Background: an optimization exercise with open tools, aiming at small area. Do not read the settings as production practice.
In this exercise RTL edits were held to simulation tests only and were not proved equivalent to the original.
Not every run is shown, and edits may drop behaviour that the tests do not exercise.
Power is estimated from default activity; no workload was simulated.

--- design.v ---
`timescale 1ns / 1ps
module register_component(
   input [15:0] in,
   input clock,
   input write,
   output wire [15:0] out,
	input reset
    );
	reg [15:0] internal;
	always @(posedge clock)
	begin
		if (reset)
		begin
			internal <= 16'b0000000000000000;
		end
		else if (write)
		begin
			internal <= in;
		end
	end
	assign out = internal;
endmodule
`timescale 1ns / 1ps
module left_shift_2(
    input [15:0] in,
    output reg [15:0] out
    );
	always@* begin
		out <= {in[13:0], 2'b00};
	end
endmodule
`timescale 1ns / 1ps
module sign_extender(
    input [7:0] in,
    output reg [15:0] out
    );
	always@* begin
		if (in[7] == 0) 
			out <= {8'b00000000, in}; 
		else
			out <= {8'b11111111, in};
	end 
endmodule
`timescale 1ns / 1ps
module zeroextender(
    input [7:0] in,
    output reg [15:0] out
    );
	always@* begin
		out <= {8'b00000000, in}; 
	end 
endmodule
`timescale 1ns / 1ps
module alu(
	input [15:0] mary,
	input [15:0] sp,
	input [15:0] shelley,
	input [15:0] zext_imm,
	input [15:0] sext_imm,
	input [15:0] sext_ls_imm,
	input [0:0] SrcA,
	input [1:0] SrcB,
	input [3:0] AluOp,
	input clock,
	output [15:0] out,
	output Overflow,
	input reset
	);
	reg [15:0] A;  
	reg [15:0] B;  
	reg [15:0] AluOut;  
	register_component AluOutReg(
	.in(AluOut),
	.clock(clock),
	.write(1'b1),
	.out(out),
	.reset(reset)
	);
	always @ *
	begin
		case(SrcA)
			1'b0: A = mary;
			1'b1: A = sp;
		endcase
		case(SrcB)
			2'b00: B = shelley;
			2'b01: B = zext_imm;
			2'b10: B = sext_imm;
			2'b11: B = sext_ls_imm;
		endcase
	end
	wire [16:0] add;  
	assign add = A + B;
	assign CarryOut = add[16];
	wire [15:0] sub;  
	assign sub = A - B;
	wire slt;  
	assign slt = (sub[15] == 1'b1) ? 1 : 0;
	wire seq;  
	assign seq = (sub == 0) ? 1 : 0;
	wire sgt;  
	assign sgt = (~slt & ~seq);
	always @*
	begin
		case(AluOp)
		4'b0000:  
			AluOut = A & B;
		4'b0001:  
			AluOut = A | B;
		4'b0010:  
			AluOut = add[15:0];
		4'b0011:  
			AluOut = sub;
		4'b0100:  
			AluOut = slt;
		4'b0101:  
			AluOut = sgt;
		4'b0110:  
			AluOut = seq;
		4'b0111:  
			AluOut = B;
		4'b1000:  
			AluOut = A << B;
		4'b1001:  
			AluOut = A >> B;
		default:
			AluOut = 16'b0000000000000000;
		endcase
	end
endmodule
`timescale 1ns / 1ps
module RegBlock(
	input [15:0] memval,
	input [15:0] aluout,
	input [15:0] immediate,
	input [15:0] pc,
	input mary_write,
	input shelley_write,
	input comp_write,
	input ra_write,
	input [2:0] mary_src,
	input [1:0] shelley_src,
	input ra_src,  
	input clock,
	output [15:0] mary_out,
	output [15:0] shelley_out,
	output [15:0] comp_out,
	output [15:0] ra_out,
	input reset,
	input [15:0] comary,
	input [15:0] coshelley,
	input [15:0] cocomp,
	input [15:0] cora
	);
	reg [15:0] mary_in;
	reg [15:0] shelley_in;
	reg [15:0] ra_in;
	always @*
	begin
		case(mary_src)
			3'b000: mary_in = memval;
			3'b001: mary_in = aluout;
			3'b010: mary_in = shelley_out;
			3'b011: mary_in = immediate;
			3'b100: mary_in = comary;  
			default: mary_in = memval;
		endcase
		case(shelley_src)
			2'b00: shelley_in = memval;
			2'b01: shelley_in = immediate;
			2'b10: shelley_in = mary_out;
			default: shelley_in = memval;
		endcase
		case(ra_src)
			1'b0: ra_in = memval;
			1'b1: ra_in = pc;
		endcase
	end
register_component mary(
	.in(mary_in),
	.clock(clock),
	.write(mary_write),
	.out(mary_out),
	.reset(reset)
	);
register_component shelley(
	.in(shelley_in),
	.clock(clock),
	.write(shelley_write),
	.out(shelley_out),
	.reset(reset)
	);
register_component comp(
	.in(aluout),
	.clock(clock),
	.write(comp_write),
	.out(comp_out),
	.reset(reset)
	);
register_component ra(
	.in(ra_in),
	.clock(clock),
	.write(ra_write),
	.out(ra_out),
	.reset(reset)
	);
endmodule
`timescale 1ns / 1ps
module RegBlock_backup(
	input [15:0] mary,
	input [15:0] shelley,
	input [15:0] comp,
	input [15:0] ra,
	input clock, 
	input in_kernel,
	output [15:0] comary_out,
	output [15:0] coshelley_out,
	output [15:0] cocomp_out,
	output [15:0] cora_out,
	input reset
	);
register_component comary(
	.in(mary),
	.clock(clock),
	.write(~in_kernel),
	.out(comary_out),
	.reset(reset)
	);
register_component coshelley(
	.in(shelley),
	.clock(clock),
	.write(~in_kernel),
	.out(coshelley_out),
	.reset(reset)
	);
endmodule
`timescale 1ns / 1ps
module RegBlockAndAlu(
	input [15:0] memval,
	input [7:0] immediate,
	input [15:0] sp,
	input [15:0] pc,
	input mary_write,
	input shelley_write,
	input comp_write,
	input ra_write,
	input [2:0] mary_src,
	input [1:0] shelley_src,
	input ra_src,  
	input clock,
	input [0:0] SrcA,
	input [1:0] SrcB,
	input [3:0] AluOp,
	output overflow,
	output [15:0] mary_output,
	output [15:0] shelley_output,
	output [15:0] comp_output,
	output [15:0] ra_output,
	output [15:0] zext_imm_output,
	output [15:0] sext_imm_output,
	output [15:0] sext_ls_imm_output,
	input reset,
	input in_kernel
	);
	wire [15:0] mary_reg_out;
	wire [15:0] shelley_reg_out;
	wire [15:0] comp_reg_out;
	wire [15:0] ra_reg_out;
	reg [15:0] mary_out;
	reg [15:0] shelley_out;
	reg [15:0] comp_out;
	reg [15:0] ra_out;
	wire [15:0] zeroextender_out;
	wire [15:0] signextender_out;
	wire [15:0] leftshifter_out;
	reg [15:0] zext_imm;
	reg [15:0] sext_imm;
	reg [15:0] sext_ls_imm;
	wire [15:0] aluout_wire;
	reg [15:0] aluout_reg;
	wire Overflow;
	always @ *
	begin
		zext_imm = zeroextender_out;
		sext_imm = signextender_out;
		sext_ls_imm = leftshifter_out;
		mary_out = mary_reg_out;
		shelley_out = shelley_reg_out;
		ra_out = ra_reg_out;
		comp_out = comp_reg_out;
	end
	assign ra_output = ra_reg_out;
	assign comp_output = comp_reg_out;
	assign shelley_output = shelley_reg_out;
	assign mary_output = mary_reg_out;
	assign zext_imm_output = zeroextender_out;
	assign sext_imm_output = signextender_out;
	assign sext_ls_imm_output = leftshifter_out;
zeroextender zeroextender(
	.in(immediate),
	.out(zeroextender_out)
	);
sign_extender signextender(
	.in(immediate),
	.out(signextender_out)
	);
left_shift_2 leftshifter(
	.in(sext_imm),
	.out(leftshifter_out)
	);
wire [15:0] comary_out;
wire [15:0] coshelley_out;
wire [15:0] cocomp_out;
wire [15:0] cora_out;
RegBlock RegBlock(
	.memval(memval),
	.aluout(aluout_wire),
	.immediate(sext_imm),
	.pc(pc),
	.mary_write(mary_write),
	.shelley_write(shelley_write),
	.comp_write(comp_write),
	.ra_write(ra_write),
	.mary_src(mary_src),
	.shelley_src(shelley_src),
	.ra_src(ra_src),
	.clock(clock),
	.mary_out(mary_reg_out),
	.shelley_out(shelley_reg_out),
	.comp_out(comp_reg_out),
	.ra_out(ra_reg_out),
	.reset(reset),
	.comary(comary_out),
	.coshelley(coshelley_out),
	.cocomp(cocomp_out),
	.cora(cora_out)
);
RegBlock_backup cop(
	.mary(mary_reg_out),
	.shelley(shelley_reg_out),
	.comp(comp_reg_out),
	.ra(ra_reg_out),
	.clock(clock),
	.in_kernel(in_kernel),
	.comary_out(comary_out),
	.coshelley_out(coshelley_out),
	.cocomp_out(cocomp_out),
	.cora_out(cora_out),
	.reset(reset)
	);
alu alu(
	.mary(mary_out),
	.sp(sp),
	.shelley(shelley_out),
	.zext_imm(zext_imm),
	.sext_imm(sext_imm),
	.sext_ls_imm(sext_ls_imm),
	.SrcA(SrcA),
	.SrcB(SrcB),
	.AluOp(AluOp),
	.clock(clock),
	.out(aluout_wire),
	.Overflow(Overflow),
	.reset(reset)
);
endmodule
`timescale 1ns / 1ps
module pc_block(
	input clock,
	input [3:0] pcSrc,
	input[15:0] immAddr,
	input[15:0] se_immAddr,
	input[15:0] ra,
	input[15:0] mary,
	input [15:0] comp,
	input pcWrite,
	input reset,
	output wire [15:0] pcOut,
	input in_kernel
	);
	reg pcWrite2;
	reg[15:0] muxOut;  
	register_component pc (
		.in(muxOut),
		.clock(clock),
		.write(pcWrite && pcWrite2),
		.out(pcOut),
		.reset(reset)
	);
	wire [15:0] copc_out;
	register_component copc(
		.in(pcOut),
		.clock(clock),
		.write(~in_kernel),
		.out(copc_out),
		.reset(reset)		
	);
	always @*
	begin
		pcWrite2 = (~comp & pcSrc[2] & pcSrc[1]) ? 0 : 1;
		case( pcSrc )
			 4'b0000 : muxOut = pcOut + 1;
			 4'b0001 : muxOut = se_immAddr + pcOut;
			 4'b0010 : muxOut = immAddr;
			 4'b0011 : muxOut = ra;
			 4'b0100 : muxOut = mary;
			 4'b0101 : muxOut = (mary << 4) + pcOut;
			 4'b0110 : muxOut = immAddr;
			 4'b0111 : muxOut = (se_immAddr + pcOut);
			 4'b1000 : muxOut = 254;  
			 4'b1001 : muxOut = copc_out;
			 default : muxOut = pcOut;
		endcase
	end
endmodule
`timescale 1ns / 1ps
module sp_block(
	input clock,
	input [1:0] spSrc,
	input spWrite,
	input reset,
	output wire [15:0] spCur
	);
	reg[15:0] muxOut;  
	register_component sp (
		.in(muxOut),
		.clock(clock),
		.write(spWrite),
		.out(spCur),
		.reset(reset)
	);
	always @*
	begin
				case( spSrc )
				 2'b00 : muxOut = spCur;
				 2'b01 : muxOut = spCur + 1;
				 2'b10 : muxOut = spCur - 1;
				 default : muxOut = spCur;
				endcase
	end
endmodule
`timescale 1ns / 1ps
module memory_datapath(
    input clock,
    input MemWrite,
    input [1:0] MemSrc,
    input [2:0] MemDst,
    input [15:0] pc,
    input [15:0] sp_in,
    input [15:0] ze_imm,
    input [15:0] ls_imm,
    input [15:0] MaryData,
    input [15:0] ShelleyData,
    input [15:0] RAData,
    output [15:0] mem_out,
	 input reset,
	 output [15:0] mem_addr,
	 output [15:0] mem_wdata,
	 output mem_we,
	 input [15:0] mem_rdata
    );
     reg [15:0] mux_to_mem_addr;
     reg [15:0] mux_to_mem_data;
     wire [15:0] mem_val = 0;
     always @* begin
			case (MemDst)
				3'b000: begin  
					mux_to_mem_addr = pc;
				end
            3'b001: begin  
                mux_to_mem_addr = ze_imm;
            end
            3'b010: begin  
                mux_to_mem_addr = MaryData;
            end
            3'b011: begin  
                mux_to_mem_addr = ShelleyData;
            end
            3'b100: begin  
                mux_to_mem_addr = sp_in + 1;
            end
            3'b101: begin  
                mux_to_mem_addr = sp_in + ls_imm;
            end
				3'b110: begin  
					mux_to_mem_addr = sp_in;
				end
            default: begin
                mux_to_mem_addr = pc;
            end
        endcase        
        case (MemSrc)
            2'b00: begin  
                mux_to_mem_data = MaryData;
            end
            2'b01: begin  
                mux_to_mem_data = ShelleyData;
            end
            2'b10: begin  
                mux_to_mem_data = RAData;
            end
				2'b11: begin  
					mux_to_mem_data = ze_imm;
				end
            default: begin
            end
        endcase
     end
	  assign mem_addr = mux_to_mem_addr;
	  assign mem_wdata = mux_to_mem_data;
	  assign mem_we = MemWrite;
	  assign mem_out = mem_rdata;
endmodule
`timescale 1ns / 1ps
module PCSPandMemoryBlock(
    input clock,
	 input MemWrite,
	 input [1:0] MemSrc,
	 input [2:0] MemDst,
	 input [15:0] ze_imm,
	 input [15:0] ls_imm,
	 input [15:0] se_imm,
	 input [15:0] MaryData,
	 input [15:0] ShelleyData,
	 input [15:0] RAData,
	 input [15:0] CompData,
	 input [3:0] PCSrc,
	 input [1:0] SPSrc,
	 input PCWrite,
	 input SPWrite,
	 input InstWrite,
	 input reset,
	 input [15:0] io_in,
	 output [15:0] io_out,
	 output [15:0] mem_data_out,
	 output [15:0] Inst_out,
	 output [15:0] pc_out,
	 output [15:0] sp_out,
	 input in_kernel,
	 output [15:0] mem_addr,
	 output [15:0] mem_wdata,
	 output mem_we,
	 input [15:0] mem_rdata
	 );
	 wire [15:0] mem_out;
	 reg new_MemWrite;
	 reg [15:0] io_in_reg;
	 reg [15:0] io_out_reg;
	 always @* begin
		if (ze_imm == 255) begin
			io_in_reg = io_in;
			new_MemWrite = 1'b0;
		end else begin
			io_in_reg = mem_out;
			new_MemWrite = MemWrite;
		end
	 end
	 always @ (posedge clock) begin
		if (reset)
			io_out_reg <= 16'b0000000000000000;
		else if (ze_imm == 255 && MemWrite == 1'b1 && Inst_out[14:10] == 5'b10100)
			io_out_reg <= MaryData;
	 end
	 assign mem_data_out = io_in_reg;
	 assign io_out = io_out_reg;
pc_block pc_block(
		.clock(clock),
		.pcSrc(PCSrc),
		.immAddr(ze_imm),
		.se_immAddr(se_imm),
		.ra(RAData),
		.mary(MaryData),
		.comp(CompData),
		.pcWrite(PCWrite),
		.reset(reset),
		.pcOut(pc_out),
		.in_kernel(in_kernel)
	);
sp_block sp_block(
		.clock(clock),
		.spSrc(SPSrc),
		.spWrite(SPWrite),
		.reset(reset),
		.spCur(sp_out)
	);
memory_datapath memory_datapath(
		.clock(clock),
		.MemWrite(new_MemWrite),
		.MemSrc(MemSrc),
		.MemDst(MemDst),
		.pc(pc_out),
		.sp_in(sp_out),
		.ze_imm(ze_imm),
		.ls_imm(ls_imm),
		.MaryData(MaryData),
		.ShelleyData(ShelleyData),
		.RAData(RAData),
		.mem_out(mem_out),
		.reset(reset),
		.mem_addr(mem_addr),
		.mem_wdata(mem_wdata),
		.mem_we(mem_we),
		.mem_rdata(mem_rdata)
	);
register_component Inst(
	.in(mem_out),
	.clock(clock),
	.write(InstWrite),
	.out(Inst_out),
	.reset(reset)
	);
endmodule
`timescale 1ns / 1ps
module ProcessorSansControl(
	input clock,
	input MemWrite,
	input [1:0] MemSrc,
	input [2:0] MemDst,
	input [3:0] PCSrc,
	input [1:0] SPSrc,
	input PCWrite,
	input SPWrite,
	input InstWrite,
	input reset,
	input mary_write,
	input shelley_write,
	input comp_write,
	input ra_write,
	input [2:0] mary_src,
	input [1:0] shelley_src,
	input ra_src,
	input SrcA,
	input [1:0] SrcB,
	input [3:0] AluOp,
	input [15:0] io_in,
	output [15:0] io_out,
	output overflow_output,
	output [15:0] instruction,
	input in_kernel,
	output [15:0] pc_out,
	output [15:0] mem_addr,
	output [15:0] mem_wdata,
	output mem_we,
	input [15:0] mem_rdata
   );
	wire [15:0] mem_out;
	wire [15:0] pc;
	assign pc_out = pc;
	wire [15:0] sp;
	wire [15:0] comp;
	wire [15:0] ra;
	wire [15:0] shelley;
	wire [15:0] mary;
	wire [15:0] sext_imm;
	wire [15:0] sext_ls_imm;
	wire [15:0] zext_imm;
PCSPandMemoryBlock PCSPandMemoryBlock(
	.clock(clock),
	.MemWrite(MemWrite),
	.MemSrc(MemSrc),
	.MemDst(MemDst),
	.ze_imm(zext_imm),
	.ls_imm(sext_ls_imm),
	.se_imm(sext_imm),
	.MaryData(mary),
	.ShelleyData(shelley),
	.RAData(ra),
	.CompData(comp),
	.PCSrc(PCSrc),
	.SPSrc(SPSrc),
	.PCWrite(PCWrite),
	.SPWrite(SPWrite),
	.InstWrite(InstWrite),
	.reset(reset),
	.io_in(io_in),
	.io_out(io_out),
	.mem_data_out(mem_out),
	.Inst_out(instruction),
	.pc_out(pc),
	.sp_out(sp),
	.in_kernel(in_kernel),
	.mem_addr(mem_addr),
	.mem_wdata(mem_wdata),
	.mem_we(mem_we),
	.mem_rdata(mem_rdata)
	);
	reg [15:0] inst_reg;
	always @*
	begin
		inst_reg = instruction;
	end
RegBlockAndAlu RegBlockAndAlu(
	.memval(mem_out),
	.immediate(inst_reg[9:2]),
	.sp(sp),
	.pc(pc),
	.mary_write(mary_write),
	.shelley_write(shelley_write),
	.comp_write(comp_write),
	.ra_write(ra_write),
	.mary_src(mary_src),
	.shelley_src(shelley_src),
	.ra_src(ra_src),
	.clock(clock),
	.SrcA(SrcA),
	.SrcB(SrcB),
	.AluOp(AluOp),
	.overflow(overflow),
	.mary_output(mary),
	.shelley_output(shelley),
	.comp_output(comp),
	.ra_output(ra),
	.zext_imm_output(zext_imm),
	.sext_imm_output(sext_imm),
	.sext_ls_imm_output(sext_ls_imm),
	.reset(reset),
	.in_kernel(in_kernel)
	);
	assign overflow_output = overflow;
endmodule
`timescale 1ns / 1ps
module control_unit(
    input [4:0] OPCODE,
    input flagbit,
	 input [15:0] io_in,
	 input [15:0] pc,
    output reg MemRead,
    output reg MemWrite,
    output reg [1:0] MemSrc,
    output reg RegWrite,
    output reg MaryWrite,
    output reg ShelleyWrite,
    output reg CompWrite,
    output reg RAWrite,
    output reg PCWrite,
    output reg SPWrite,
	 output reg InstWrite, 
    output reg [2:0] MarySrc,
    output reg [1:0] ShelleySrc,
    output reg RASrc,
    output reg [3:0] PCSrc,
    output reg [1:0] SPSrc,
    output reg RegDst,
	 output reg [2:0] MemDst,
    output reg RegData,
    output reg SrcA,
    output reg [1:0] SrcB,
    output reg [3:0] ALUOP,
	 output reg in_kernel,
	 input wire CLK,
	 input wire Reset 
	 );
	 reg [3:0] current_state;
	 reg [3:0] next_state;
	 reg max_state; 
	 reg in_kernel_q;
	parameter Fetch = 0; 
	parameter Decode = 1; 
	parameter Third = 2;  
	parameter Fourth = 3; 
	parameter Fifth = 4;
	always@ (posedge CLK) begin
		if(Reset)
		begin
			current_state <= Fetch; 
			in_kernel_q <= 1'b0;
		end
		else
		begin
			if (io_in != 16'b0000000000000000 && in_kernel == 0)  
				current_state <= Fifth;
			else
				current_state <= next_state;
			if (current_state == Fifth)
				in_kernel_q <= 1'b1;
		end
	end 
	always @* begin
		MemRead = 0;
		MemWrite = 0; 
		MemSrc = 0; 
		RegWrite = 0; 
		MaryWrite = 0; 
		ShelleyWrite = 0; 
		CompWrite = 0; 
		RAWrite = 0; 
		PCWrite = 0; 
		SPWrite = 0; 
		InstWrite = 0; 
		MarySrc = 0; 
		ShelleySrc = 0;
		RASrc = 0; 
		PCSrc = 0; 
		SPSrc = 0; 
		RegDst = 0; 
		MemDst = 0;
		RegData = 0; 
		SrcA = 0; 
		SrcB = 0; 
		ALUOP = 0; 
		max_state = 0; 
		in_kernel = in_kernel_q;
	case(current_state) 
		Fetch:
			if (pc == 255)  
			begin
				PCWrite = 1'b1; 
				PCSrc = 4'b1001;
				MaryWrite = 1'b1;
				MarySrc = 3'b100;
			end
			else
			begin
				PCWrite = 1'b1; 
				PCSrc = 4'b0000;
				MemWrite = 1'b0; 
				MemDst = 3'b000;
				InstWrite = 1'b0; 
			end 
		Decode:
			begin 
				MemRead = 0;
				MemWrite = 0; 
				MemSrc = 0; 
				RegWrite = 0; 
				MaryWrite = 0; 
				ShelleyWrite = 0; 
				CompWrite = 0; 
				RAWrite = 0; 
				PCWrite = 0; 
				SPWrite = 0; 
				InstWrite = 1; 
				MarySrc = 0; 
				ShelleySrc = 0;
				RASrc = 0; 
				PCSrc = 0; 
				SPSrc = 0; 
				RegDst = 0; 
				MemDst = 0;
				RegData = 0; 
				SrcA = 0; 
				SrcB = 0; 
				ALUOP = 0; 
			end 
	endcase 
	if (current_state == Fifth)
	begin
		PCSrc = 4'b1000;
		PCWrite = 1;
		in_kernel = 1;
	end
	if (current_state == 2 || current_state == 3)
	begin
	case (OPCODE)
		5'b00000: begin
		case (flagbit)
			0:  
			begin
				MaryWrite = 1'b1; 
				MarySrc = 3'b011;
			end
			1:  
			begin
				ShelleyWrite = 1'b1; 
				ShelleySrc = 2'b01; 
			end
			endcase
		end
		5'b00001:  
		begin
			MemDst = 3'b100; 
			SPWrite = 1'b1;
			SPSrc = 2'b01;
			MemWrite = 1'b1; 
			MemSrc = 2'b11;
		end
		5'b00010: begin
		case (flagbit)
			0:  
				begin
				case (current_state)
					2: begin
						SrcA = 1'b0;
						SrcB = 2'b01;
						ALUOP = 4'b0010;
						max_state = 1;
					end
					3: begin
						MaryWrite = 1'b1;  
						MarySrc = 3'b001; 
					end
				endcase
				end
			1:  
				begin
				case (current_state)
					2: begin
						SrcA = 1'b0;
						SrcB = 2'b00;
						ALUOP = 4'b0010;
						max_state = 1;
					end
					3: begin
						MaryWrite = 1'b1;  
						MarySrc = 3'b001; 
					end
				endcase
				end
			endcase
		end
		5'b00011: begin
		case (flagbit)
			0:  
			begin
				case (current_state)
					2: begin
						SrcA = 1'b0;
						SrcB = 2'b01;
						ALUOP = 4'b0011;
						max_state = 1; 
						end
					3: begin
						MaryWrite = 1'b1;  
						MarySrc = 3'b001; 
						end
				endcase
			end
			1:  
			begin
				case (current_state)
					2: begin
						SrcA = 1'b0;
						SrcB = 2'b00;
						ALUOP = 4'b0011;
						max_state = 1; 
					end
					3: begin
						MaryWrite = 1'b1;  
						MarySrc = 3'b001; 
					end
				endcase
			end
			endcase
			end
		5'b00100: begin
		case (flagbit)
			0:  
				begin
				case (current_state)
					2: begin
						MemWrite = 1'b0; 
						MemDst = 3'b101; 
						max_state = 1; 
						end
					3: begin
						MaryWrite = 1'b1;
						MarySrc = 3'b000;
						end
				endcase
				end
			1:  
				begin
				case (current_state)
					2: begin
						MemWrite = 1'b0; 
						MemDst = 3'b101; 
						max_state = 1; 
						end
					3: begin
						ShelleyWrite = 1'b1;
						ShelleySrc = 2'b00;
						end
				endcase
				end
			endcase
			end
		5'b00101: begin
		case (flagbit)
			0:  
				begin
				case (current_state)
					2: begin
						MemWrite = 1'b0; 
						MemDst = 3'b110; 
						max_state = 1; 
						end
					3: begin
						SPWrite = 1'b1; 
						SPSrc = 2'b10; 
						MaryWrite = 1'b1; 
						MarySrc = 3'b000; 
						end
				endcase
				end
			1:  
				begin
				case (current_state)
					2: begin
						MemWrite = 1'b0; 
						MemDst = 3'b110; 
						max_state = 1; 
						end
					3: begin
						SPWrite = 1'b1; 
						SPSrc = 2'b10; 
						ShelleyWrite = 1'b1; 
						ShelleySrc = 2'b00; 
						end
				endcase
				end
			endcase
			end
		5'b00110: begin
		case (current_state)  
			2: begin
				MemWrite = 1'b0; 
				MemDst = 3'b110; 
				max_state = 1;
				end
			3: begin
				SPWrite = 1'b1; 
				SPSrc = 2'b10; 
				RAWrite = 1'b1; 
				RASrc = 2'b00; 
				end
			endcase
		end
		5'b00111: begin
		case (flagbit)
			0:  
				begin
				PCWrite = 1'b1;
				PCSrc = 4'b0010; 
				end
			1:  
				begin
				PCWrite = 1'b1;
				PCSrc = 4'b0001; 
				end
			endcase
			end
		5'b01000: begin
		case (flagbit)
			0:  
				begin
				PCWrite = 1'b1;
				PCSrc = 4'b0100;
				end
			1:  
				begin
				PCWrite = 1'b1;
				PCSrc = 4'b0101;
				end
			endcase
		end
		5'b01001: begin
		case (flagbit)
			0:  
				begin
				PCWrite = 1'b1;
				PCSrc = 4'b0110; 
				end
			1:  
				begin
				PCWrite = 1'b1;
				PCSrc = 4'b0111; 
				end
			endcase
		end
		5'b01010:  
			begin
			PCWrite = 1'b1;
			PCSrc = 4'b0011; 
			end
		5'b01011: begin
		case (flagbit)
			0:  
				begin
				RAWrite = 1'b1; 
				RASrc = 1'b1; 
				PCWrite = 1'b1;
				PCSrc = 4'b0010;
				end
			1:  
				begin
				RAWrite = 1'b1; 
				RASrc = 1'b1; 
				PCWrite = 1'b1;
				PCSrc = 4'b0001; 
				end
			endcase
		end
		5'b01100: begin
		case (flagbit)
			0: begin
			case (current_state)  
				2: begin
					SrcA = 1'b0; 
					SrcB = 2'b01; 
					ALUOP = 4'b0110;
					max_state = 1; 
					end
				3: begin
					CompWrite = 1'b1; 
					end
				endcase
			end
			1: begin
			case (current_state)  
				2: begin
					SrcA = 1'b0; 
					SrcB = 2'b00; 
					ALUOP = 4'b0110; 
					max_state = 1;
					end
				3: begin
					CompWrite = 1'b1; 
					end
				endcase
			end
			endcase
		end
		5'b01101: begin
		case (flagbit)
			0: begin
			case (current_state)  
				2: begin
					SrcA = 1'b0;
					SrcB = 2'b01; 
					ALUOP = 4'b0100;
					max_state = 1; 
					end
				3: begin
					CompWrite = 1'b1;
					end
				endcase
			end
			1: begin
			case (current_state)  
				2: begin
					SrcA = 1'b0;
					SrcB = 2'b00; 
					ALUOP = 4'b0100;
					max_state = 1; 
					end
				3: begin
					CompWrite = 1'b1; 
					end
				endcase
			end
			endcase
		end
		5'b01110: begin
		case (flagbit)
			0: begin
			case (current_state)  
				2: begin
					SrcA = 1'b0;
					SrcB = 2'b01; 
					ALUOP = 4'b0101;
					max_state = 1; 
					end
				3: begin
					CompWrite = 1'b1; 
					end
				endcase
			end
			1: begin
			case (current_state)  
				2: begin
					SrcA = 1'b0;
					SrcB = 2'b00; 
					ALUOP = 4'b0101;
					max_state = 1; 
					end
				3: begin
					CompWrite = 1'b1; 
					end
				endcase
			end
			endcase
		end
		5'b01111: begin
		case (flagbit)
			0: begin
			case (current_state)  
				2: begin
					SrcA = 1'b0; 
					SrcB = 2'b01; 
					ALUOP = 4'b0001;
					max_state = 1; 
					end
				3: begin
					MaryWrite = 1'b1; 
					MarySrc = 3'b001; 
					end
				endcase
			end
			1: begin
			case (current_state)  
				2: begin
					SrcA = 1'b0; 
					SrcB = 2'b00; 
					ALUOP = 4'b0001;
					max_state = 1; 
					end
				3: begin
					MaryWrite = 1'b1; 
					MarySrc = 3'b001; 
					end
				endcase
			end
			endcase
		end
		5'b10000: begin
		case (flagbit)
			0: begin
			case (current_state)  
				2: begin
					SrcA = 1'b0; 
					SrcB = 2'b01; 
					ALUOP = 4'b0000;
					max_state = 1; 
					end
				3: begin
					MaryWrite = 1'b1; 
					MarySrc = 3'b001; 
					end
				endcase
			end
			1: begin
			case (current_state)  
				2: begin
					SrcA = 1'b0; 
					SrcB = 2'b00; 
					ALUOP = 4'b0000;
					max_state = 1; 
					end
				3: begin
					MaryWrite = 1'b1; 
					MarySrc = 3'b001; 
					end
				endcase
			end
			endcase
		end
		5'b10001: begin
		case (flagbit)
			0: begin
			case (current_state)  
				2: begin
					SrcA = 1'b0; 
					SrcB = 2'b01;
					ALUOP = 4'b1000;
					max_state = 1; 
					end
				3: begin
					MaryWrite = 1'b1; 
					MarySrc = 3'b001;
					end
				endcase
			end
			1: begin
			case (current_state)  
				2: begin
					SrcA = 1'b0; 
					SrcB = 2'b00;
					ALUOP = 4'b1000;
					max_state = 1; 
					end
				3: begin
					MaryWrite = 1'b1; 
					MarySrc = 3'b001;
					end
				endcase
			end
			endcase
		end
		5'b10010: begin
		case (flagbit)
			0: begin
			case (current_state)  
				2: begin
					SrcA = 1'b0; 
					SrcB = 2'b01; 
					ALUOP = 4'b1001;
					max_state = 1; 
					end
				3: begin
					MaryWrite = 1'b1; 
					MarySrc = 3'b001; 
					end
				endcase
			end
			1: begin
			case (current_state)  
				2: begin
					SrcA = 1'b0; 
					SrcB = 2'b00; 
					ALUOP = 4'b1001;
					max_state = 1; 
					end
				3: begin
					MaryWrite = 1'b1; 
					MarySrc = 3'b001; 
					end
				endcase
			end
			endcase
		end
		5'b10011: begin
		case (flagbit)
			0: begin
			case (current_state)  
				2: begin
					MemWrite = 1'b0;
					MemDst = 3'b001;
					max_state = 1;
					end
				3: begin
					MaryWrite = 1'b1; 
					MarySrc = 3'b000; 
					end
				endcase
			end
			1: begin
			case (current_state)  
				2: begin
					MemWrite = 1'b0;
					MemDst = 3'b011;
					max_state = 1;
					end
				3: begin
					MaryWrite = 1'b1; 
					MarySrc = 3'b000; 
					end
				endcase
			end
			endcase
		end
		5'b10100: begin
		case (flagbit)
			0:  
				begin
				MemWrite = 1'b1;
				MemDst = 3'b001;
				MarySrc = 3'b000;
				end
			1:  
				begin
				MemWrite = 1'b1;
				MemDst = 3'b011;
				MarySrc = 3'b000;
				end
			endcase
		end
		5'b10101: begin
		case (flagbit)
			0:  
				begin
				SPWrite = 1'b1;
				SPSrc = 2'b01; 
				MemWrite = 1'b1; 
				MemDst = 3'b100; 
				MemSrc = 2'b00; 
				end
			1:  
				begin
				SPWrite = 1'b1;
				SPSrc = 2'b01; 
				MemWrite = 1'b1; 
				MemDst = 3'b100; 
				MemSrc = 2'b01; 
				end
			endcase
		end
		5'b10110:  
		begin
			SPWrite = 1'b1;
			SPSrc = 2'b01; 
			MemWrite = 1'b1; 
			MemDst = 3'b100; 
			MemSrc = 2'b10; 
		end
		5'b10111:  
		begin
		MaryWrite = 1'b1;
		MarySrc = 3'b010;
		ShelleyWrite = 1'b1;
		ShelleySrc = 2'b10;
		end
	endcase
	end
	end
	always @* begin
		next_state = Fetch;
		if(current_state == Fetch) begin
			next_state = Decode; 
		end
		if(current_state == Decode) begin
			next_state = Third; 
		end 
		if(current_state == Third && max_state == 0) begin
			next_state = Fetch; 
		end
		if(current_state == Third && max_state == 1) begin
			next_state = Fourth; 
		end
		if(current_state == Fourth) begin
			next_state = Fetch; 
		end 
		if(current_state == Fifth) begin
			next_state = Fetch;
		end
	end
endmodule
`timescale 1ns / 1ps
module Frankie(
	input clock,
	input reset,
	input [15:0] io_in,
	output [15:0] io_out,
	output [15:0] mem_addr,
	output [15:0] mem_wdata,
	output mem_we,
	input [15:0] mem_rdata
    );
	wire [15:0] inst_out;
	wire MemWrite;
	wire [1:0] MemSrc;
	wire [2:0] MemDst;
	wire [3:0] PCSrc;
	wire [1:0] SPSrc;
	wire PCWrite;
	wire SPWrite;
	wire InstWrite;
	wire mary_write;
	wire shelley_write;
	wire comp_write;
	wire ra_write;
	wire [2:0] mary_src;
	wire [1:0] shelley_src;
	wire ra_src;
	wire SrcA;
	wire [1:0] SrcB;
	wire [3:0] AluOp;
	wire in_kernel;
	wire [15:0] pc_out;
ProcessorSansControl processor(
		.clock(clock),
		.MemWrite(MemWrite),
		.MemSrc(MemSrc),
		.MemDst(MemDst),
		.PCSrc(PCSrc),
		.SPSrc(SPSrc),
		.PCWrite(PCWrite),
		.SPWrite(SPWrite),
		.InstWrite(InstWrite),
		.reset(reset),
		.mary_write(mary_write),
		.shelley_write(shelley_write),
		.comp_write(comp_write),
		.ra_write(ra_write),
		.mary_src(mary_src),
		.shelley_src(shelley_src),
		.ra_src(ra_src),
		.SrcA(SrcA),
		.SrcB(SrcB),
		.AluOp(AluOp),
		.io_in(io_in),
		.io_out(io_out),
		.overflow_output(overflow),
		.instruction(inst_out),
		.in_kernel(in_kernel),
		.pc_out(pc_out),
		.mem_addr(mem_addr),
		.mem_wdata(mem_wdata),
		.mem_we(mem_we),
		.mem_rdata(mem_rdata)
	);
	reg [15:0] inst;
	always @ *
	begin
		inst = inst_out;
	end
control_unit control(
		.OPCODE(inst[14:10]),
		.flagbit(inst[15]),
		.io_in(io_in),
		.pc(pc_out),
		.MemRead(MemRead),
		.MemWrite(MemWrite),
		.MemSrc(MemSrc),
		.RegWrite(RegWrite),
		.MaryWrite(mary_write),
		.ShelleyWrite(shelley_write),
		.CompWrite(comp_write),
		.RAWrite(ra_write),
		.PCWrite(PCWrite),
		.SPWrite(SPWrite),
		.InstWrite(InstWrite),
		.MarySrc(mary_src),
		.ShelleySrc(shelley_src),
		.RASrc(ra_src),
		.PCSrc(PCSrc),
		.SPSrc(SPSrc),
		.RegDst(RegDst),
		.MemDst(MemDst),
		.RegData(RegData),
		.SrcA(SrcA),
		.SrcB(SrcB),
		.ALUOP(AluOp),
		.in_kernel(in_kernel),
		.CLK(clock),
		.Reset(reset)
	);
endmodule
--- run.sh ---
#!/bin/bash
# synth_recipe.tcl (not shown) runs the flow's synth.tcl, then flattens the netlist and writes it again
# the make line also repeats each setting of config.mk as NAME=value (left out here)
make -C /OpenROAD-flow-scripts/flow DESIGN_CONFIG=/design/flow/config.mk WORK_HOME=/design/flow/orfs CLKGATE_MAP_FILE= SYNTH_SCRIPT=/design/flow/synth_recipe.tcl finish
--- config.mk ---
export PLATFORM = sky130hd
export DESIGN_NAME = Frankie
export DESIGN_NICKNAME = Frankie
export VERILOG_FILES = /design/flow/design.v
export SDC_FILE = /design/flow/constraint.sdc
export NUM_CORES = 4
export LEC_CHECK = 0
export CAP_MARGIN = 20
export CORE_MARGIN = 2
export CORE_UTILIZATION = 40
export PLACE_DENSITY = 0.6
export SLEW_MARGIN = 20
--- constraint.sdc ---
create_clock -name core_clock -period 8.0 [get_ports {clock}]
set_input_delay 1.6000 -clock core_clock [delete_from_list [all_inputs] [get_ports {clock}]]
set_output_delay 1.6000 -clock core_clock [all_outputs]
set_load 0.01 [all_outputs]
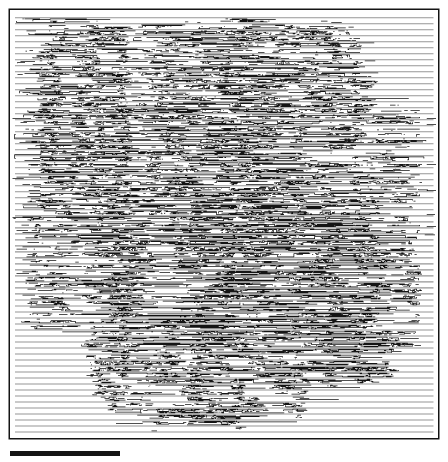
(run_1/layer_met1.png)
The bar under the picture is 50 um long. Supply wires on this layer in grey.
The layer holds 42% of the routed length. The longest straight run is 75.0 um. The wires run mostly horizontal. 2000 nets have wire on it. The layer carries 26.5 mm of wire.

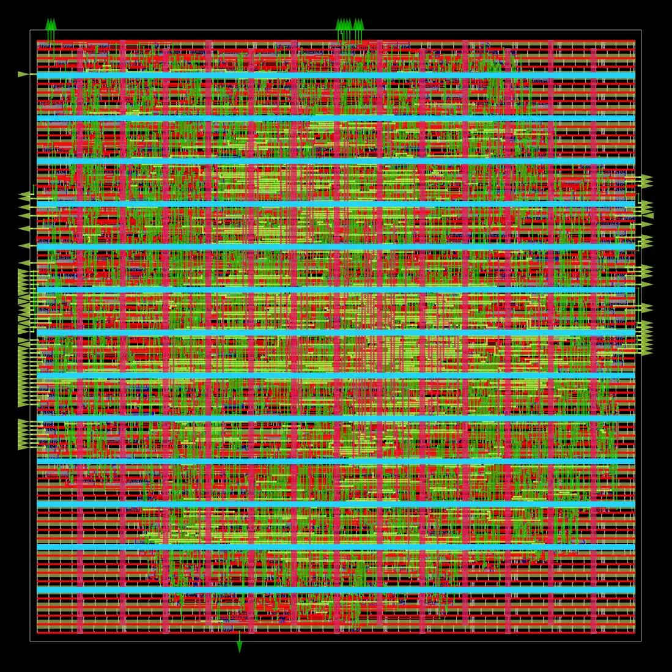
(run_1/chip.png)
I/O pin cnt: 83
final WL: 63300 um
die span in x: 194 um

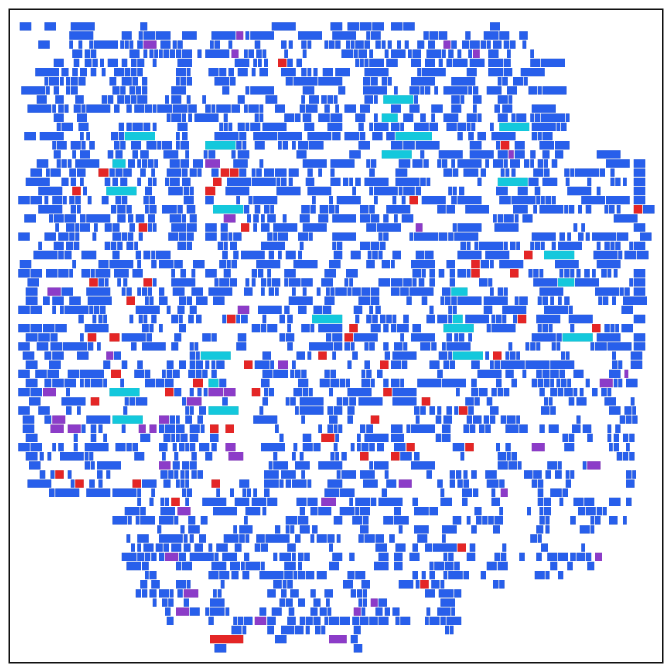
(run_1/sizes.png)
_6 and larger: drawn in cyan, cells 24, share 1.2%. _3 and _4 cells: drawn in red, cells 54, share 2.6%. _0 and _1 cells: drawn in blue, cells 1934, share 94%. _2 cells: drawn in purple, cells 42, share 2.0%.
count of plain and timing-repair buffers in the layout: 126
worst setup margin: 1670 ps
Layout Area Growth over Synthesis: 11.8%
post-route cell area: 16100 um2

run 1: final timing paths:
path / from / to / cells after the start
worst max-delay path: processor.PCSPandMemoryBlock.Inst.internal[13] / mem_addr[14] / 13
worst min-delay path: processor.PCSPandMemoryBlock.io_out_reg[7] / processor.PCSPandMemoryBlock.io_out_reg[7] / 2
worst max register to register: processor.PCSPandMemoryBlock.Inst.internal[14] / register / 16
worst min register to register: processor.PCSPandMemoryBlock.io_out_reg[7] / processor.PCSPandMemoryBlock.io_out_reg[7] / 2
run 1: layout make-up:
class	instances	area share (%)
Tap cell	461	3.58
Clock buffer	20	2.89
Sequential cell	163	20.2
Clock inverter	12	0.760
Multi-Input combinational cell	1643	63.3
Antenna cell	1	0.0155
Inverter	90	2.09
Timing Repair Buffer	126	7.12
run 1: kinds of logic after synthesis:
kind of cell / synth area share (%)
and+or+nand+nor: 23.3
AOI/OAI and AO/OA: 31.1
buffers and inverters: 6.87
DFF: 22.6
adders and majority gates: 8.02
xor gates and xnor gates: 4.37
muxes: 3.70
run 1: tightest hold or removal path, cell delays in order (launching register included):
cell and delay (ps):
dfxtp_1 310, nand2_1 50, a21oi_1 50
run 1: layer usage:
| layer | wire, um | global-route usage (%) | up-vias |
|---|---|---|---|
| met5 | 0 | 0 | - |
| met4 | 2510 | 12.0 | 0 |
| met3 | 7670 | 10.3 | 175 |
| met2 | 26600 | 49.2 | 928 |
| met1 | 26500 | 43.7 | 7638 |
| li1 | - | - | 7452 |
run 1: power by group through the flow:
stage	Sequential (mW)	Combinational (mW)	Clock, mW
6_report	0.922	0.478	0.849
5_1_grt	0.924	0.518	0.885
3_3_place_gp	0.935	0.462	0
3_5_place_dp	0.936	0.466	0
4_1_cts	0.917	0.470	0.858
2_1_floorplan	0.888	0.317	0
run 1: stage by stage:
step	instance area (um2)	worst slack (ps)
finish	16100	1670
global route	16100	1330
CTS	16100	1770
detailed placement	15500	2250
global placement	15500	2350
floorplan	14400	3550
run 1: placed cells by master (no fill, tap or decap), types with 11 or more instances in the layout:
cell type,synthesis,routed
and2_1,11,11
ha_1,86,86
a222oi_1,11,11
a211oi_1,55,55
o22ai_1,12,12
nand2b_1,15,14
o211ai_1,23,23
xnor2_1,52,52
mux2i_1,42,42
nor2_1,218,215
a21oi_1,240,240
a221o_1,12,12
nor2b_1,12,12
clkbuf_16,0,17
dfxtp_1,163,163
a22oi_1,23,23
a22o_1,14,14
a31oi_1,35,35
o221ai_1,12,12
a21o_1,19,19
nand2_1,276,276
xor2_1,20,20
or3_1,13,13
o21ai_0,95,94
clkdlybuf4s50_1,0,81
nand3_1,59,59
nor4_1,20,18
nor3_1,53,50
a221oi_1,41,41
inv_1,89,89
and3_1,24,24
o21bai_1,14,14
buf_4,0,45
==> results.cfg, run 1 <==
[run_status]
status = no timing/DRC/antenna violations

[worst_setup_path]
crit_path_top_delay_cell = a31oi_1
cp.required_ps = 6400
path_class = register to primary output
critical_path.max_stage_delay_ps = 790
cp_max_fo = 19

[route]
drc_errors = 0
dr.pass1.iters = 9
vias = 16200
first_iter_violations = 2356

[logic_synthesis]
yosysWarnings = 21
synth_top_area_cell = dfxtp_1
synthesis.area_um2 = 14400
synth_top_area_share_pct = 22.6
ys_types = 83
synth_seq_cells = 163
ys_top_cells_by_count = nand2_1, a21oi_1, nor2_1
avgSynthCellArea_um2 = 6.98
ys.flop_type = dfxtp_1

[clock_tree]
clockRootBuffer = clkbuf_16
clock_latency_ps = 460
cts_setup_buffers = 0
cts_tree = built
holdBufCountCts = 0
cts.sink_count = 163

[timing]
fmax_mhz = 158
whs_ps = 454
finalClockSkew_ps = 17.5
worst_pin_slew_ps = 1080
period_minus_slack_ps = 6330
rsz0062_at_grt = no
timing.setup.tns_ps = 0
period_share_pct = 79.2

[floorplan]
initial_core_util_pct = 40.6
rows = 69

[power_and_ir_drop]
switchingPower_mw = 0.761
intPower_mw = 1.49
ir_worst_vdd_mv = 0.158

[global_route]
gr-usage-all-layers_pct = 32.7
grt_start_max_net_pins = 94
grt_pass1_wl_um = 94600
grt_overflow_total = 0

[placement]
hpwl_um = 46600
gp_congestion = 0.983

[layout]
regArea_um2 = 3260
multi_input_area_um2 = 10200
finalNonFillerCells = 2516
drive_above_1_share_pct = 5.84
==> run_1/logic_types.png <==
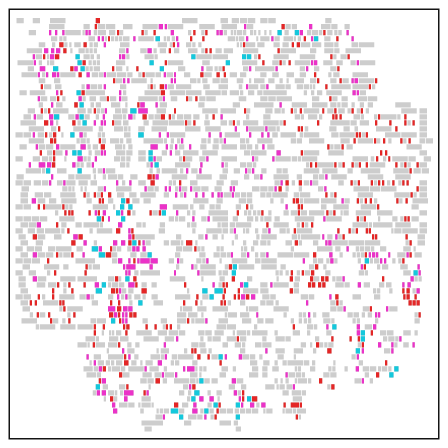

==> run 2: a larger rewrite; changed files in full <==
==> design.v <==
`timescale 1ns / 1ps
module Frankie(
	input clock,
	input reset,
	input [15:0] io_in,
	output [15:0] io_out,
	output [15:0] mem_addr,
	output [15:0] mem_wdata,
	output mem_we,
	input [15:0] mem_rdata
	);
	reg [2:0] st;
	reg kern;             
	reg [15:0] pc, sp, mary, shel, ra, copc, comary, io_q;
	reg [15:2] ir;
	reg comp;
	wire sF = (st == 3'd0);
	wire sD = (st == 3'd1);
	wire sE1 = (st == 3'd2);
	wire sE2 = (st == 3'd3);
	wire sK = (st == 3'd4);
	wire [4:0] op = ir[14:10];
	wire f = ir[15];
	wire [7:0] imm = ir[9:2];
	wire io = &imm;
	wire [15:0] zimm = {8'b0, imm};
	wire [15:0] simm = {{8{imm[7]}}, imm};
	wire [15:0] memval = io ? io_in : mem_rdata;
	wire o_aput = (op == 5'd0);
	wire o_sput = (op == 5'd1);
	wire o_aadd = (op == 5'd2);
	wire o_asub = (op == 5'd3);
	wire o_spek = (op == 5'd4);
	wire o_spop = (op == 5'd5);
	wire o_rpop = (op == 5'd6);
	wire o_jimm = (op == 5'd7);
	wire o_jacc = (op == 5'd8);
	wire o_jcmp = (op == 5'd9);
	wire o_jret = (op == 5'd10);
	wire o_jfnc = (op == 5'd11);
	wire o_cequ = (op == 5'd12);
	wire o_cles = (op == 5'd13);
	wire o_cgre = (op == 5'd14);
	wire o_lorr = (op == 5'd15);
	wire o_land = (op == 5'd16);
	wire o_shfl = (op == 5'd17);
	wire o_shfr = (op == 5'd18);
	wire o_load = (op == 5'd19);
	wire o_stor = (op == 5'd20);
	wire o_bkac = (op == 5'd21);
	wire o_bkra = (op == 5'd22);
	wire o_swap = (op == 5'd23);
	wire o_cmp = o_cequ | o_cles | o_cgre;
	wire o_push = o_sput | o_bkac | o_bkra;
	wire two = o_aadd | o_asub | o_spek | o_spop | o_rpop | o_cmp | o_lorr |
	           o_land | o_shfl | o_shfr | o_load;
	wire [15:0] B = f ? shel : zimm;
	wire [15:0] sum = mary + (o_aadd ? B : ~B) + {15'b0, ~o_aadd};
	wire zero = (sum == 16'd0);
	wire big = |B[15:4];
	wire [15:0] shin = o_shfl ? mary : {mary[0], mary[1], mary[2], mary[3], mary[4], mary[5], mary[6], mary[7],
	                                    mary[8], mary[9], mary[10], mary[11], mary[12], mary[13], mary[14], mary[15]};
	wire [15:0] shv = big ? 16'd0 : (shin << B[3:0]);
	wire [15:0] shout = o_shfl ? shv : {shv[0], shv[1], shv[2], shv[3], shv[4], shv[5], shv[6], shv[7],
	                                    shv[8], shv[9], shv[10], shv[11], shv[12], shv[13], shv[14], shv[15]};
	reg [15:0] alu;
	always @* begin
		if (o_lorr) alu = mary | B;
		else if (o_land) alu = mary & B;
		else if (o_shfl | o_shfr) alu = shout;
		else alu = sum;
	end
	wire [15:0] padd = pc + (sF ? 16'd1 : (o_jacc ? {mary[11:0], 4'b0} : simm));
	wire [15:0] sadd = sp + (sE2 ? 16'hffff : (o_spek ? {simm[13:0], 2'b00} : 16'd1));
	reg [15:0] addr;
	always @* begin
		addr = pc;
		if (sE1) begin
			if (o_push | o_spek) addr = sadd;
			else if (o_spop | o_rpop) addr = sp;
			else if (o_load | o_stor) addr = f ? shel : zimm;
		end
	end
	assign mem_addr = addr;
	assign mem_we = sE1 & (o_stor | o_push) & ~io;
	assign mem_wdata = o_bkra ? ra : o_sput ? zimm : (o_bkac & f) ? shel : mary;
	assign io_out = io_q;
	wire ret = (pc == 16'd255);
	wire intr = (io_in != 16'd0) & ~kern & ~sK;
	wire nokern = ~kern & ~sK;
	always @(posedge clock) begin
		if (reset) begin
			st <= 3'd0;
			kern <= 1'b0;
		end else begin
			if (intr) st <= 3'd4;
			else if (sF) st <= 3'd1;
			else if (sD) st <= 3'd2;
			else if (sE1 & two) st <= 3'd3;
			else st <= 3'd0;
			if (sK) kern <= 1'b1;
		end
	end
	always @(posedge clock) begin
		if (nokern) begin
			copc <= pc;
			comary <= mary;
		end
	end
	always @(posedge clock) begin
		if (sD) ir <= mem_rdata[15:2];
	end
	always @(posedge clock) begin
		if (reset) io_q <= 16'd0;
		else if (sE1 & o_stor & io) io_q <= mary;
	end
	always @(posedge clock) begin
		if (reset) pc <= 16'd0;
		else if (sF) pc <= ret ? copc : padd;
		else if (sK) pc <= 16'd254;
		else if (sE1) begin
			if (o_jret) pc <= ra;
			else if (o_jacc) pc <= f ? padd : mary;
			else if (o_jimm | o_jfnc | (o_jcmp & comp)) pc <= f ? padd : zimm;
		end
	end
	always @(posedge clock) begin
		if (reset) sp <= 16'd0;
		else if ((sE1 & o_push) | (sE2 & (o_spop | o_rpop))) sp <= sadd;
	end
	always @(posedge clock) begin
		if (reset) mary <= 16'd0;
		else if (sF & ret) mary <= comary;
		else if (sE1 & o_aput & ~f) mary <= simm;
		else if (sE1 & o_swap) mary <= shel;
		else if (sE2 & (((o_spek | o_spop) & ~f) | o_load)) mary <= memval;
		else if (sE2 & (o_aadd | o_asub | o_lorr | o_land | o_shfl | o_shfr)) mary <= alu;
	end
	always @(posedge clock) begin
		if (reset) shel <= 16'd0;
		else if (sE1 & o_aput & f) shel <= simm;
		else if (sE1 & o_swap) shel <= mary;
		else if (sE2 & (o_spek | o_spop) & f) shel <= memval;
	end
	always @(posedge clock) begin
		if (reset) ra <= 16'd0;
		else if (sE1 & o_jfnc) ra <= pc;
		else if (sE2 & o_rpop) ra <= memval;
	end
	always @(posedge clock) begin
		if (reset) comp <= 1'b0;
		else if (sE2 & o_cmp)
			comp <= o_cequ ? zero : o_cles ? sum[15] : (~sum[15] & ~zero);
	end
endmodule
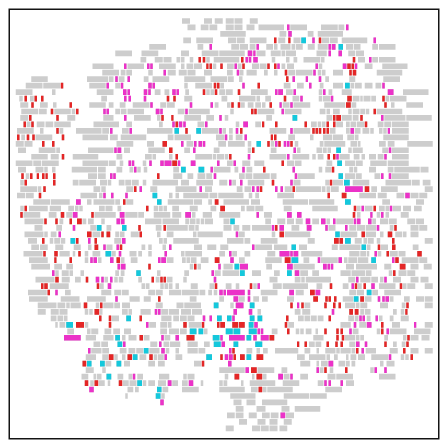
(run_2/logic_types.png)
nor cells: drawn in magenta, cells 276. and/or cells: drawn in cyan, cells 65. nand cells: drawn in red, cells 252.
most common cell after layout, fill and taps aside: nor2_1
post-route insts no fill: 2000
multi-input gate share of the layout cell area: 60.3%

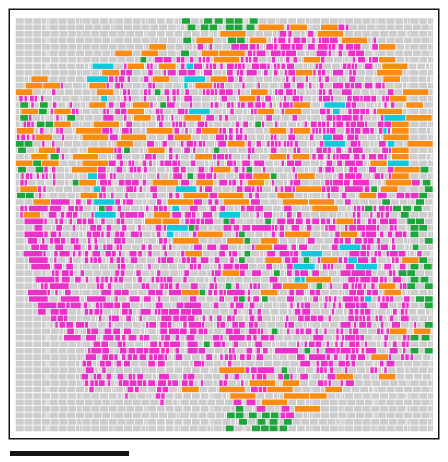
(run_2/placement_by_type.png)
The bar under the picture is 50 um long. Fill, decap, tap and diode cells in grey.
clock drivers and dummy loads: drawn in cyan, cells 32, share of their area 4.1%. sequential cells: drawn in orange, cells 147, share of their area 25%. combinational and other logic: drawn in magenta, cells 1311, share of their area 63%. remaining buffers and delay cells: drawn in green, cells 113, share of their area 7.8%.

==> run 2 against run 1 <==
Synthesized cell count decreased by 23%; non-clock buffer count decreased by 13; count of clock-buffer cells in the layout decreased by 3; clock power decreased by 8.6%; total power increased by 9.3%; cell count decreased by 21%; register-to-register slack improved by 770 ps; first-iteration DRC count decreased by 9.3%; core utilization increased by 0.40 points; routed wire length decreased by 18%; fmax decreased by 8.4%; critical endpoint unchanged; largest cell class unchanged; highest routed layer is now met5.
==> results.cfg, run 2 <==
[timing]
worst_pin_slew_ps = 1220
period_minus_slack_ps = 6910
rsz0062_at_grt = no
timing.setup.tns_ps = 0
fmax_mhz = 145
finalClockSkew_ps = 12.9
setup_ws_ps = 1090
hold_violations = 0

[clock_tree]
cts_setup_buffers = 0
cts_buffers = 17
clock_latency_ps = 450
cts_tree = built
cts.sink_count = 147
clockRootBuffer = clkbuf_16
holdBufCountCts = 0

[logic_synthesis]
synth_top_area_share_pct = 16.3
synth_simple_gate_area_share_pct = 22.4
synth_cells = 1583
synth-xor-area-share_pct = 3.67
ys_types = 95
synth_top_area_cell = dfxtp_1
seq_area_frac_synth_pct = 27.4
muxShareOfSynthArea_pct = 9.18
ys.flop_type = dfxtp_1
ys_top_cells_by_count = nor2_1, nand2_1, a21oi_1
synthAdderAreaFrac_pct = 5.33
yosysWarnings = 1
synth-compound-area-share_pct = 27.0
synth_top_family_by_area = compound AO/OA/AOI/OAI gates
async_flop_share_pct = 0
synthesis.area_um2 = 12400
avgSynthCellArea_um2 = 7.83
synth_seq_cells = 147

[layout]
final_cell_mix = nor2_1, nand2_1, a21oi_1
drive_above_1_share_pct = 8.92
fin_nets = 1675
syn2layout_area_growth_pct = 12.9

[worst_setup_path]
worstRegToRegCells = 14
cp.required_ps = 6400
path_class = register to primary output
cp_max_fo = 14

[route]
dr.pass1.iters = 7
drc_errors = 0
vias = 13200
first_iter_violations = 2138

[floorplan]
ios = 83
rows = 64
fp.dieW_um = 180
initial_core_util_pct = 40.5

[placement]
gp_congestion = 0.998
dp_slack_ps = 1620
hpwl_um = 37500

[hold_path]
whs_path_depth = 2

[global_route]
gr-usage-all-layers_pct = 31.4
grt_overflow_total = 0
grt_start_max_net_pins = 76
grt_pass1_wl_um = 77800

[run_status]
status = no timing/DRC/antenna violations

[power_and_ir_drop]
ir_worst_vdd_mv = 0.163
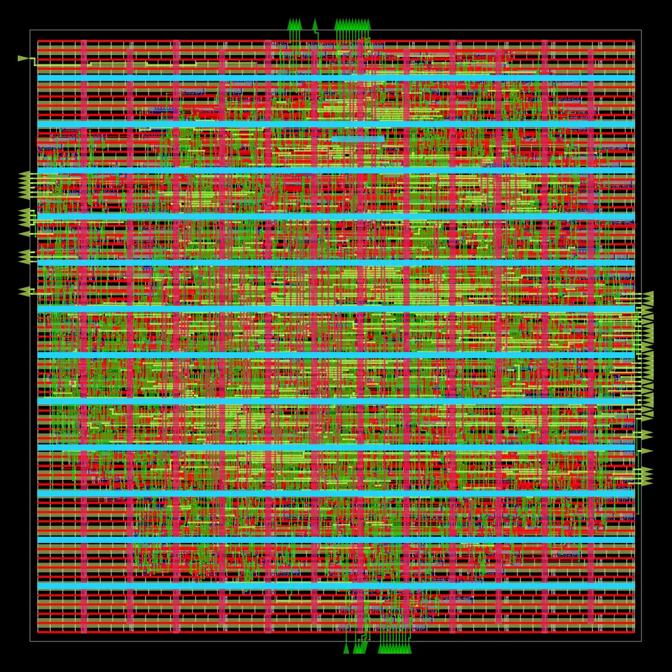
(run_2/chip.png)
final WL: 52200 um
Die H: 180 um

-- run 2: cell count changes in the layout (fill, tap and decap cells not counted), sizes merged, moves of 38 or more --
cell / change
nand2: -81
dfxtp: -62
edfxtp: +46
a21oi: -102
ha: -38
inv: -71
-- run 2: layout make-up --
type	instances	area, um2
sequential	147	3400
fill	3085	16600
clock buffer	17	425
antenna	1	2.50
tap	396	495
multi-input combinational	1295	8430
clock inverter	15	125
inverter	16	60.1
timing repair buffer	113	1050
-- run 2: worst max-delay path, stage by stage, from the launching register on --
cell,delay [ps]
edfxtp_1,650
or3b_2,600
nor3_2,440
nand2_1,130
ha_1,260
inv_1,80
fa_1,210
nor2b_1,60
o21ai_0,210
a21boi_0,160
o21ai_0,290
a211oi_1,150
o31ai_1,410
o21ai_0,260
mux2i_1,160
a211o_1,290
clkdlybuf4s50_1,480
-- run 2: routing by layer --
layer | part of all wire [%] | track usage [%] | vias to the layer above
met3 | 11 | 7.32 | 178
met2 | 42 | 47.4 | 860
met4 | 5.8 | 16.8 | 2
li1 | - | - | 5916
met1 | 40 | 41.7 | 6219
met5 | 0.025 | 0 | -
-- run 2: cell families (layout without fill, tap and decap cells) --
group                    after synthesis  in the layout
AO/OA/AOI/OAI                        506            506
AND/OR/NAND/NOR                      593            593
XOR/XNOR                              52             52
flip-flops                           147            147
adder cells (fa/ha/maj)               51             51
other                                  0              1
multiplexers                          93             93
buffers and inverters                141            161
-- run 2: path summary, 6_finish.rpt --
kind / startpoint / endpoint
worst max-delay path: ir[13] / mem_addr[14]
worst min-delay path: io_q[4] / io_q[4]
worst max register to register: ir[11] / comp
worst min register to register: io_q[4] / io_q[4]
-- run 2: metrics by stage --
step / hold slack (ps) / total power [mW] / cell area [um2] / util [%]
finish: 453 / 2.46 / 14000 / 45.8
global route: 469 / 2.56 / 14000 / 45.7
CTS: 457 / 2.44 / 14000 / 45.7
detailed placement: 445 / 1.67 / 13400 / 43.9
global placement: 437 / 1.67 / 13400 / 43.9
floorplan: 406 / 1.39 / 12400 / -
-- run 2: where the power goes --
group	switching (mW)	total, mW	internal, mW
clock	0.371	0.776	0.405
sequential	0.134	0.993	0.859
combinational	0.410	0.690	0.281
total	0.914	2.46	1.55
==> run_2/layer_met1.png <==
The bar under the picture is 50 um long. Supply wires on this layer in grey.
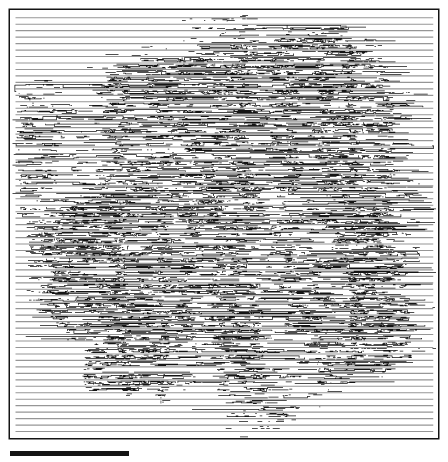

==> inputs of run 3 (changes only) <==
--- a/design.v
+++ b/design.v
@@ -53,8 +53,48 @@
 	wire o_cmp = o_cequ | o_cles | o_cgre;
 	wire o_push = o_sput | o_bkac | o_bkra;
-	wire two = o_aadd | o_asub | o_spek | o_spop | o_rpop | o_cmp | o_lorr |
+	wire o_pop = o_spop | o_rpop;
+	wire o_jimmlike = o_jimm | o_jfnc | o_jcmp;
+	wire two = o_aadd | o_asub | o_spek | o_pop | o_cmp | o_lorr |
 	           o_land | o_shfl | o_shfr | o_load;
 	wire [15:0] B = f ? shel : zimm;
-	wire [15:0] sum = mary + (o_aadd ? B : ~B) + {15'b0, ~o_aadd};
+	reg [15:0] aop, xop;
+	reg cin;
+	always @* begin
+		aop = 16'd0;
+		xop = 16'd0;
+		cin = 1'b0;
+		if (sE2) begin
+			if (o_pop) begin
+				aop = sp;
+				xop = 16'hffff;
+			end else begin
+				aop = mary;
+				xop = o_aadd ? B : ~B;
+				cin = ~o_aadd;
+			end
+		end else if (sE1) begin
+			if (o_push) begin
+				aop = sp;
+				cin = 1'b1;
+			end else if (o_spek) begin
+				aop = sp;
+				xop = {simm[13:0], 2'b00};
+			end else if (o_pop) begin
+				aop = sp;
+			end else if (o_jacc) begin
+				aop = f ? pc : 16'd0;
+				xop = f ? {mary[11:0], 4'b0} : mary;
+			end else if (o_jret) begin
+				xop = ra;
+			end else begin
+				aop = f ? pc : 16'd0;
+				xop = f ? simm : zimm;
+			end
+		end else begin
+			aop = pc;
+			cin = 1'b1;
+		end
+	end
+	wire [15:0] sum = aop + xop + {15'b0, cin};
 	wire zero = (sum == 16'd0);
 	wire big = |B[15:4];
@@ -71,16 +111,6 @@
 		else alu = sum;
 	end
-	wire [15:0] padd = pc + (sF ? 16'd1 : (o_jacc ? {mary[11:0], 4'b0} : simm));
-	wire [15:0] sadd = sp + (sE2 ? 16'hffff : (o_spek ? {simm[13:0], 2'b00} : 16'd1));
-	reg [15:0] addr;
-	always @* begin
-		addr = pc;
-		if (sE1) begin
-			if (o_push | o_spek) addr = sadd;
-			else if (o_spop | o_rpop) addr = sp;
-			else if (o_load | o_stor) addr = f ? shel : zimm;
-		end
-	end
-	assign mem_addr = addr;
+	wire memop = o_push | o_spek | o_pop | o_load | o_stor;
+	assign mem_addr = (sE1 & memop) ? ((o_load | o_stor) ? B : sum) : pc;
 	assign mem_we = sE1 & (o_stor | o_push) & ~io;
 	assign mem_wdata = o_bkra ? ra : o_sput ? zimm : (o_bkac & f) ? shel : mary;
@@ -117,15 +147,11 @@
 	always @(posedge clock) begin
 		if (reset) pc <= 16'd0;
-		else if (sF) pc <= ret ? copc : padd;
+		else if (sF) pc <= ret ? copc : sum;
 		else if (sK) pc <= 16'd254;
-		else if (sE1) begin
-			if (o_jret) pc <= ra;
-			else if (o_jacc) pc <= f ? padd : mary;
-			else if (o_jimm | o_jfnc | (o_jcmp & comp)) pc <= f ? padd : zimm;
-		end
+		else if (sE1 & (o_jret | o_jacc | o_jimm | o_jfnc | (o_jcmp & comp))) pc <= sum;
 	end
 	always @(posedge clock) begin
 		if (reset) sp <= 16'd0;
-		else if ((sE1 & o_push) | (sE2 & (o_spop | o_rpop))) sp <= sadd;
+		else if ((sE1 & o_push) | (sE2 & o_pop)) sp <= sum;
 	end
 	always @(posedge clock) begin
==> flow/run.sh (new file) <==
#!/bin/bash
# Own flow: the standard layout, except that synthesis maps the logic with an
# area-oriented ABC script (flow/synth.tcl, flow/area.abc).
set -euo pipefail
W=$(pwd)
bash standard.sh SYNTH_SCRIPT=$W/flow/synth.tcl synth > $W/synth.log 2>&1
grep -q "abc with script" orfs/logs/*/Frankie/base/1_2_yosys.log
# the rest of the standard layout
bash standard.sh finish > $W/layout.log 2>&1
==> flow/area.abc (new file) <==
strash; &get -n; &deepsyn -T 40; &put; dch -f; amap; topo; stime -c
==> flow/synth.tcl (new file) <==
# The standard synthesis (synth_recipe.tcl), with ABC's technology mapping run on an
# area-oriented script (area.abc beside this file) instead of ORFS's speed script.
# Registers are mapped before ABC runs, so their names and cells are unchanged.
proc synth {args} { yosys synth -nofsm -noshare {*}$args }
set ::area_abc [file join [file dirname [file normalize [info script]]] area.abc]
proc abc {args} {
  set i [lsearch -exact $args -script]
  if {$i >= 0} {
    set args [lreplace $args [expr {$i + 1}] [expr {$i + 1}] $::area_abc]
  }
  puts "abc with script $::area_abc"
  yosys abc {*}$args
}
source $::env(SCRIPTS_DIR)/synth.tcl
# left out here: clear keep_hierarchy, flatten, clean up, hide names made inside functions, write 1_2_yosys.v
==> standard.sh (new file) <==
#!/bin/bash
# synth_recipe.tcl (not shown) runs the flow's synth.tcl, then flattens the netlist and writes it again
# the make line also repeats each setting of config.mk as NAME=value (left out here)
make -C /OpenROAD-flow-scripts/flow DESIGN_CONFIG=/design/flow/config.mk WORK_HOME=/design/flow/orfs CLKGATE_MAP_FILE= SYNTH_SCRIPT=/design/flow/synth_recipe.tcl "${@:-finish}"
removed: run.sh
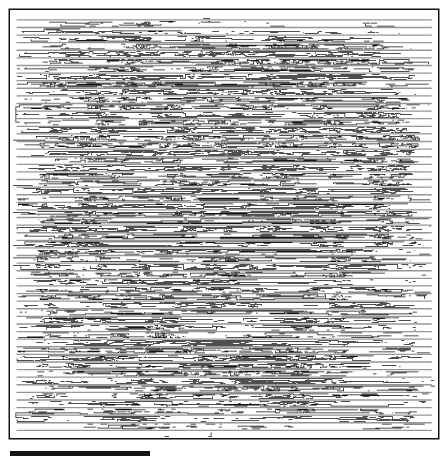
(run_3/layer_met1.png)
The bar under the picture is 50 um long. Supply wires on this layer in grey.
DR vias: 11.1k
met1 usage: 52.5%

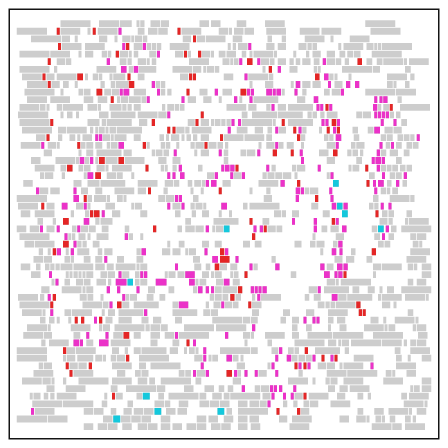
(run_3/logic_types.png)
and/or cells: drawn in cyan, cells 10. nor cells: drawn in magenta, cells 234, where spread over the die. nand cells: drawn in red, cells 107, where spread over the die.
post-route insts no fill: 1625
multi-input gate share of the layout cell area: 43.0%

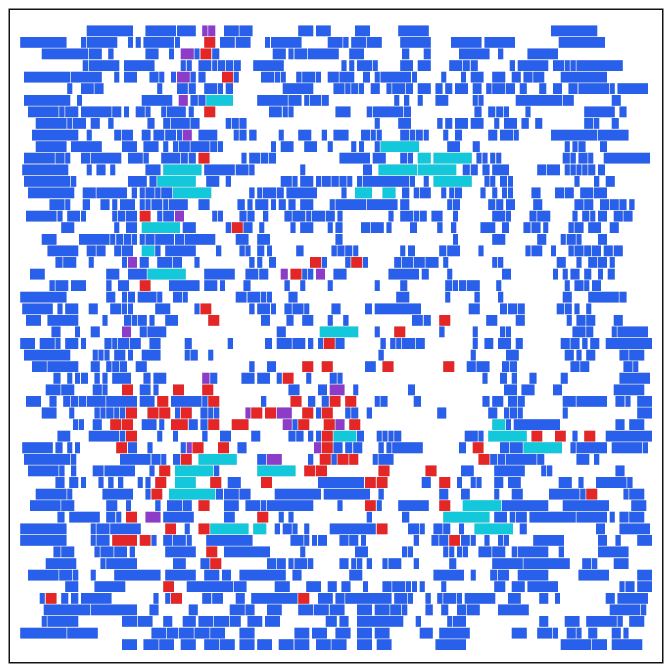
(run_3/sizes.png)
_3 and _4 cells: drawn in red, cells 90, share 6.7%. _2 cells: drawn in purple, cells 21, share 1.6%. _6 and larger: drawn in cyan, cells 30, share 2.2%. _0 and _1 cells: drawn in blue, cells 1204, share 90%.
post-route cell area: 11400 um2
worst setup margin: 387 ps
count of plain and timing-repair buffers in the layout: 167
Layout Area Growth over Synthesis: 28.4%

==> run 3 against run 2 <==
Sequential share of layout area increased by 5.5 points; critical path depth increased by 19; largest cell class unchanged; synthesized cell count decreased by 28%; setup slack got worse by 700 ps; sequential power decreased by 11%; design area decreased by 18%; still clean on timing, DRC and antenna; global-route usage increased by 8.6 points; core utilization increased by 6.6 points; highest routed layer is now met4; first-iteration DRC count decreased by 32%; register-to-register slack got worse by 1200 ps; die area decreased by 28%; largest power group is now the clock network; clock power increased by 15%.
==> results.cfg, run 3 <==
[logic_synthesis]
ys.flop_type = dfxtp_1
ys_top_cells_by_count = nor2_1, clkinv_1, o22ai_1
synth_cells = 1147
seq_area_frac_synth_pct = 38.3
yosysWarnings = 1
ys_types = 42
synth_top_area_share_pct = 22.7
synthesis.area_um2 = 8900
synth_top_area_cell = dfxtp_1

[timing]
finalClockSkew_ps = 13.6
period_minus_slack_ps = 7610
hold_violations = 0

[power_and_ir_drop]
ir_worst_vdd_mv = 0.145

[global_route]
grt_pass1_wl_um = 69500
grt_overflow_total = 0
gr-usage-all-layers_pct = 40.0
grt_start_max_net_pins = 27

[layout]
fin_nets = 1383
diodes = 0
final_cell_mix = nor2_1, clkinv_1, o22ai_1

[route]
dr.pass1.iters = 8
drt_wl_total_um = 47900
first_iter_violations = 1460

[clock_tree]
cts_buffers = 17
cts_tree = built
clock_latency_ps = 440

[run_status]
status = no timing/DRC/antenna violations

[worst_setup_path]
path_common_cell = buf_4

[floorplan]
fp.dieW_um = 153
ios = 83

[placement]
hpwl_um = 37000
==> run 3: cell types whose count changed after synthesis, sizes merged, moves of 34 or more <==
cell    change
clkinv    +175
nand2     -115
o22ai     +105
clkbuf     -87
a21oi      -83
mux2i      -67
o221ai     +63
a211oi     -45
buf        -38
xnor2      -38
o21ai      -37
ha         -34
==> run 3: repair_timing <==
item	4_1_cts	5_1_grt
resized for setup	13	24
setup buffers	8	6
pin swaps	1	5
hold endpoints to repair	0	0
setup endpoints to repair	3	6
==> run 3: metrics by stage <==
stage	hold WS [ps]	cell area [um2]	setup slack [ps]	power (mW)	setup TNS (ps)
2_1_floorplan	425	8900	29.6	1.15	0
3_3_place_gp	432	10600	190	1.40	0
3_5_place_dp	440	10600	26.5	1.40	0
4_1_cts	455	11300	25.8	2.29	0
5_1_grt	465	11400	-10.9	2.38	-20.1
6_report	447	11400	387	2.32	0
==> run 3: kinds of logic after synthesis <==
kind of cell / after synthesis / synth area share, %
AO/OA/AOI/OAI: 458 / 35.4
adder cells (fa/ha/maj): 16 / 2.42
flip-flops: 147 / 38.3
AND/OR/NAND/NOR: 351 / 16.6
buffers and inverters: 175 / 7.38
==> run 3: critical path: cells and delay by family (launching register included) <==
kind	cells	cell delay, ps
flops	1	460
compound gates	10	2060
simple gates	13	1240
fa+ha+maj	1	170
buf+inv	11	1680
==> run 3: cell type report <==
cell class | instances | area (um2)
Clock buffer | 20 | 489
Clock inverter | 11 | 138
Fill cell | 2164 | 10400
Inverter | 175 | 676
Multi-Input combinational cell | 825 | 4910
Sequential cell | 147 | 3400
Tap cell | 280 | 350
Timing Repair Buffer | 167 | 1460
==> run 3: path summary, 6_finish.rpt <==
check,cells past startpoint,to,start
hold / removal,2,pc[11],copc[11]
setup / recovery,35,mem_addr[12],ir[11]
hold reg to reg,2,pc[11],copc[11]
setup reg to reg,42,mary[15],ir[11]
==> run 3: routing by layer <==
layer / GRT usage [%] / routed length (um) / part of all wire [%]
met1: 52.5 / 18600 / 39
met2: 61.5 / 20900 / 44
met3: 9.10 / 5590 / 12
met4: 20.9 / 2800 / 5.8
met5: 0 / 0 / 0
==> run 3: power breakdown <==
part	leakage [nW]	switching (mW)	internal, mW
sequential	1.28	0.0433	0.842
combinational	2.35	0.353	0.189
clock	0.299	0.377	0.512
total	3.93	0.773	1.54
==> run_3/placement_by_type.png <==
The bar under the picture is 50 um long. Fill, decap, tap and diode cells in grey.
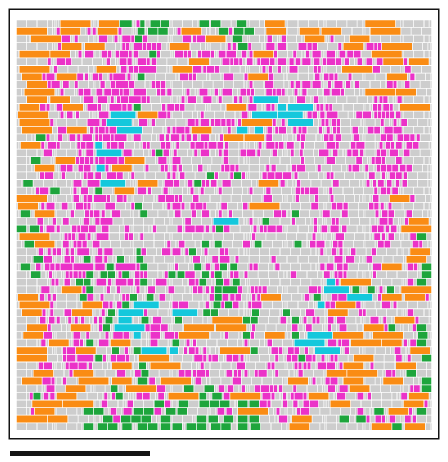

==> run 4: a larger rewrite; changed files in full <==
==> design.v <==
`timescale 1ns / 1ps
module Frankie(
	input clock,
	input reset,
	input [15:0] io_in,
	output [15:0] io_out,
	output [15:0] mem_addr,
	output [15:0] mem_wdata,
	output mem_we,
	input [15:0] mem_rdata
	);
	reg [2:0] st;
	reg kern;             
	reg [15:0] pc, sp, mary, shel, ra, copc, comary, io_q;
	reg [15:2] ir;
	reg comp;
	wire sF = (st == 3'd0);
	wire sD = (st == 3'd1);
	wire sE1 = (st == 3'd2);
	wire sE2 = (st == 3'd3);
	wire sK = (st == 3'd4);
	wire rF = sF & ~reset;
	wire rD = sD & ~reset;
	wire rE1 = sE1 & ~reset;
	wire rE2 = sE2 & ~reset;
	wire rK = sK & ~reset;
	wire [4:0] op = ir[14:10];
	wire f = ir[15];
	wire [7:0] imm = ir[9:2];
	wire io = &imm;
	wire [15:0] memval = io ? io_in : mem_rdata;
	wire o_aput = (op == 5'd0);
	wire o_sput = (op == 5'd1);
	wire o_aadd = (op == 5'd2);
	wire o_asub = (op == 5'd3);
	wire o_spek = (op == 5'd4);
	wire o_spop = (op == 5'd5);
	wire o_rpop = (op == 5'd6);
	wire o_jimm = (op == 5'd7);
	wire o_jacc = (op == 5'd8);
	wire o_jcmp = (op == 5'd9);
	wire o_jret = (op == 5'd10);
	wire o_jfnc = (op == 5'd11);
	wire o_cequ = (op == 5'd12);
	wire o_cles = (op == 5'd13);
	wire o_cgre = (op == 5'd14);
	wire o_lorr = (op == 5'd15);
	wire o_land = (op == 5'd16);
	wire o_shfl = (op == 5'd17);
	wire o_shfr = (op == 5'd18);
	wire o_load = (op == 5'd19);
	wire o_stor = (op == 5'd20);
	wire o_bkac = (op == 5'd21);
	wire o_bkra = (op == 5'd22);
	wire o_swap = (op == 5'd23);
	wire o_cmp = o_cequ | o_cles | o_cgre;
	wire o_push = o_sput | o_bkac | o_bkra;
	wire o_pop = o_spop | o_rpop;
	wire o_shift = o_shfl | o_shfr;
	wire o_jump = o_jimm | o_jfnc | o_jcmp;
	wire two = o_aadd | o_asub | o_spek | o_pop | o_cmp | o_lorr |
	           o_land | o_shift | o_load;
	wire [15:0] B = (((f & ~o_sput) | o_swap)) ? shel : {8'b0, imm};
	wire [4:0] nop = mem_rdata[14:10];
	wire n_push = (nop == 5'd1) | (nop == 5'd21) | (nop == 5'd22);
	wire n_spek = (nop == 5'd4);
	wire [7:0] limm = sD ? mem_rdata[9:2] : imm;
	wire [15:0] lsimm = {{6{limm[7]}}, limm, 2'b00};
	wire intr = (io_in != 16'd0) & ~kern & ~sK;
	reg [15:0] aop, xop;
	reg inv, cin;
	always @* begin
		aop = 16'd0;
		xop = 16'd0;
		inv = 1'b0;
		cin = 1'b0;
		if (rF) begin
			aop = pc;
			cin = 1'b1;
		end
		if (rD) begin
			aop = sp;
			if (n_spek) xop = lsimm;
			else cin = 1'b1;
		end
		if (rE1) begin
			if (o_spek) aop = sp;
			else if (f & (o_jacc | o_jump)) aop = pc;
			if (o_spek) begin
				xop = lsimm;
				inv = 1'b1;
				cin = 1'b1;
			end else if (o_jacc & f) xop = {mary[11:0], 4'b0};
			else if (o_jacc | o_stor | (o_bkac & ~f)) xop = mary;
			else if (o_jret | o_bkra) xop = ra;
			else if (o_swap | o_sput | o_bkac) xop = B;
			else xop = {{8{imm[7] & (f | o_aput)}}, imm};    
		end
		if (rE2) begin
			if (o_pop) begin
				aop = sp;
				inv = 1'b1;
				cin = 1'b0;
			end else begin
				aop = mary;
				xop = B;
				inv = o_asub | o_cmp;
				cin = o_asub | o_cmp;
			end
		end
		if (rK) xop = 16'd254;
	end
	wire [15:0] sum = aop + (xop ^ {16{inv}}) + {15'b0, cin};
	wire zero = (sum == 16'd0);
	wire big = rE1 & (|B[15:4]);
	wire [3:0] sha = rE1 ? B[3:0] : 4'd0;
	wire [15:0] rmary = {mary[0], mary[1], mary[2], mary[3], mary[4], mary[5], mary[6], mary[7],
	                     mary[8], mary[9], mary[10], mary[11], mary[12], mary[13], mary[14], mary[15]};
	wire [15:0] shin = o_shfr ? rmary : mary;
	wire [15:0] shv = big ? 16'd0 : (shin << sha);
	wire sel_mem = rE2 & (o_spek | o_pop | o_load);
	wire sel_or = rE2 & o_lorr;
	wire sel_and = rE2 & o_land;
	wire sel_sh = (rE1 | rE2) & o_shift;
	reg [15:0] res;
	always @* begin
		if (sel_mem) res = memval;
		else if (sel_or) res = mary | B;
		else if (sel_and) res = mary & B;
		else if (sel_sh) res = shv;
		else res = sum;
	end
	assign mem_addr = (sE1 & (o_push | o_spek | o_pop)) ? sp : (sE1 & (o_load | o_stor)) ? B : pc;
	assign mem_we = sE1 & (o_stor | o_push) & ~io;
	assign mem_wdata = xop;
	assign io_out = io_q;
	wire ret = (pc == 16'd255);
	always @(posedge clock) begin
		if (reset) begin
			st <= 3'd0;
			kern <= 1'b0;
		end else begin
			if (intr) st <= 3'd4;
			else if (sF) st <= 3'd1;
			else if (sD) st <= 3'd2;
			else if (sE1 & two) st <= 3'd3;
			else st <= 3'd0;
			if (sK) kern <= 1'b1;
		end
	end
	always @(posedge clock) begin
		if (~kern & ~sK) copc <= pc;
		if (~kern & ~sK & ~(sE2 & o_shift)) comary <= mary;
	end
	always @(posedge clock) begin
		if (sD) ir <= mem_rdata[15:2];
	end
	always @(posedge clock) begin
		if (reset | (rE1 & o_stor & io)) io_q <= res;
	end
	always @(posedge clock) begin
		if (reset | rF | rK | (rE1 & (o_jret | o_jacc | o_jimm | o_jfnc | (o_jcmp & comp))))
			pc <= (rF & ret) ? copc : res;
	end
	always @(posedge clock) begin
		if (reset | (rD & (n_push | n_spek) & ~intr) | (rE1 & o_spek) | (rE2 & o_pop))
			sp <= sum;
	end
	always @(posedge clock) begin
		if (reset | (rF & ret) | (rE1 & ((o_aput & ~f) | o_swap | (o_shift & ~intr))) |
		    (rE2 & (((o_spek | o_spop) & ~f) | o_load | o_aadd | o_asub | o_lorr | o_land | o_shift)))
			mary <= (rF & ret) ? comary : res;
	end
	always @(posedge clock) begin
		if (reset | (rE1 & ((o_aput & f) | o_swap)) | (rE2 & (o_spek | o_spop) & f))
			shel <= (rE1 & o_swap) ? mary : res;
	end
	always @(posedge clock) begin
		if (reset | (rE1 & o_jfnc) | (rE2 & o_rpop))
			ra <= (rE1 & o_jfnc) ? pc : res;
	end
	always @(posedge clock) begin
		if (reset) comp <= 1'b0;
		else if (sE2 & o_cmp)
			comp <= o_cequ ? zero : o_cles ? sum[15] : (~sum[15] & ~zero);
	end
endmodule
==> flow/run.sh <==
#!/bin/bash
# Own flow: the standard layout, with
#  - synthesis mapping the logic with an area-oriented ABC script (flow/synth.tcl, flow/area.abc),
#  - the smallest buffer on each port,
#  - a clock tree built from small clock buffers, without dummy loads.
# Each step's full output goes to a log file in this folder.
set -euo pipefail
W=$(pwd)
bash standard.sh SYNTH_SCRIPT=$W/flow/synth.tcl synth > $W/synth.log 2>&1
grep -q "abc with script" orfs/logs/*/Frankie/base/1_2_yosys.log
# the rest of the standard layout
bash standard.sh \
  "BUFFER_PORTS_ARGS=-buffer_cell sky130_fd_sc_hd__buf_1" \
  "CTS_ARGS=-sink_clustering_enable -repair_clock_nets -dont_use_dummy_load -buf_list sky130_fd_sc_hd__clkbuf_8 -root_buf sky130_fd_sc_hd__clkbuf_8" \
  finish > $W/layout.log 2>&1
==> flow/area.abc <==
strash; dc2; &get -n; &deepsyn -T 40; &put; dch -f; amap; topo; stime -c; upsize -D 5000; dnsize -D 5000
==> config.mk <==
export PLATFORM = sky130hd
export DESIGN_NAME = Frankie
export DESIGN_NICKNAME = Frankie
export VERILOG_FILES = /design/flow/design.v
export SDC_FILE = /design/flow/constraint.sdc
export NUM_CORES = 4
export LEC_CHECK = 0
export CAP_MARGIN = 20
export CORE_MARGIN = 2
export CORE_UTILIZATION = 40
export GPL_TIMING_DRIVEN = 0
export PLACE_DENSITY = 0.6
export SLEW_MARGIN = 20
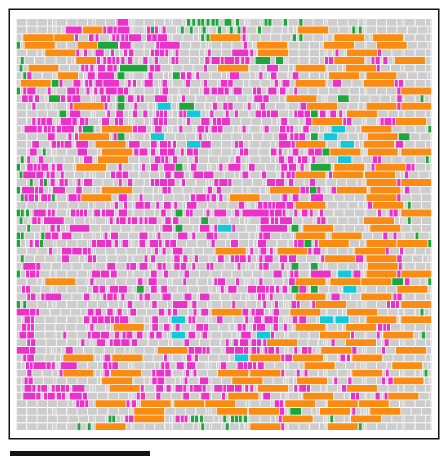
(run_4/placement_by_type.png)
The bar under the picture is 50 um long. Fill, decap, tap and diode cells in grey.
combinational and other logic: drawn in magenta, cells 832, share of their area 48%. sequential cells: drawn in orange, cells 147, share of their area 44%. clock drivers: drawn in cyan, cells 17, share of their area 2.3%. remaining buffers and delay cells: drawn in green, cells 116, share of their area 6.5%.
Seq/total area: 42.1%
core area: 21800 um2
post-route cell area: 10400 um2

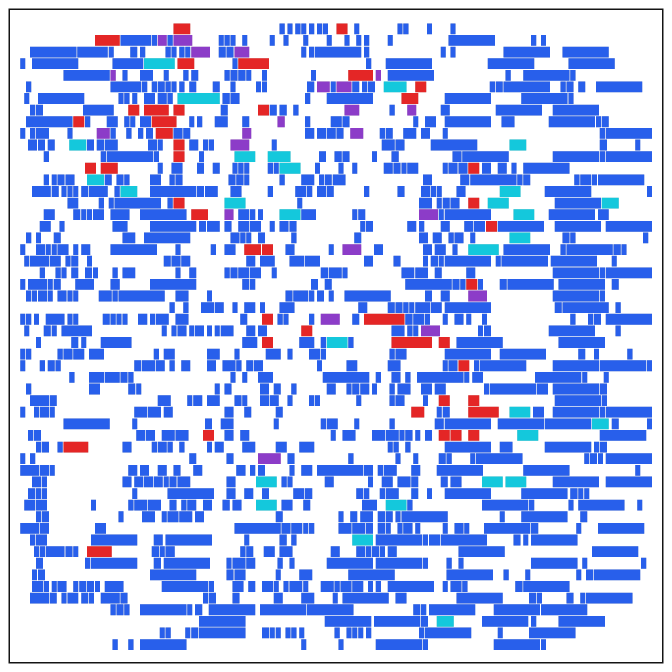
(run_4/sizes.png)
_6 and larger: drawn in cyan, cells 29, share 2.6%. _2 cells: drawn in purple, cells 22, share 2.0%. _0 and _1 cells: drawn in blue, cells 1017, share 91%. _3 and _4 cells: drawn in red, cells 44, share 4.0%.
count of plain and timing-repair buffers in the layout: 116
Layout Area Growth over Synthesis: 17.3%
worst setup margin: 430 ps

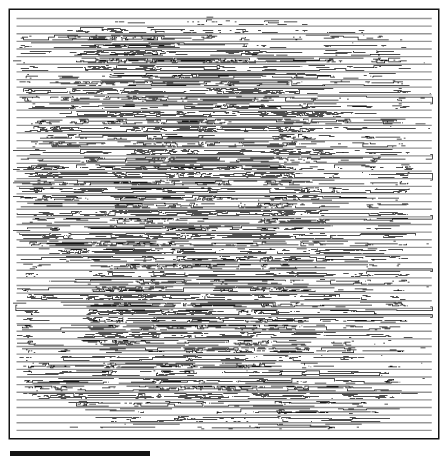
(run_4/layer_met1.png)
The bar under the picture is 50 um long. Supply wires on this layer in grey.
The longest straight run is 57.5 um. The layer carries 16800 um of wire. The wires run mostly horizontal. The layer holds 41% of the routed length. 1100 nets have wire on it.

==> run 4 against run 3 <==
Still clean on timing, DRC and antenna; critical path type is now register to register; critical path depth increased by 2; combinational power rose by 38%; cell count down 14%; largest cell class is now registers; non-clock buffer count is 51 lower; routed wire length decreased by 15%; synthesized cell count decreased by 15%; sequential share of layout area grew 12 points.
==> results.cfg, run 4 <==
[global_route]
grt_start_max_net_pins = 27
gr-usage-all-layers_pct = 34.6
grt_pass1_wl_um = 58700
grt_overflow_total = 0

[logic_synthesis]
synthesis.area_um2 = 8840
synth_top_area_cell = edfxtp_1
synth_top_area_share_pct = 48.2
synth_cells = 979
yosysWarnings = 1
synth_edf_count = 142
ys_types = 44
ys_top_cells_by_count = clkinv_1, edfxtp_1, nor2_1
seq_area_frac_synth_pct = 49.4
ys.flop_type = edfxtp_1

[layout]
finalNonFillerCells = 1392
diodes = 0
fin_nets = 1164
final_cell_mix = clkinv_1, edfxtp_1, nor2_1

[worst_setup_path]
crit_family = simple AND/OR/NAND/NOR gates
end_kind = register
cp.required_ps = 8370
path_common_cell = nand2_1
crit_path_top_delay_cell = dfxtp_1
path_buf_inv = 5
critical_path.max_stage_delay_ps = 630
worst_setup_path_start_kind = register

[route]
vias = 9131
drc_errors = 0
final_antenna_net_count = 0
first_iter_violations = 1507
dr.pass1.iters = 6
drt_wl_total_um = 40900

[clock_tree]
clock_latency_ps = 460
clockRootBuffer = clkbuf_8
cts_buffers = 17
cts_tree = built
holdBufCountCts = 0

[power_and_ir_drop]
power.leakage_nw = 3.42
power_mw = 2.43
ir_worst_vdd_mv = 0.0898

[flow_run]
drv_cap = 0

[floorplan]
initial_core_util_pct = 40.6
fp.dieW_um = 153
dieArea_um2 = 23300
die_h_um = 153
ios = 83

[timing]
relSlewSlack_pct = 22.5
worst_pin_slew_ps = 1150
period_minus_slack_ps = 7570
finalClockSkew_ps = 34.0
hold_violations = 0

[run_status]
status = no timing/DRC/antenna violations

[placement]
hpwl_um = 31800
dp_slack_ps = -2910
io_buffers = 82
[run 4: cell count changes after synthesis, moves of 18 or more]
cell	delta
dfxtp_1	-96
nor2_1	-58
o221ai_1	-38
a211oi_1	+18
edfxtp_1	+96
a221oi_1	-19
o22ai_1	-44
[run 4: kinds of logic after synthesis]
| kind of cell | share of synthesized area (%) |
|---|---|
| flops | 49.4 |
| compound gates | 28.0 |
| fa+ha+maj | 2.43 |
| buf+inv | 7.18 |
| simple gates | 13.0 |
[run 4: worst min-delay path: cells and delay by family, from the launching register on]
family	cells	cell delay (ps)
AO/OA/AOI/OAI	1	70
flip-flops	1	310
buffers and inverters	1	50
[run 4: metal layers]
metal	GRT usage, %	share of wire, %	wire length [um]
met2	49.2	41	16900
met4	14.1	5.4	2210
met3	9.47	12	5000
met5	0	0	0
met1	49.9	41	16800
[run 4: through the flow]
stage / instance area (um2) / hold slack (ps) / TNS (ps)
after detailed placement: 9690 / 452 / -118310
after global placement: 9510 / 450 / -123390
after global routing: 10400 / 490 / -57.4
after floorplan: 8850 / 433 / 0
after CTS: 10100 / 478 / 0
final: 10400 / 479 / 0
[run 4: cell type report]
cell class	count	area (um2)
clock buffers	17	234
flip-flops and latches	147	4360
well taps	280	350
repair buffers	116	649
multi-input cells	663	4120
fillers	2123	11400
inverters	169	651
[run 4: timing repair]
action	in CTS	in global routing
resized for setup	23	30
pin swaps	3	6
setup endpoints to repair	88	24
setup buffers	5	17
[run 4: power breakdown]
group          leakage (nW)  switching, mW  internal (mW)
logic                  1.79          0.524          0.225
registers              1.51          0.147           1.07
clock network         0.122          0.274          0.188
total                  3.42          0.945           1.48
[run 4: path summary, 6_finish.rpt]
path	startpoint	to	slack [ps]	cells after the start
setup / recovery	st[0]	comp	430	37
hold / removal	comp	comp	480	2
setup reg to reg	st[0]	comp	430	37
hold reg to reg	comp	comp	480	2
==> run_4/chip.png <==
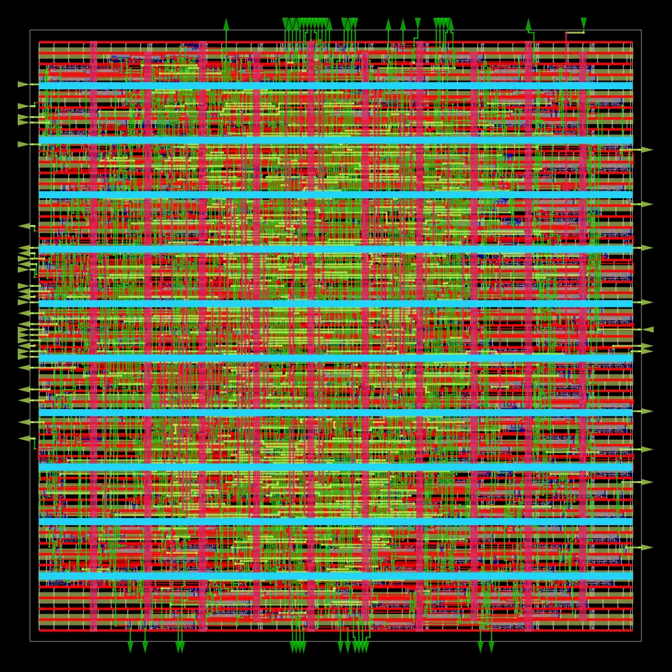

==> inputs of run 5 (changes only) <==
--- a/design.v
+++ b/design.v
@@ -15,9 +15,10 @@
 	reg [15:2] ir;
 	reg comp;
-	wire sF = (st == 3'd0);
-	wire sD = (st == 3'd1);
-	wire sE1 = (st == 3'd2);
-	wire sE2 = (st == 3'd3);
-	wire sK = (st == 3'd4);
+	localparam [2:0] S_F = 3'd0, S_D = 3'd1, S_E1 = 3'd2, S_E2 = 3'd3, S_K = 3'd4;
+	wire sF = (st == S_F);
+	wire sD = (st == S_D);
+	wire sE1 = (st == S_E1);
+	wire sE2 = (st == S_E2);
+	wire sK = (st == S_K);
 	wire rF = sF & ~reset;
 	wire rD = sD & ~reset;
@@ -65,4 +66,5 @@
 	wire n_push = (nop == 5'd1) | (nop == 5'd21) | (nop == 5'd22);
 	wire n_spek = (nop == 5'd4);
+	wire n_jfnc = (nop == 5'd11);
 	wire [7:0] limm = sD ? mem_rdata[9:2] : imm;
 	wire [15:0] lsimm = {{6{limm[7]}}, limm, 2'b00};
@@ -80,7 +82,7 @@
 		end
 		if (rD) begin
-			aop = sp;
+			aop = n_jfnc ? pc : sp;
 			if (n_spek) xop = lsimm;
-			else cin = 1'b1;
+			cin = n_push;
 		end
 		if (rE1) begin
@@ -138,12 +140,12 @@
 	always @(posedge clock) begin
 		if (reset) begin
-			st <= 3'd0;
+			st <= S_F;
 			kern <= 1'b0;
 		end else begin
-			if (intr) st <= 3'd4;
-			else if (sF) st <= 3'd1;
-			else if (sD) st <= 3'd2;
-			else if (sE1 & two) st <= 3'd3;
-			else st <= 3'd0;
+			if (intr) st <= S_K;
+			else if (sF) st <= S_D;
+			else if (sD) st <= S_E1;
+			else if (sE1 & two) st <= S_E2;
+			else st <= S_F;
 			if (sK) kern <= 1'b1;
 		end
@@ -177,6 +179,6 @@
 	end
 	always @(posedge clock) begin
-		if (reset | (rE1 & o_jfnc) | (rE2 & o_rpop))
-			ra <= (rE1 & o_jfnc) ? pc : res;
+		if (reset | (rD & n_jfnc & ~intr) | (rE2 & o_rpop))
+			ra <= res;
 	end
 	always @(posedge clock) begin
--- a/config.mk
+++ b/config.mk
@@ -6,8 +6,8 @@
 export NUM_CORES = 4
 export LEC_CHECK = 0
-export CAP_MARGIN = 20
+export CAP_MARGIN = 0
 export CORE_MARGIN = 2
 export CORE_UTILIZATION = 40
 export GPL_TIMING_DRIVEN = 0
 export PLACE_DENSITY = 0.6
-export SLEW_MARGIN = 20
+export SLEW_MARGIN = 0
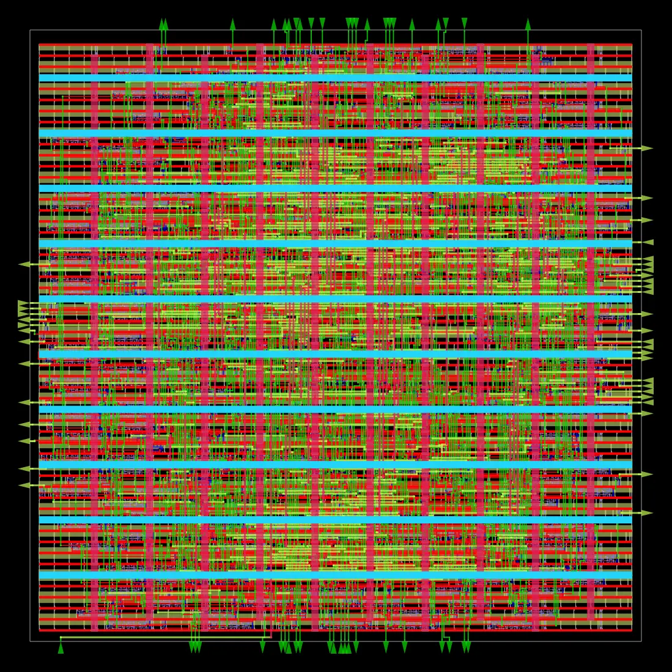
(run_5/chip.png)
Die ar.: 22700 um2
post-route cell area: 9900 um2
Die H: 151 um

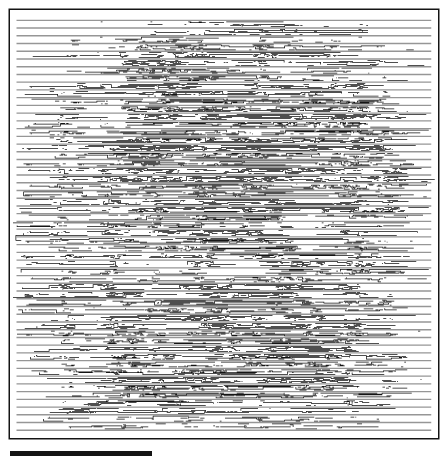
(run_5/layer_met1.png)
The bar under the picture is 50 um long. Supply wires on this layer in grey.
met1 usage: 47.3%
DR vias: 8750
final WL: 38200 um

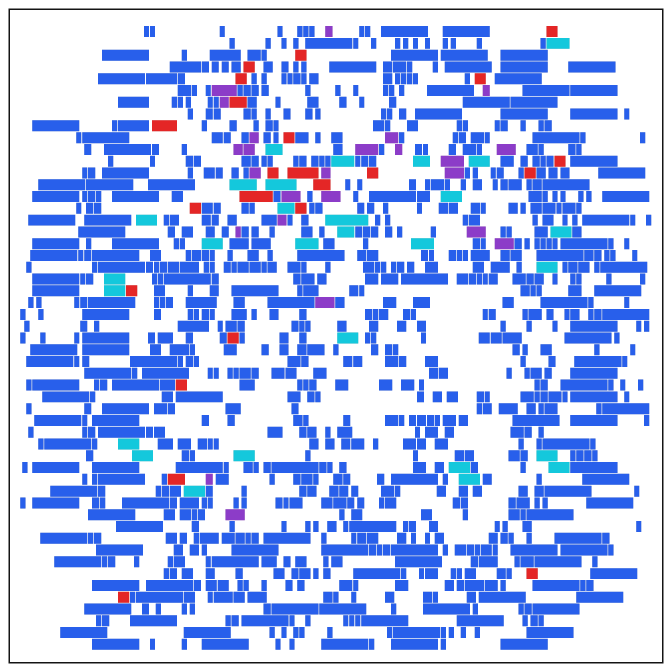
(run_5/sizes.png)
_6 and larger: drawn in cyan, cells 28, share 2.7%. _0 and _1 cells: drawn in blue, cells 977, share 93%. _2 cells: drawn in purple, cells 24, share 2.3%. _3 and _4 cells: drawn in red, cells 23, share 2.2%.

==> run 5 against run 4 <==
Non-clock buffer count fell by 10; sequential power fell by 3%; clock power barely moved; die area fell by 2.8%; global-route usage fell by 0.56 points; core utilization fell by 0.52 points; routed wire length fell by 6.8%; critical path type is now primary input to register; highest routed layer unchanged.
==> results.cfg, run 5 <==
[worst_setup_path]
cp.required_ps = 8280
crit_path_top_delay_cell = a21oi_1
path_common_cell = nor2_1
end_kind = register
worst_setup_path_start_kind = primary input
r2r_setup_slack_ps = 500

[timing]
setup_viol = 0
period_minus_slack_ps = 7710
hold_violations = 0
relSlewSlack_pct = 7.61
finalClockSkew_ps = 32.4
worst_pin_slew_ps = 1370

[logic_synthesis]
ys_top_cells_by_count = clkinv_1, edfxtp_1, nor2_1
synthesis.area_um2 = 8590
synth_edf_count = 142
synth_simple_gate_area_share_pct = 13.5
synth-xor-area-share_pct = 0.102
muxShareOfSynthArea_pct = 0
synth_top_area_share_pct = 49.7
ys_types = 44
synth_cells = 929
yosysWarnings = 1
synth_top_area_cell = edfxtp_1
synth_top_family_by_area = compound AO/OA/AOI/OAI gates
ys.flop_type = edfxtp_1
synth-compound-area-share_pct = 26.7
seq_area_frac_synth_pct = 50.8

[run_status]
status = no timing/DRC/antenna violations

[route]
final_antenna_net_count = 0
first_iter_violations = 967
dr.pass1.iters = 8
drc_errors = 0

[floorplan]
core_area_um2 = 21000
ios = 83

[placement]
hpwl_um = 28300
placed_area_um2 = 9410
io_buffers = 82

[layout]
fin_nets = 1104
final_cell_mix = edfxtp_1, clkinv_1, nor2_1
diodes = 0
final_common_cell = edfxtp_1
finalNonFillerCells = 1327
syn2layout_area_growth_pct = 15.4

[clock_tree]
cts_tree = built
cts_max_level = 4
cts_buffers = 17
holdBufCountCts = 0
clockRootBuffer = clkbuf_8
clock_latency_ps = 480
cts.clk_slew.worst_paths_ps = 90

[global_route]
grt_overflow_total = 0
grt_pass1_wl_um = 54500
grt_start_max_net_pins = 49
gr-usage-all-layers_pct = 34.0

[power_and_ir_drop]
ir_worst_vdd_mv = 0.159
power.leakage_nw = 3.31
power_mw = 2.29

[hold_path]
min_path_type = register to register

[flow_run]
drv_cap = 0
run 5: changes by cell type in the layout (fill, tap and decap cells not counted), moves of 15 or more:
cell and delta:
a21oi_1 -16, o21ai_0 +23, a211oi_1 -16, a2111oi_0 +15, clkinv_1 -26
run 5: where the power goes:
part	internal [mW]	switching, mW	leakage, nW	total, mW
registers	1.07	0.115	1.51	1.18
clock network	0.188	0.274	0.122	0.462
logic	0.180	0.465	1.68	0.645
total	1.43	0.855	3.31	2.29
run 5: layer usage:
layer  track usage (%)  up-vias  share of wire (%)
met5                 0        -                  0
met1              47.3     4152                 39
met2              49.3      691                 42
met4              14.3        0                4.8
met3              10.2      127                 14
li1                  -     3780                  -
run 5: cell families (layout without fill, tap and decap cells):
logic type | after synthesis | in the layout
compound gates | 353 | 353
xor+xnor | 1 | 1
fa+ha+maj | 16 | 16
buf+inv | 145 | 268
flops | 147 | 147
simple gates | 267 | 267
run 5: layout make-up:
class | count | area (um2)
sequential | 147 | 4360
fill | 2032 | 11100
clock buffer | 17 | 234
multi-input combinational | 637 | 3820
tap | 275 | 344
timing repair buffer | 106 | 567
inverter | 145 | 573
run 5: worst paths after layout:
check	startpoint	endpoint	cells past startpoint
worst max-delay path	reset	shel[15]	37
worst min-delay path	mary[14]	comary[14]	0
worst max register to register	ir[10]	shel[15]	37
worst min register to register	mary[14]	comary[14]	0
run 5: critical path, delay by kind of cell:
kind / cells / cell delay, ps
compound gates: 12 / 2420
buf+inv: 3 / 560
simple gates: 21 / 3180
fa+ha+maj: 1 / 220
run 5: timing repair:
| action | CTS | global route |
|---|---|---|
| cloned | 0 | 0 |
| buffers inserted | 5 | 5 |
| endpoints found under the hold margin | 0 | 0 |
| setup endpoints to repair | 85 | 18 |
| resized for setup | 18 | 13 |
| pin swaps | 1 | 2 |
run 5: metrics by stage:
stage	worst slack [ps]	setup TNS [ps]	utilization, %
detailed placement	-2140	-92600	44.8
global placement	-2760	-166660	43.9
CTS	58.7	0	46.4
floorplan	953	0	-
global route	64.6	0	47.1
finish	292	0	47.1
==> run_5/placement_by_type.png <==
The bar under the picture is 50 um long. Fill, decap, tap and diode cells in grey.
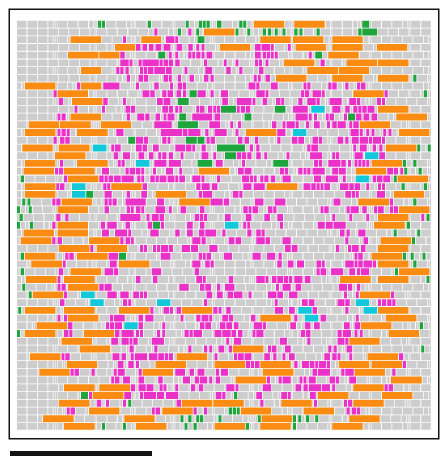

==> inputs of run 6 (changes only) <==
--- a/flow/run.sh
+++ b/flow/run.sh
@@ -13,3 +13,3 @@
   "BUFFER_PORTS_ARGS=-buffer_cell sky130_fd_sc_hd__buf_1" \
   "CTS_ARGS=-sink_clustering_enable -repair_clock_nets -dont_use_dummy_load -buf_list sky130_fd_sc_hd__clkbuf_8 -root_buf sky130_fd_sc_hd__clkbuf_8" \
-  finish > $W/layout.log 2>&1
+  RECOVER_POWER=100 finish > $W/layout.log 2>&1
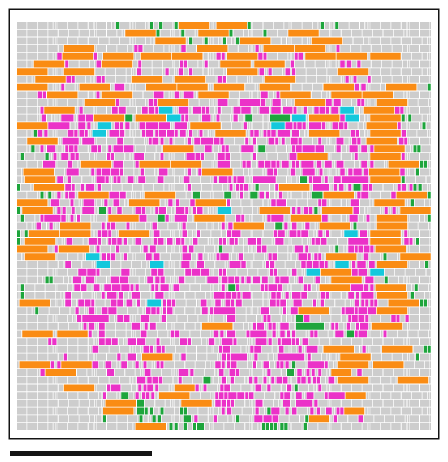
(run_6/placement_by_type.png)
The bar under the picture is 50 um long. Fill, decap, tap and diode cells in grey.
post-route cell area: 10100 um2
Rows: 53
Seq/total area: 43.3%
core area: 21100 um2

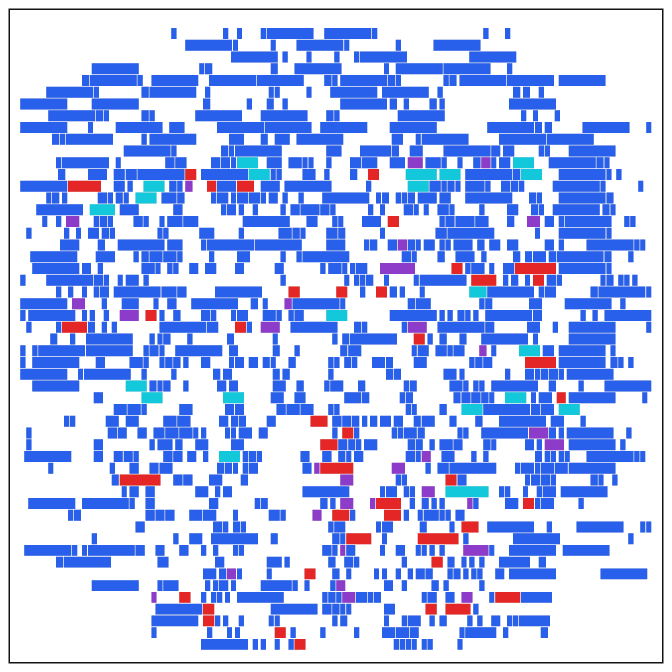
(run_6/sizes.png)
_2 cells: drawn in purple, cells 31, share 2.9%. _0 and _1 cells: drawn in blue, cells 976, share 91%. _3 and _4 cells: drawn in red, cells 42, share 3.9%. _6 and larger: drawn in cyan, cells 21, share 2.0%.

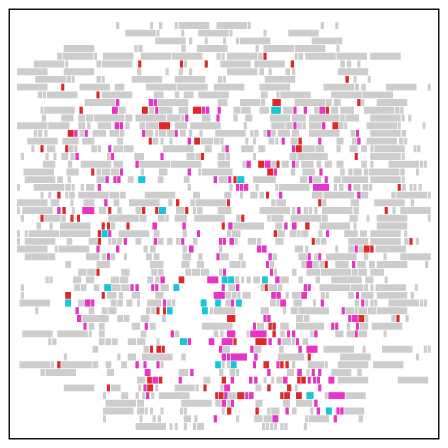
(run_6/logic_types.png)
and/or cells: drawn in cyan, cells 21. nand cells: drawn in red, cells 100, where spread over the die. nor cells: drawn in magenta, cells 186.

==> run 6 against run 5 <==
Largest power group unchanged; sequential power is essentially flat; combinational power grew 8.8%; first-iteration DRC count grew 37%; flip-flop and latch count is the same; the layout now fails its checks (max-capacitance violations, max-slew violations); fmax shrank 0.63%; design area grew 1.8%; via count grew 1.1%; core utilization grew 0.69 points; sequential share of layout area shrank 0.77 points.
==> results.cfg, run 6 <==
[run_status]
status = finished with violations
failed_checks = max-capacitance violations, max-slew violations

[clock_tree]
clockRootBuffer = clkbuf_8
cts_buffers = 17
cts.clk_slew.worst_paths_ps = 80
holdBufCountCts = 0

[layout]
final_common_cell = edfxtp_1
multi_input_area_um2 = 4020
syn2layout_area_growth_pct = 16.7

[logic_synthesis]
synth_top_area_cell = edfxtp_1
synth_top_area_share_pct = 49.4
ys_types = 49
ys.flop_type = edfxtp_1
synth_edf_count = 142
synth_cells = 941

[placement]
placed_area_um2 = 9490
hpwl_um = 27300

[timing]
finalClockSkew_ps = 31.1
relSlewSlack_pct = -78.8
slew_violations = 19
worst_pin_slew_ps = 2680
setup_ws_ps = 243

[global_route]
use_met2_pct = 51.0
grt_pass1_wl_um = 53600
grtUsageMet1_pct = 43.9

[worst_setup_path]
path_common_cell = nor2_1
worst_setup_path_start_kind = register
end_kind = register
crit_path_top_delay_cell = o22ai_2

[route]
vias = 8846
final_antenna_net_count = 0

[power_and_ir_drop]
power.leakage_nw = 3.38

[flow_run]
drv_cap = 1
==> run 6: cell types whose count changed in the layout (fill, tap and decap cells not counted), moves of 5 or more <==
cell and delta:
a221o_1 +5, clkbuf_1 +7, a22oi_1 -10, o21ai_0 -38
nand2_1 -5, o21ai_2 +5, o22ai_1 +8, nor2_1 +32
buf_4 +6, o21a_1 -10, a2111oi_0 +8
==> run 6: area by class of cell <==
class,instances,share of cell area (%)
sequential,147,43.3
multi-input combinational,649,39.9
inverter,145,5.65
timing repair buffer,112,5.42
tap,275,3.41
clock buffer,17,2.32
antenna,1,0.0248
==> run 6: timing repair <==
| item | in CTS | in global routing |
|---|---|---|
| gates cloned | 0 | 0 |
| pin swaps | 4 | 7 |
| buffers inserted | 14 | 5 |
| resized for setup | 45 | 31 |
| endpoints found under the setup margin | 50 | 14 |
==> run 6: worst reg2reg max path, delay by kind of cell, from the launching register on <==
family / cells / cell delay (ps)
AO/OA/AOI/OAI: 15 / 2870
AND/OR/NAND/NOR: 21 / 2440
buffers and inverters: 6 / 1370
flip-flops: 1 / 440
adder cells (fa/ha/maj): 1 / 350
==> run 6: through the flow <==
step,hold WS [ps],std cells
2_1_floorplan,435,941
3_3_place_gp,445,1298
3_5_place_dp,452,1309
4_1_cts,472,1340
5_1_grt,475,1345
6_report,465,1346
==> run 6: per-layer routing <==
metal | vias up | share of wire [%]
met5 | - | 0
met4 | 0 | 4.9
met3 | 132 | 11
met2 | 695 | 44
met1 | 4188 | 40
li1 | 3831 | -
==> run 6: path summary, 6_finish.rpt <==
check	from	end	slack, ps	cells after the start
hold / removal	mary[2]	comary[2]	460	0
setup / recovery	ir[11]	shel[15]	240	43
setup reg to reg	ir[11]	shel[15]	240	43
hold reg to reg	mary[2]	comary[2]	460	0
==> run 6: report_power, final <==
| group | switching (mW) | internal (mW) |
|---|---|---|
| clock | 0.263 | 0.187 |
| sequential | 0.120 | 1.08 |
| combinational | 0.495 | 0.208 |
| total | 0.877 | 1.48 |
==> run 6: cell families (layout without fill, tap and decap cells) <==
logic type / after synthesis / after routing / synth area share, %
flip-flops: 147 / 147 / 50.5
AND/OR/NAND/NOR: 307 / 307 / 15.5
other: 0 / 1 / 0
buffers and inverters: 145 / 274 / 6.30
adder cells (fa/ha/maj): 16 / 16 / 2.49
AO/OA/AOI/OAI: 326 / 326 / 25.2
==> run_6/layer_met1.png <==
The bar under the picture is 50 um long. Supply wires on this layer in grey.
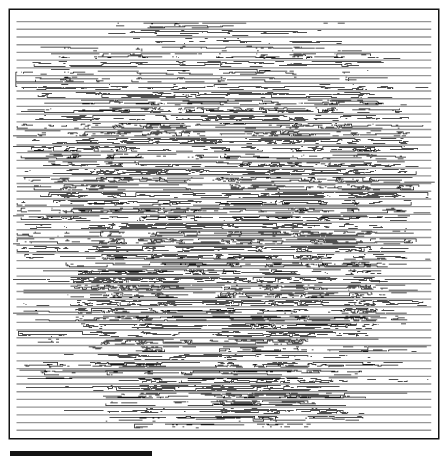

==> inputs of run 7 (changes only) <==
--- a/design.v
+++ b/design.v
@@ -161,21 +161,21 @@
 		if (reset | (rE1 & o_stor & io)) io_q <= res;
 	end
-	always @(posedge clock) begin
-		if (reset | rF | rK | (rE1 & (o_jret | o_jacc | o_jimm | o_jfnc | (o_jcmp & comp))))
-			pc <= (rF & ret) ? copc : res;
-	end
+	wire pc_we = reset | rF | rK | (rE1 & (o_jret | o_jacc | o_jimm | o_jfnc | (o_jcmp & comp)));
+	wire pc_co = rF & ret;
+	always @(posedge clock)
+		pc <= ({16{~pc_we}} & pc) | ({16{pc_co}} & copc) | ({16{pc_we & ~pc_co}} & res);
 	always @(posedge clock) begin
 		if (reset | (rD & (n_push | n_spek) & ~intr) | (rE1 & o_spek) | (rE2 & o_pop))
 			sp <= sum;
 	end
-	always @(posedge clock) begin
-		if (reset | (rF & ret) | (rE1 & ((o_aput & ~f) | o_swap | (o_shift & ~intr))) |
-		    (rE2 & (((o_spek | o_spop) & ~f) | o_load | o_aadd | o_asub | o_lorr | o_land | o_shift)))
-			mary <= (rF & ret) ? comary : res;
-	end
-	always @(posedge clock) begin
-		if (reset | (rE1 & ((o_aput & f) | o_swap)) | (rE2 & (o_spek | o_spop) & f))
-			shel <= (rE1 & o_swap) ? mary : res;
-	end
+	wire mary_we = reset | (rF & ret) | (rE1 & ((o_aput & ~f) | o_swap | (o_shift & ~intr))) |
+	    (rE2 & (((o_spek | o_spop) & ~f) | o_load | o_aadd | o_asub | o_lorr | o_land | o_shift));
+	wire mary_co = rF & ret;
+	always @(posedge clock)
+		mary <= ({16{~mary_we}} & mary) | ({16{mary_co}} & comary) | ({16{mary_we & ~mary_co}} & res);
+	wire shel_we = reset | (rE1 & ((o_aput & f) | o_swap)) | (rE2 & (o_spek | o_spop) & f);
+	wire shel_sw = rE1 & o_swap;
+	always @(posedge clock)
+		shel <= ({16{~shel_we}} & shel) | ({16{shel_sw}} & mary) | ({16{shel_we & ~shel_sw}} & res);
 	always @(posedge clock) begin
 		if (reset | (rD & n_jfnc & ~intr) | (rE2 & o_rpop))
==> flow/run.sh (replaced) <==
#!/bin/bash
# Own flow: the standard layout (standard.sh), with
#  - synthesis mapping the logic with an area-oriented ABC script (flow/synth.tcl, flow/area.abc);
#    the registers are mapped before ABC runs, and this flow checks that they match the standard
#    synthesis's (names and cells), falling back to the standard synthesis if they do not,
#  - the smallest buffer (buf_1) on each port,
#  - a clock tree of clkbuf_8 buffers, without dummy loads.
# Each step's full output goes to a log file in this folder.
set -euo pipefail
W=$(pwd)
RES=orfs/results/sky130hd/Frankie/base

# the standard synthesis, as a reference for the registers
sed "s|WORK_HOME=[^ ]*|WORK_HOME=$W/orfs_ref|" standard.sh > ref_synth.sh
bash ref_synth.sh synth > $W/ref_synth.log 2>&1

bash standard.sh SYNTH_SCRIPT=$W/flow/synth.tcl synth > $W/synth.log 2>&1
if ! grep -q "abc with script" orfs/logs/*/Frankie/base/1_2_yosys.log ||
   ! python3 flow/regs.py orfs_ref/results/sky130hd/Frankie/base/1_2_yosys.v $RES/1_2_yosys.v > $W/regs.log 2>&1; then
  echo "falling back to the standard synthesis" >> $W/regs.log
  rm -rf orfs
  bash standard.sh synth > $W/synth.log 2>&1
fi

# the rest of the standard layout
bash standard.sh \
  "BUFFER_PORTS_ARGS=-buffer_cell sky130_fd_sc_hd__buf_1" \
  "CTS_ARGS=-sink_clustering_enable -repair_clock_nets -dont_use_dummy_load -buf_list sky130_fd_sc_hd__clkbuf_8 -root_buf sky130_fd_sc_hd__clkbuf_8" \
  finish > $W/layout.log 2>&1
==> flow/regs.py (new file) <==
#!/usr/bin/env python3
"""regs.py REF MINE: exit 0 if both netlists have the same registers (instance name and cell
family), else print the difference and exit 1."""
import re
import sys

CELL = re.compile(r"^\s*(sky130_fd_sc_hd__\w+)\s+(\\\S+|\w+)\s*\(", re.M)


def regs(path):
    text = open(path).read()
    return {
        name.lstrip("\\"): re.sub(r"_\d+$", "", cell)
        for cell, name in CELL.findall(text)
        if re.search(r"__(e|s|se)?df", cell)
    }


ref, mine = regs(sys.argv[1]), regs(sys.argv[2])
if ref == mine and ref:
    print(f"registers match: {len(ref)}")
    sys.exit(0)
print(f"registers differ: reference {len(ref)}, this synthesis {len(mine)}")
for n in sorted(set(ref) ^ set(mine))[:20]:
    print("  ", n, ref.get(n), mine.get(n))
sys.exit(1)
--- a/config.mk
+++ b/config.mk
@@ -6,8 +6,8 @@
 export NUM_CORES = 4
 export LEC_CHECK = 0
-export CAP_MARGIN = 0
+export CAP_MARGIN = 10
 export CORE_MARGIN = 2
 export CORE_UTILIZATION = 40
 export GPL_TIMING_DRIVEN = 0
 export PLACE_DENSITY = 0.6
-export SLEW_MARGIN = 0
+export SLEW_MARGIN = 10
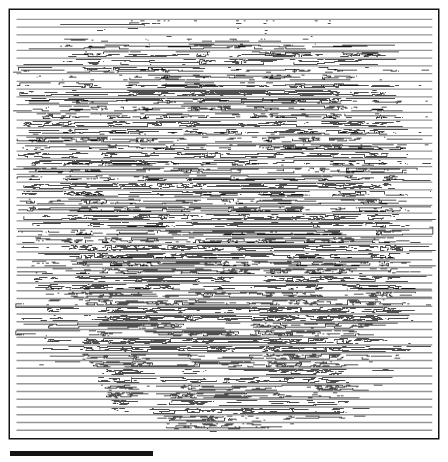
(run_7/layer_met1.png)
The bar under the picture is 50 um long. Supply wires on this layer in grey.
1083 nets have wire on it. The longest straight run is 60.3 um.
DR vias: 8957
final WL: 37100 um
met1 usage: 44.1%

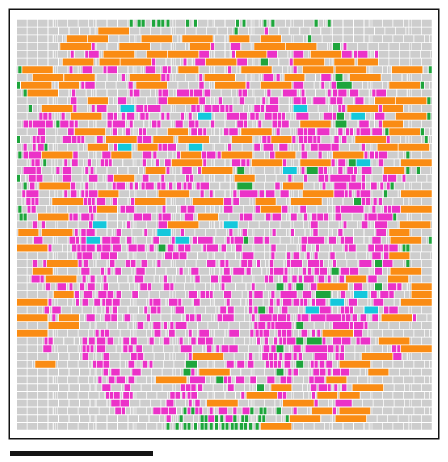
(run_7/placement_by_type.png)
The bar under the picture is 50 um long. Fill, decap, tap and diode cells in grey.
combinational and other logic: drawn in magenta, cells 825, share of their area 51%. sequential cells: drawn in orange, cells 147, share of their area 40%. clock drivers: drawn in cyan, cells 17, share of their area 2.4%. remaining buffers and delay cells: drawn in green, cells 112, share of their area 6.0%.

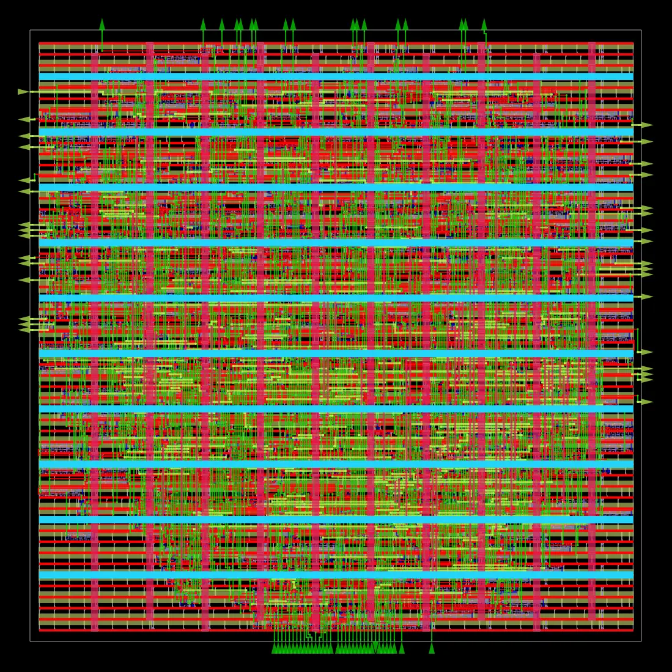
(run_7/chip.png)
Final Util: 47.4%
post-route cell area: 9970 um2
die span in x: 150 um

==> run 7 against run 6 <==
The run now finishes clean; count of clock-buffer cells in the layout unchanged; area after synthesis fell by 1.1%; register-to-register slack improved by 360 ps; routed wire length increased by 0.34%; combinational power fell by 5.1%; synthesized cell count is 3.3% higher; cell count rose by 2.2%; clock power hardly changed; die area is 1.1% lower; global-route usage increased by 0.23 points.
==> results.cfg, run 7 <==
[power_and_ir_drop]
power.leakage_nw = 3.23
power_frac_clock_pct = 20.0
seqPwrFrac_pct = 50.1
p_comb_share_pct = 29.8

[layout]
finalNonFillerCells = 1376
final_common_cell = clkinv_1
multi_input_area_um2 = 4260
syn2layout_area_growth_pct = 16.7
diodes = 0

[worst_setup_path]
worstReg2RegStart = ir[12]
reg2reg_to = pc[15]
worst_setup_path_start_kind = primary input
r2r_setup_slack_ps = 600

[clock_tree]
clockRootBuffer = clkbuf_8
cts_buffers = 17
holdBufCountCts = 0

[logic_synthesis]
synth_top_area_cell = edfxtp_1
synth_edf_count = 94
ys_types = 48

[flow_run]
drv_cap = 0

[route]
final_antenna_net_count = 0

[global_route]
grt_pass1_wl_um = 54000
use_met2_pct = 52.3

[run_status]
status = no timing/DRC/antenna violations

[timing]
slew_violations = 0

[hold_path]
hold_path.startpoint = copc[3]

[floorplan]
core_area_um2 = 21000
## run 7: changes by cell type in the layout (fill, tap and decap cells not counted), moves of 7 or more
cell / change
o221ai_1: +31
o22ai_1: -14
a222oi_1: +12
clkbuf_1: -7
a2111oi_0: -22
a21oi_1: -10
nor2_1: -43
edfxtp_1: -48
clkinv_1: +26
nand3_1: +18
dfxtp_1: +48
## run 7: kinds of logic after synthesis
kind of cell	share of synthesized area, %
adders and majority gates	2.52
DFF	45.4
and+or+nand+nor	14.5
buffers and inverters	7.47
AOI/OAI and AO/OA	30.0
## run 7: repair_timing
action,in CTS,in global routing
endpoints found under the setup margin,84,26
resized for setup,26,33
buffers inserted,3,16
pin swaps,1,6
gates cloned,0,0
## run 7: area by class of cell
class | count | area share [%]
Tap cell | 275 | 3.45
Inverter | 170 | 6.80
Clock buffer | 17 | 2.35
Sequential cell | 147 | 38.9
Timing Repair Buffer | 112 | 5.75
Multi-Input combinational cell | 655 | 42.7
## run 7: per-stage QoR
| stage | area (um2) | hold slack, ps | worst slack (ps) |
|---|---|---|---|
| final | 9970 | 452 | 518 |
| after global routing | 9970 | 483 | -1.95 |
| after CTS | 9740 | 454 | -46.3 |
| after detailed placement | 9410 | 452 | -2490 |
| after global placement | 9200 | 443 | -2490 |
| after floorplan | 8550 | 437 | 301 |
## run 7: worst max-delay path: cells and delay by family
family	cells	cell delay (ps)
buffers and inverters	5	700
AO/OA/AOI/OAI	13	2700
adder cells (fa/ha/maj)	1	290
AND/OR/NAND/NOR	20	2510
## run 7: power by group through the flow
stage / Sequential [mW] / Clock (mW) / Combinational [mW]
after detailed placement: 1.13 / 0 / 0.621
after global routing: 1.13 / 0.475 / 0.708
after floorplan: 1.08 / 0 / 0.364
final: 1.12 / 0.447 / 0.666
after global placement: 1.13 / 0 / 0.607
after CTS: 1.11 / 0.447 / 0.631
## run 7: routing by layer
metal	vias up	wire length (um)	share of wire (%)
met1	4298	15300	41
li1	4015	-	-
met4	0	1600	4.3
met2	538	16800	45
met5	-	0	0
met3	106	3340	9.0
## run 7: worst max-delay path by stage
stage	cells past startpoint	end	from
5_1_grt	45	pc[15]	ir[10]
3_3_place_gp	44	mary[15]	ir[11]
4_1_cts	38	pc[15]	reset
6_report	39	pc[15]	reset
3_5_place_dp	41	pc[15]	reset
2_1_floorplan	40	pc[15]	reset
==> run_7/sizes.png <==
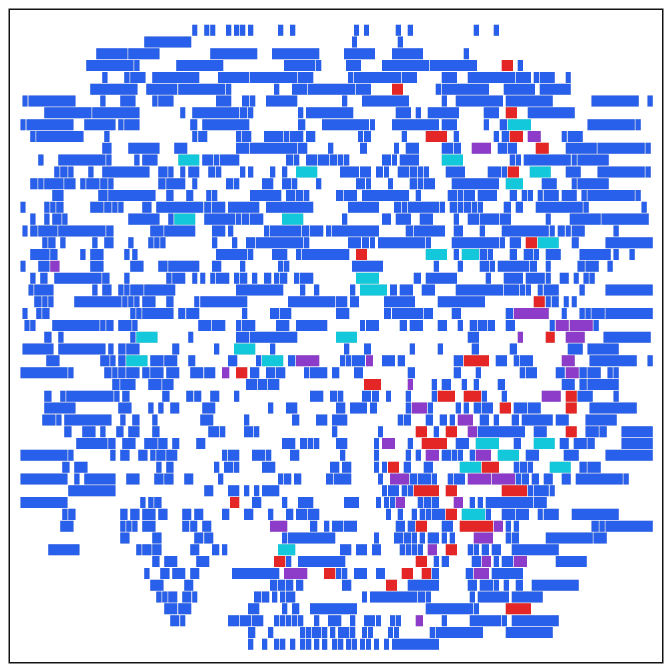

==> inputs of run 8 (changes only) <==
--- a/design.v
+++ b/design.v
@@ -56,11 +56,13 @@
 	wire o_swap = (op == 5'd23);
 	wire o_cmp = o_cequ | o_cles | o_cgre;
+	wire o_jump = o_jimm | o_jfnc | o_jcmp;
 	wire o_push = o_sput | o_bkac | o_bkra;
 	wire o_pop = o_spop | o_rpop;
 	wire o_shift = o_shfl | o_shfr;
-	wire o_jump = o_jimm | o_jfnc | o_jcmp;
 	wire two = o_aadd | o_asub | o_spek | o_pop | o_cmp | o_lorr |
 	           o_land | o_shift | o_load;
-	wire [15:0] B = (((f & ~o_sput) | o_swap)) ? shel : {8'b0, imm};
+	wire selshel = (f & ~(o_sput | o_aput | o_jump)) | o_swap;
+	wire sx = o_aput | (f & o_jump);
+	wire [15:0] B = selshel ? shel : {{8{imm[7] & sx}}, imm};
 	wire [4:0] nop = mem_rdata[14:10];
 	wire n_push = (nop == 5'd1) | (nop == 5'd21) | (nop == 5'd22);
@@ -96,6 +98,5 @@
 			else if (o_jacc | o_stor | (o_bkac & ~f)) xop = mary;
 			else if (o_jret | o_bkra) xop = ra;
-			else if (o_swap | o_sput | o_bkac) xop = B;
-			else xop = {{8{imm[7] & (f | o_aput)}}, imm};    
+			else xop = B;    
 		end
 		if (rE2) begin
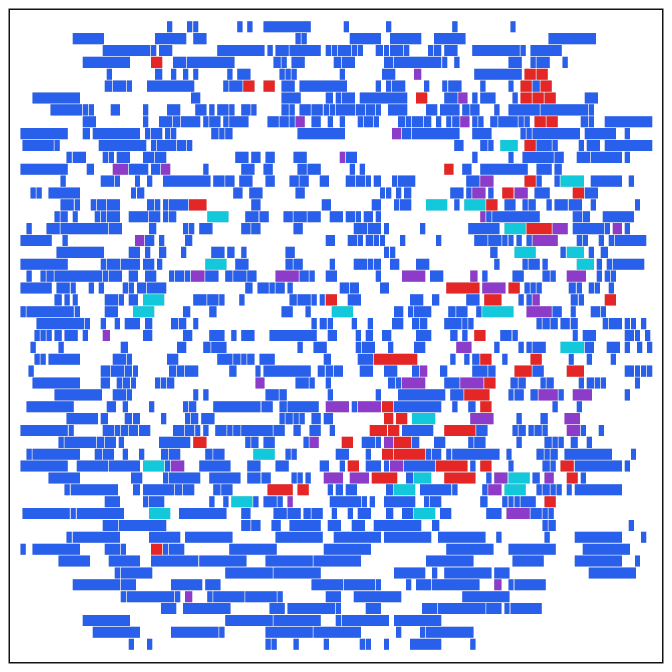
(run_8/sizes.png)
_0 and _1 cells: drawn in blue, cells 964, share 88%. _2 cells: drawn in purple, cells 50, share 4.6%. _6 and larger: drawn in cyan, cells 25, share 2.3%. _3 and _4 cells: drawn in red, cells 57, share 5.2%.

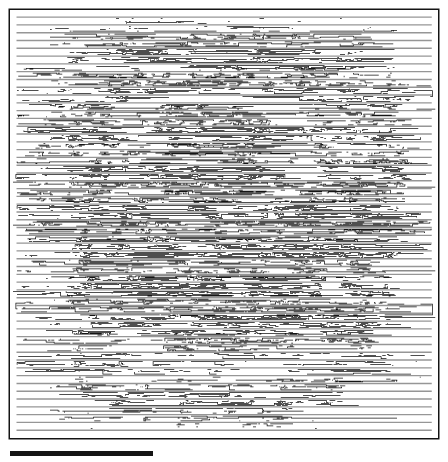
(run_8/layer_met1.png)
The bar under the picture is 50 um long. Supply wires on this layer in grey.
The layer carries 15000 um of wire. 1060 nets have wire on it. The longest straight run is 60.7 um. The layer holds 41% of the routed length.

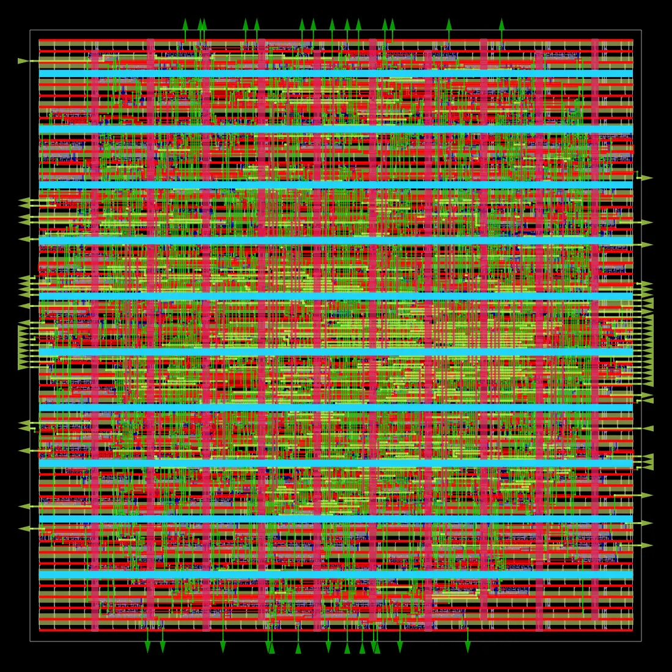
(run_8/chip.png)
post-route insts no fill: 1371
Die H: 149 um

==> run 8 against run 7 <==
Register-to-register slack lost 180 ps; global-route usage down 0.059 points; design area increased by 1.5%; flip-flop and latch count is the same; still clean.
==> results.cfg, run 8 <==
[worst_setup_path]
r2r_setup_slack_ps = 420
cp-startpoint = reset
reg2reg_to = pc[15]
worst_setup_path_start_kind = primary input
worstReg2RegStart = ir[11]
endpoint = pc[15]

[logic_synthesis]
ys_types = 49
synth_edf_count = 94
synth_top_area_cell = edfxtp_1

[global_route]
grtUsageMet1_pct = 44.2
grt_pass1_wl_um = 53000
use_met2_pct = 50.1

[timing]
whs_ps = 447
setup_ws_ps = 336

[route]
vias = 8956
wl_met1_um = 15000
routed.top_layer = met4
wl_met3_um = 3910
drt_wl_total_um = 36800
final_antenna_net_count = 0

[placement]
placed_area_um2 = 9330
dp_slack_ps = -2510
hpwl_um = 27900

[floorplan]
core_area_um2 = 20900
tapCellCount = 275

[layout]
nNonClkInverters = 147
clkbuf_count = 17
seq_cells = 147
dominant_cells = multi-input gates
diodes = 0
multi_input_area_um2 = 4380
multi_input_area_share_pct = 43.2
multi_input_comb_cells = 655
buf_share_pct = 6.97

[clock_tree]
clockRootBuffer = clkbuf_8
cts_buffers = 17
holdBufCountCts = 0

[power_and_ir_drop]
power.leakage_nw = 3.38

[flow_run]
drv_cap = 0

[run_status]
status = no timing/DRC/antenna violations
## run 8: cell count changes in the layout (fill, tap and decap cells not counted), moves of 7 or more
cell and delta:
a221o_1 -14, a221oi_1 -7, a22oi_1 +9, a311oi_1 +7
a32oi_1 -7, buf_4 +14, clkinv_1 -22, nor2_1 +14
nor3_1 -9, o21ai_0 -17, o22a_1 +8
## run 8: report_power, final
| part | switching, mW | total, mW | internal (mW) |
|---|---|---|---|
| clock network | 0.265 | 0.452 | 0.187 |
| logic | 0.507 | 0.750 | 0.243 |
| registers | 0.121 | 1.13 | 1.01 |
| total | 0.893 | 2.33 | 1.44 |
## run 8: how the worst min path moves through the flow
| stage | endpoint | slack [ps] | cells after the start |
|---|---|---|---|
| after floorplan | copc[10] | 420 | 0 |
| after global placement | copc[9] | 420 | 0 |
| after detailed placement | copc[10] | 430 | 0 |
| after CTS | copc[11] | 450 | 0 |
| after global routing | copc[10] | 460 | 0 |
| final | copc[10] | 450 | 0 |
## run 8: critical path, delay by kind of cell
| kind | cells | cell delay [ps] |
|---|---|---|
| AOI/OAI and AO/OA | 14 | 2370 |
| xor gates and xnor gates | 1 | 170 |
| adders and majority gates | 1 | 280 |
| buffers and inverters | 7 | 840 |
| and+or+nand+nor | 24 | 2710 |
## run 8: logic make-up after synthesis
logic type | Yosys count | synth area share [%]
XOR/XNOR | 1 | 0.104
AND/OR/NAND/NOR | 287 | 14.8
buffers and inverters | 147 | 6.53
adder cells (fa/ha/maj) | 16 | 2.55
AO/OA/AOI/OAI | 351 | 30.1
flip-flops | 147 | 46.0

## Gallery

Gate families picked out.
shot_01.png
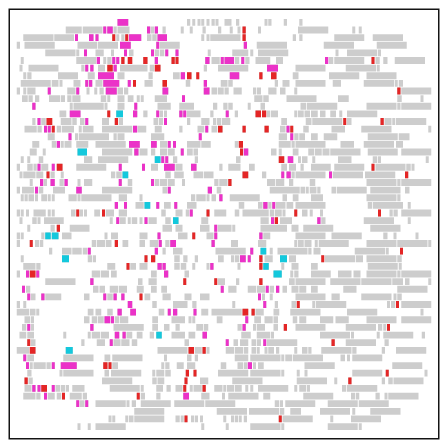
shot_02.png
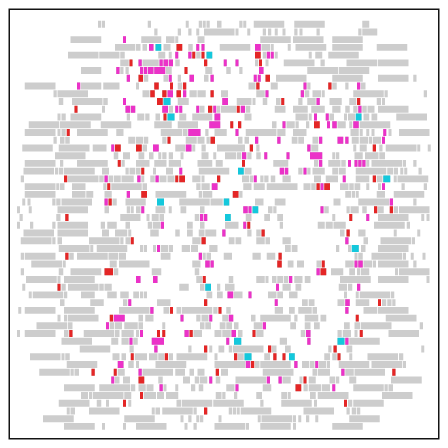
shot_03.png
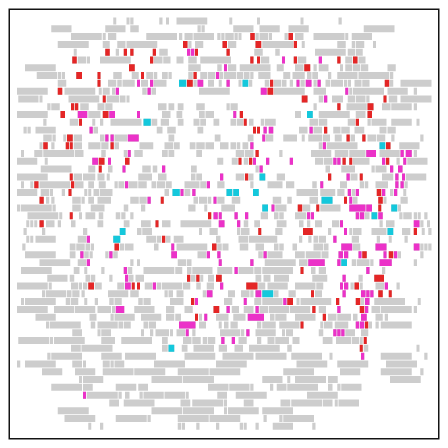
shot_04.png
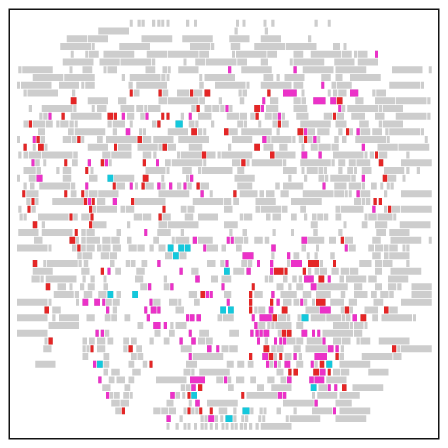
| picture | from |
|---|---|
| shot_01.png | run 4 |
| shot_02.png | run 5 |
| shot_04.png | run 7 |
| shot_03.png | run 8 |

Key to shot_04.png:
and/or cells: drawn in cyan, cells 18. nand cells: drawn in red, cells 116. nor cells: drawn in magenta, cells 145.

==> static timing again, ports no longer ideal <==
No port has a modelled driver above. Below, the same layouts with a new extraction and two added sets of constraints. Step 1 assumes that a clkbuf_16 drives the clock port and a buf_2 every other input. Step 2 moves the port delays by t, midway between the first and last clock arrival at a register: inputs arrive t later, outputs are due t later. That takes back most of the time a late clock gives input paths. a / b / c = no drivers / after step 1 / after step 2; a / b = the first two.
| run | shift t [ns] | slack for setup (ns) | hold WS [ns] | worst setup path at the end |
|---|---|---|---|---|
| run 1 | 0.508 | 1.667 / 1.612 / 2.113 | 0.454 / 0.454 / 0.454 | register to register |
| run 2 | 0.494 | 1.089 / 1.038 / 1.533 | 0.453 / 0.453 / 0.453 | register to output |
| run 3 | 0.478 | 0.387 / 0.337 / 0.816 | 0.447 / 0.447 / 0.447 | register to output |
| run 4 | 0.488 | 0.430 / 0.430 / -0.011 | 0.479 / 0.479 / 0.479 | input to register |
| run 5 | 0.506 | 0.292 / 0.313 / -0.193 | 0.485 / 0.485 / 0.485 | input to register |
| run 6 | 0.491 | 0.243 / 0.243 / -0.206 | 0.465 / 0.465 / 0.465 | input to register |
| run 7 | 0.506 | 0.518 / 0.534 / 0.028 | 0.452 / 0.452 / 0.452 | input to register |
| run 8 | 0.494 | 0.336 / 0.354 / -0.140 | 0.447 / 0.447 / 0.447 | input to register |
The setup slack of run 7, which loses most, moves by +0.016 ns with the drivers and by -0.490 ns with both steps.
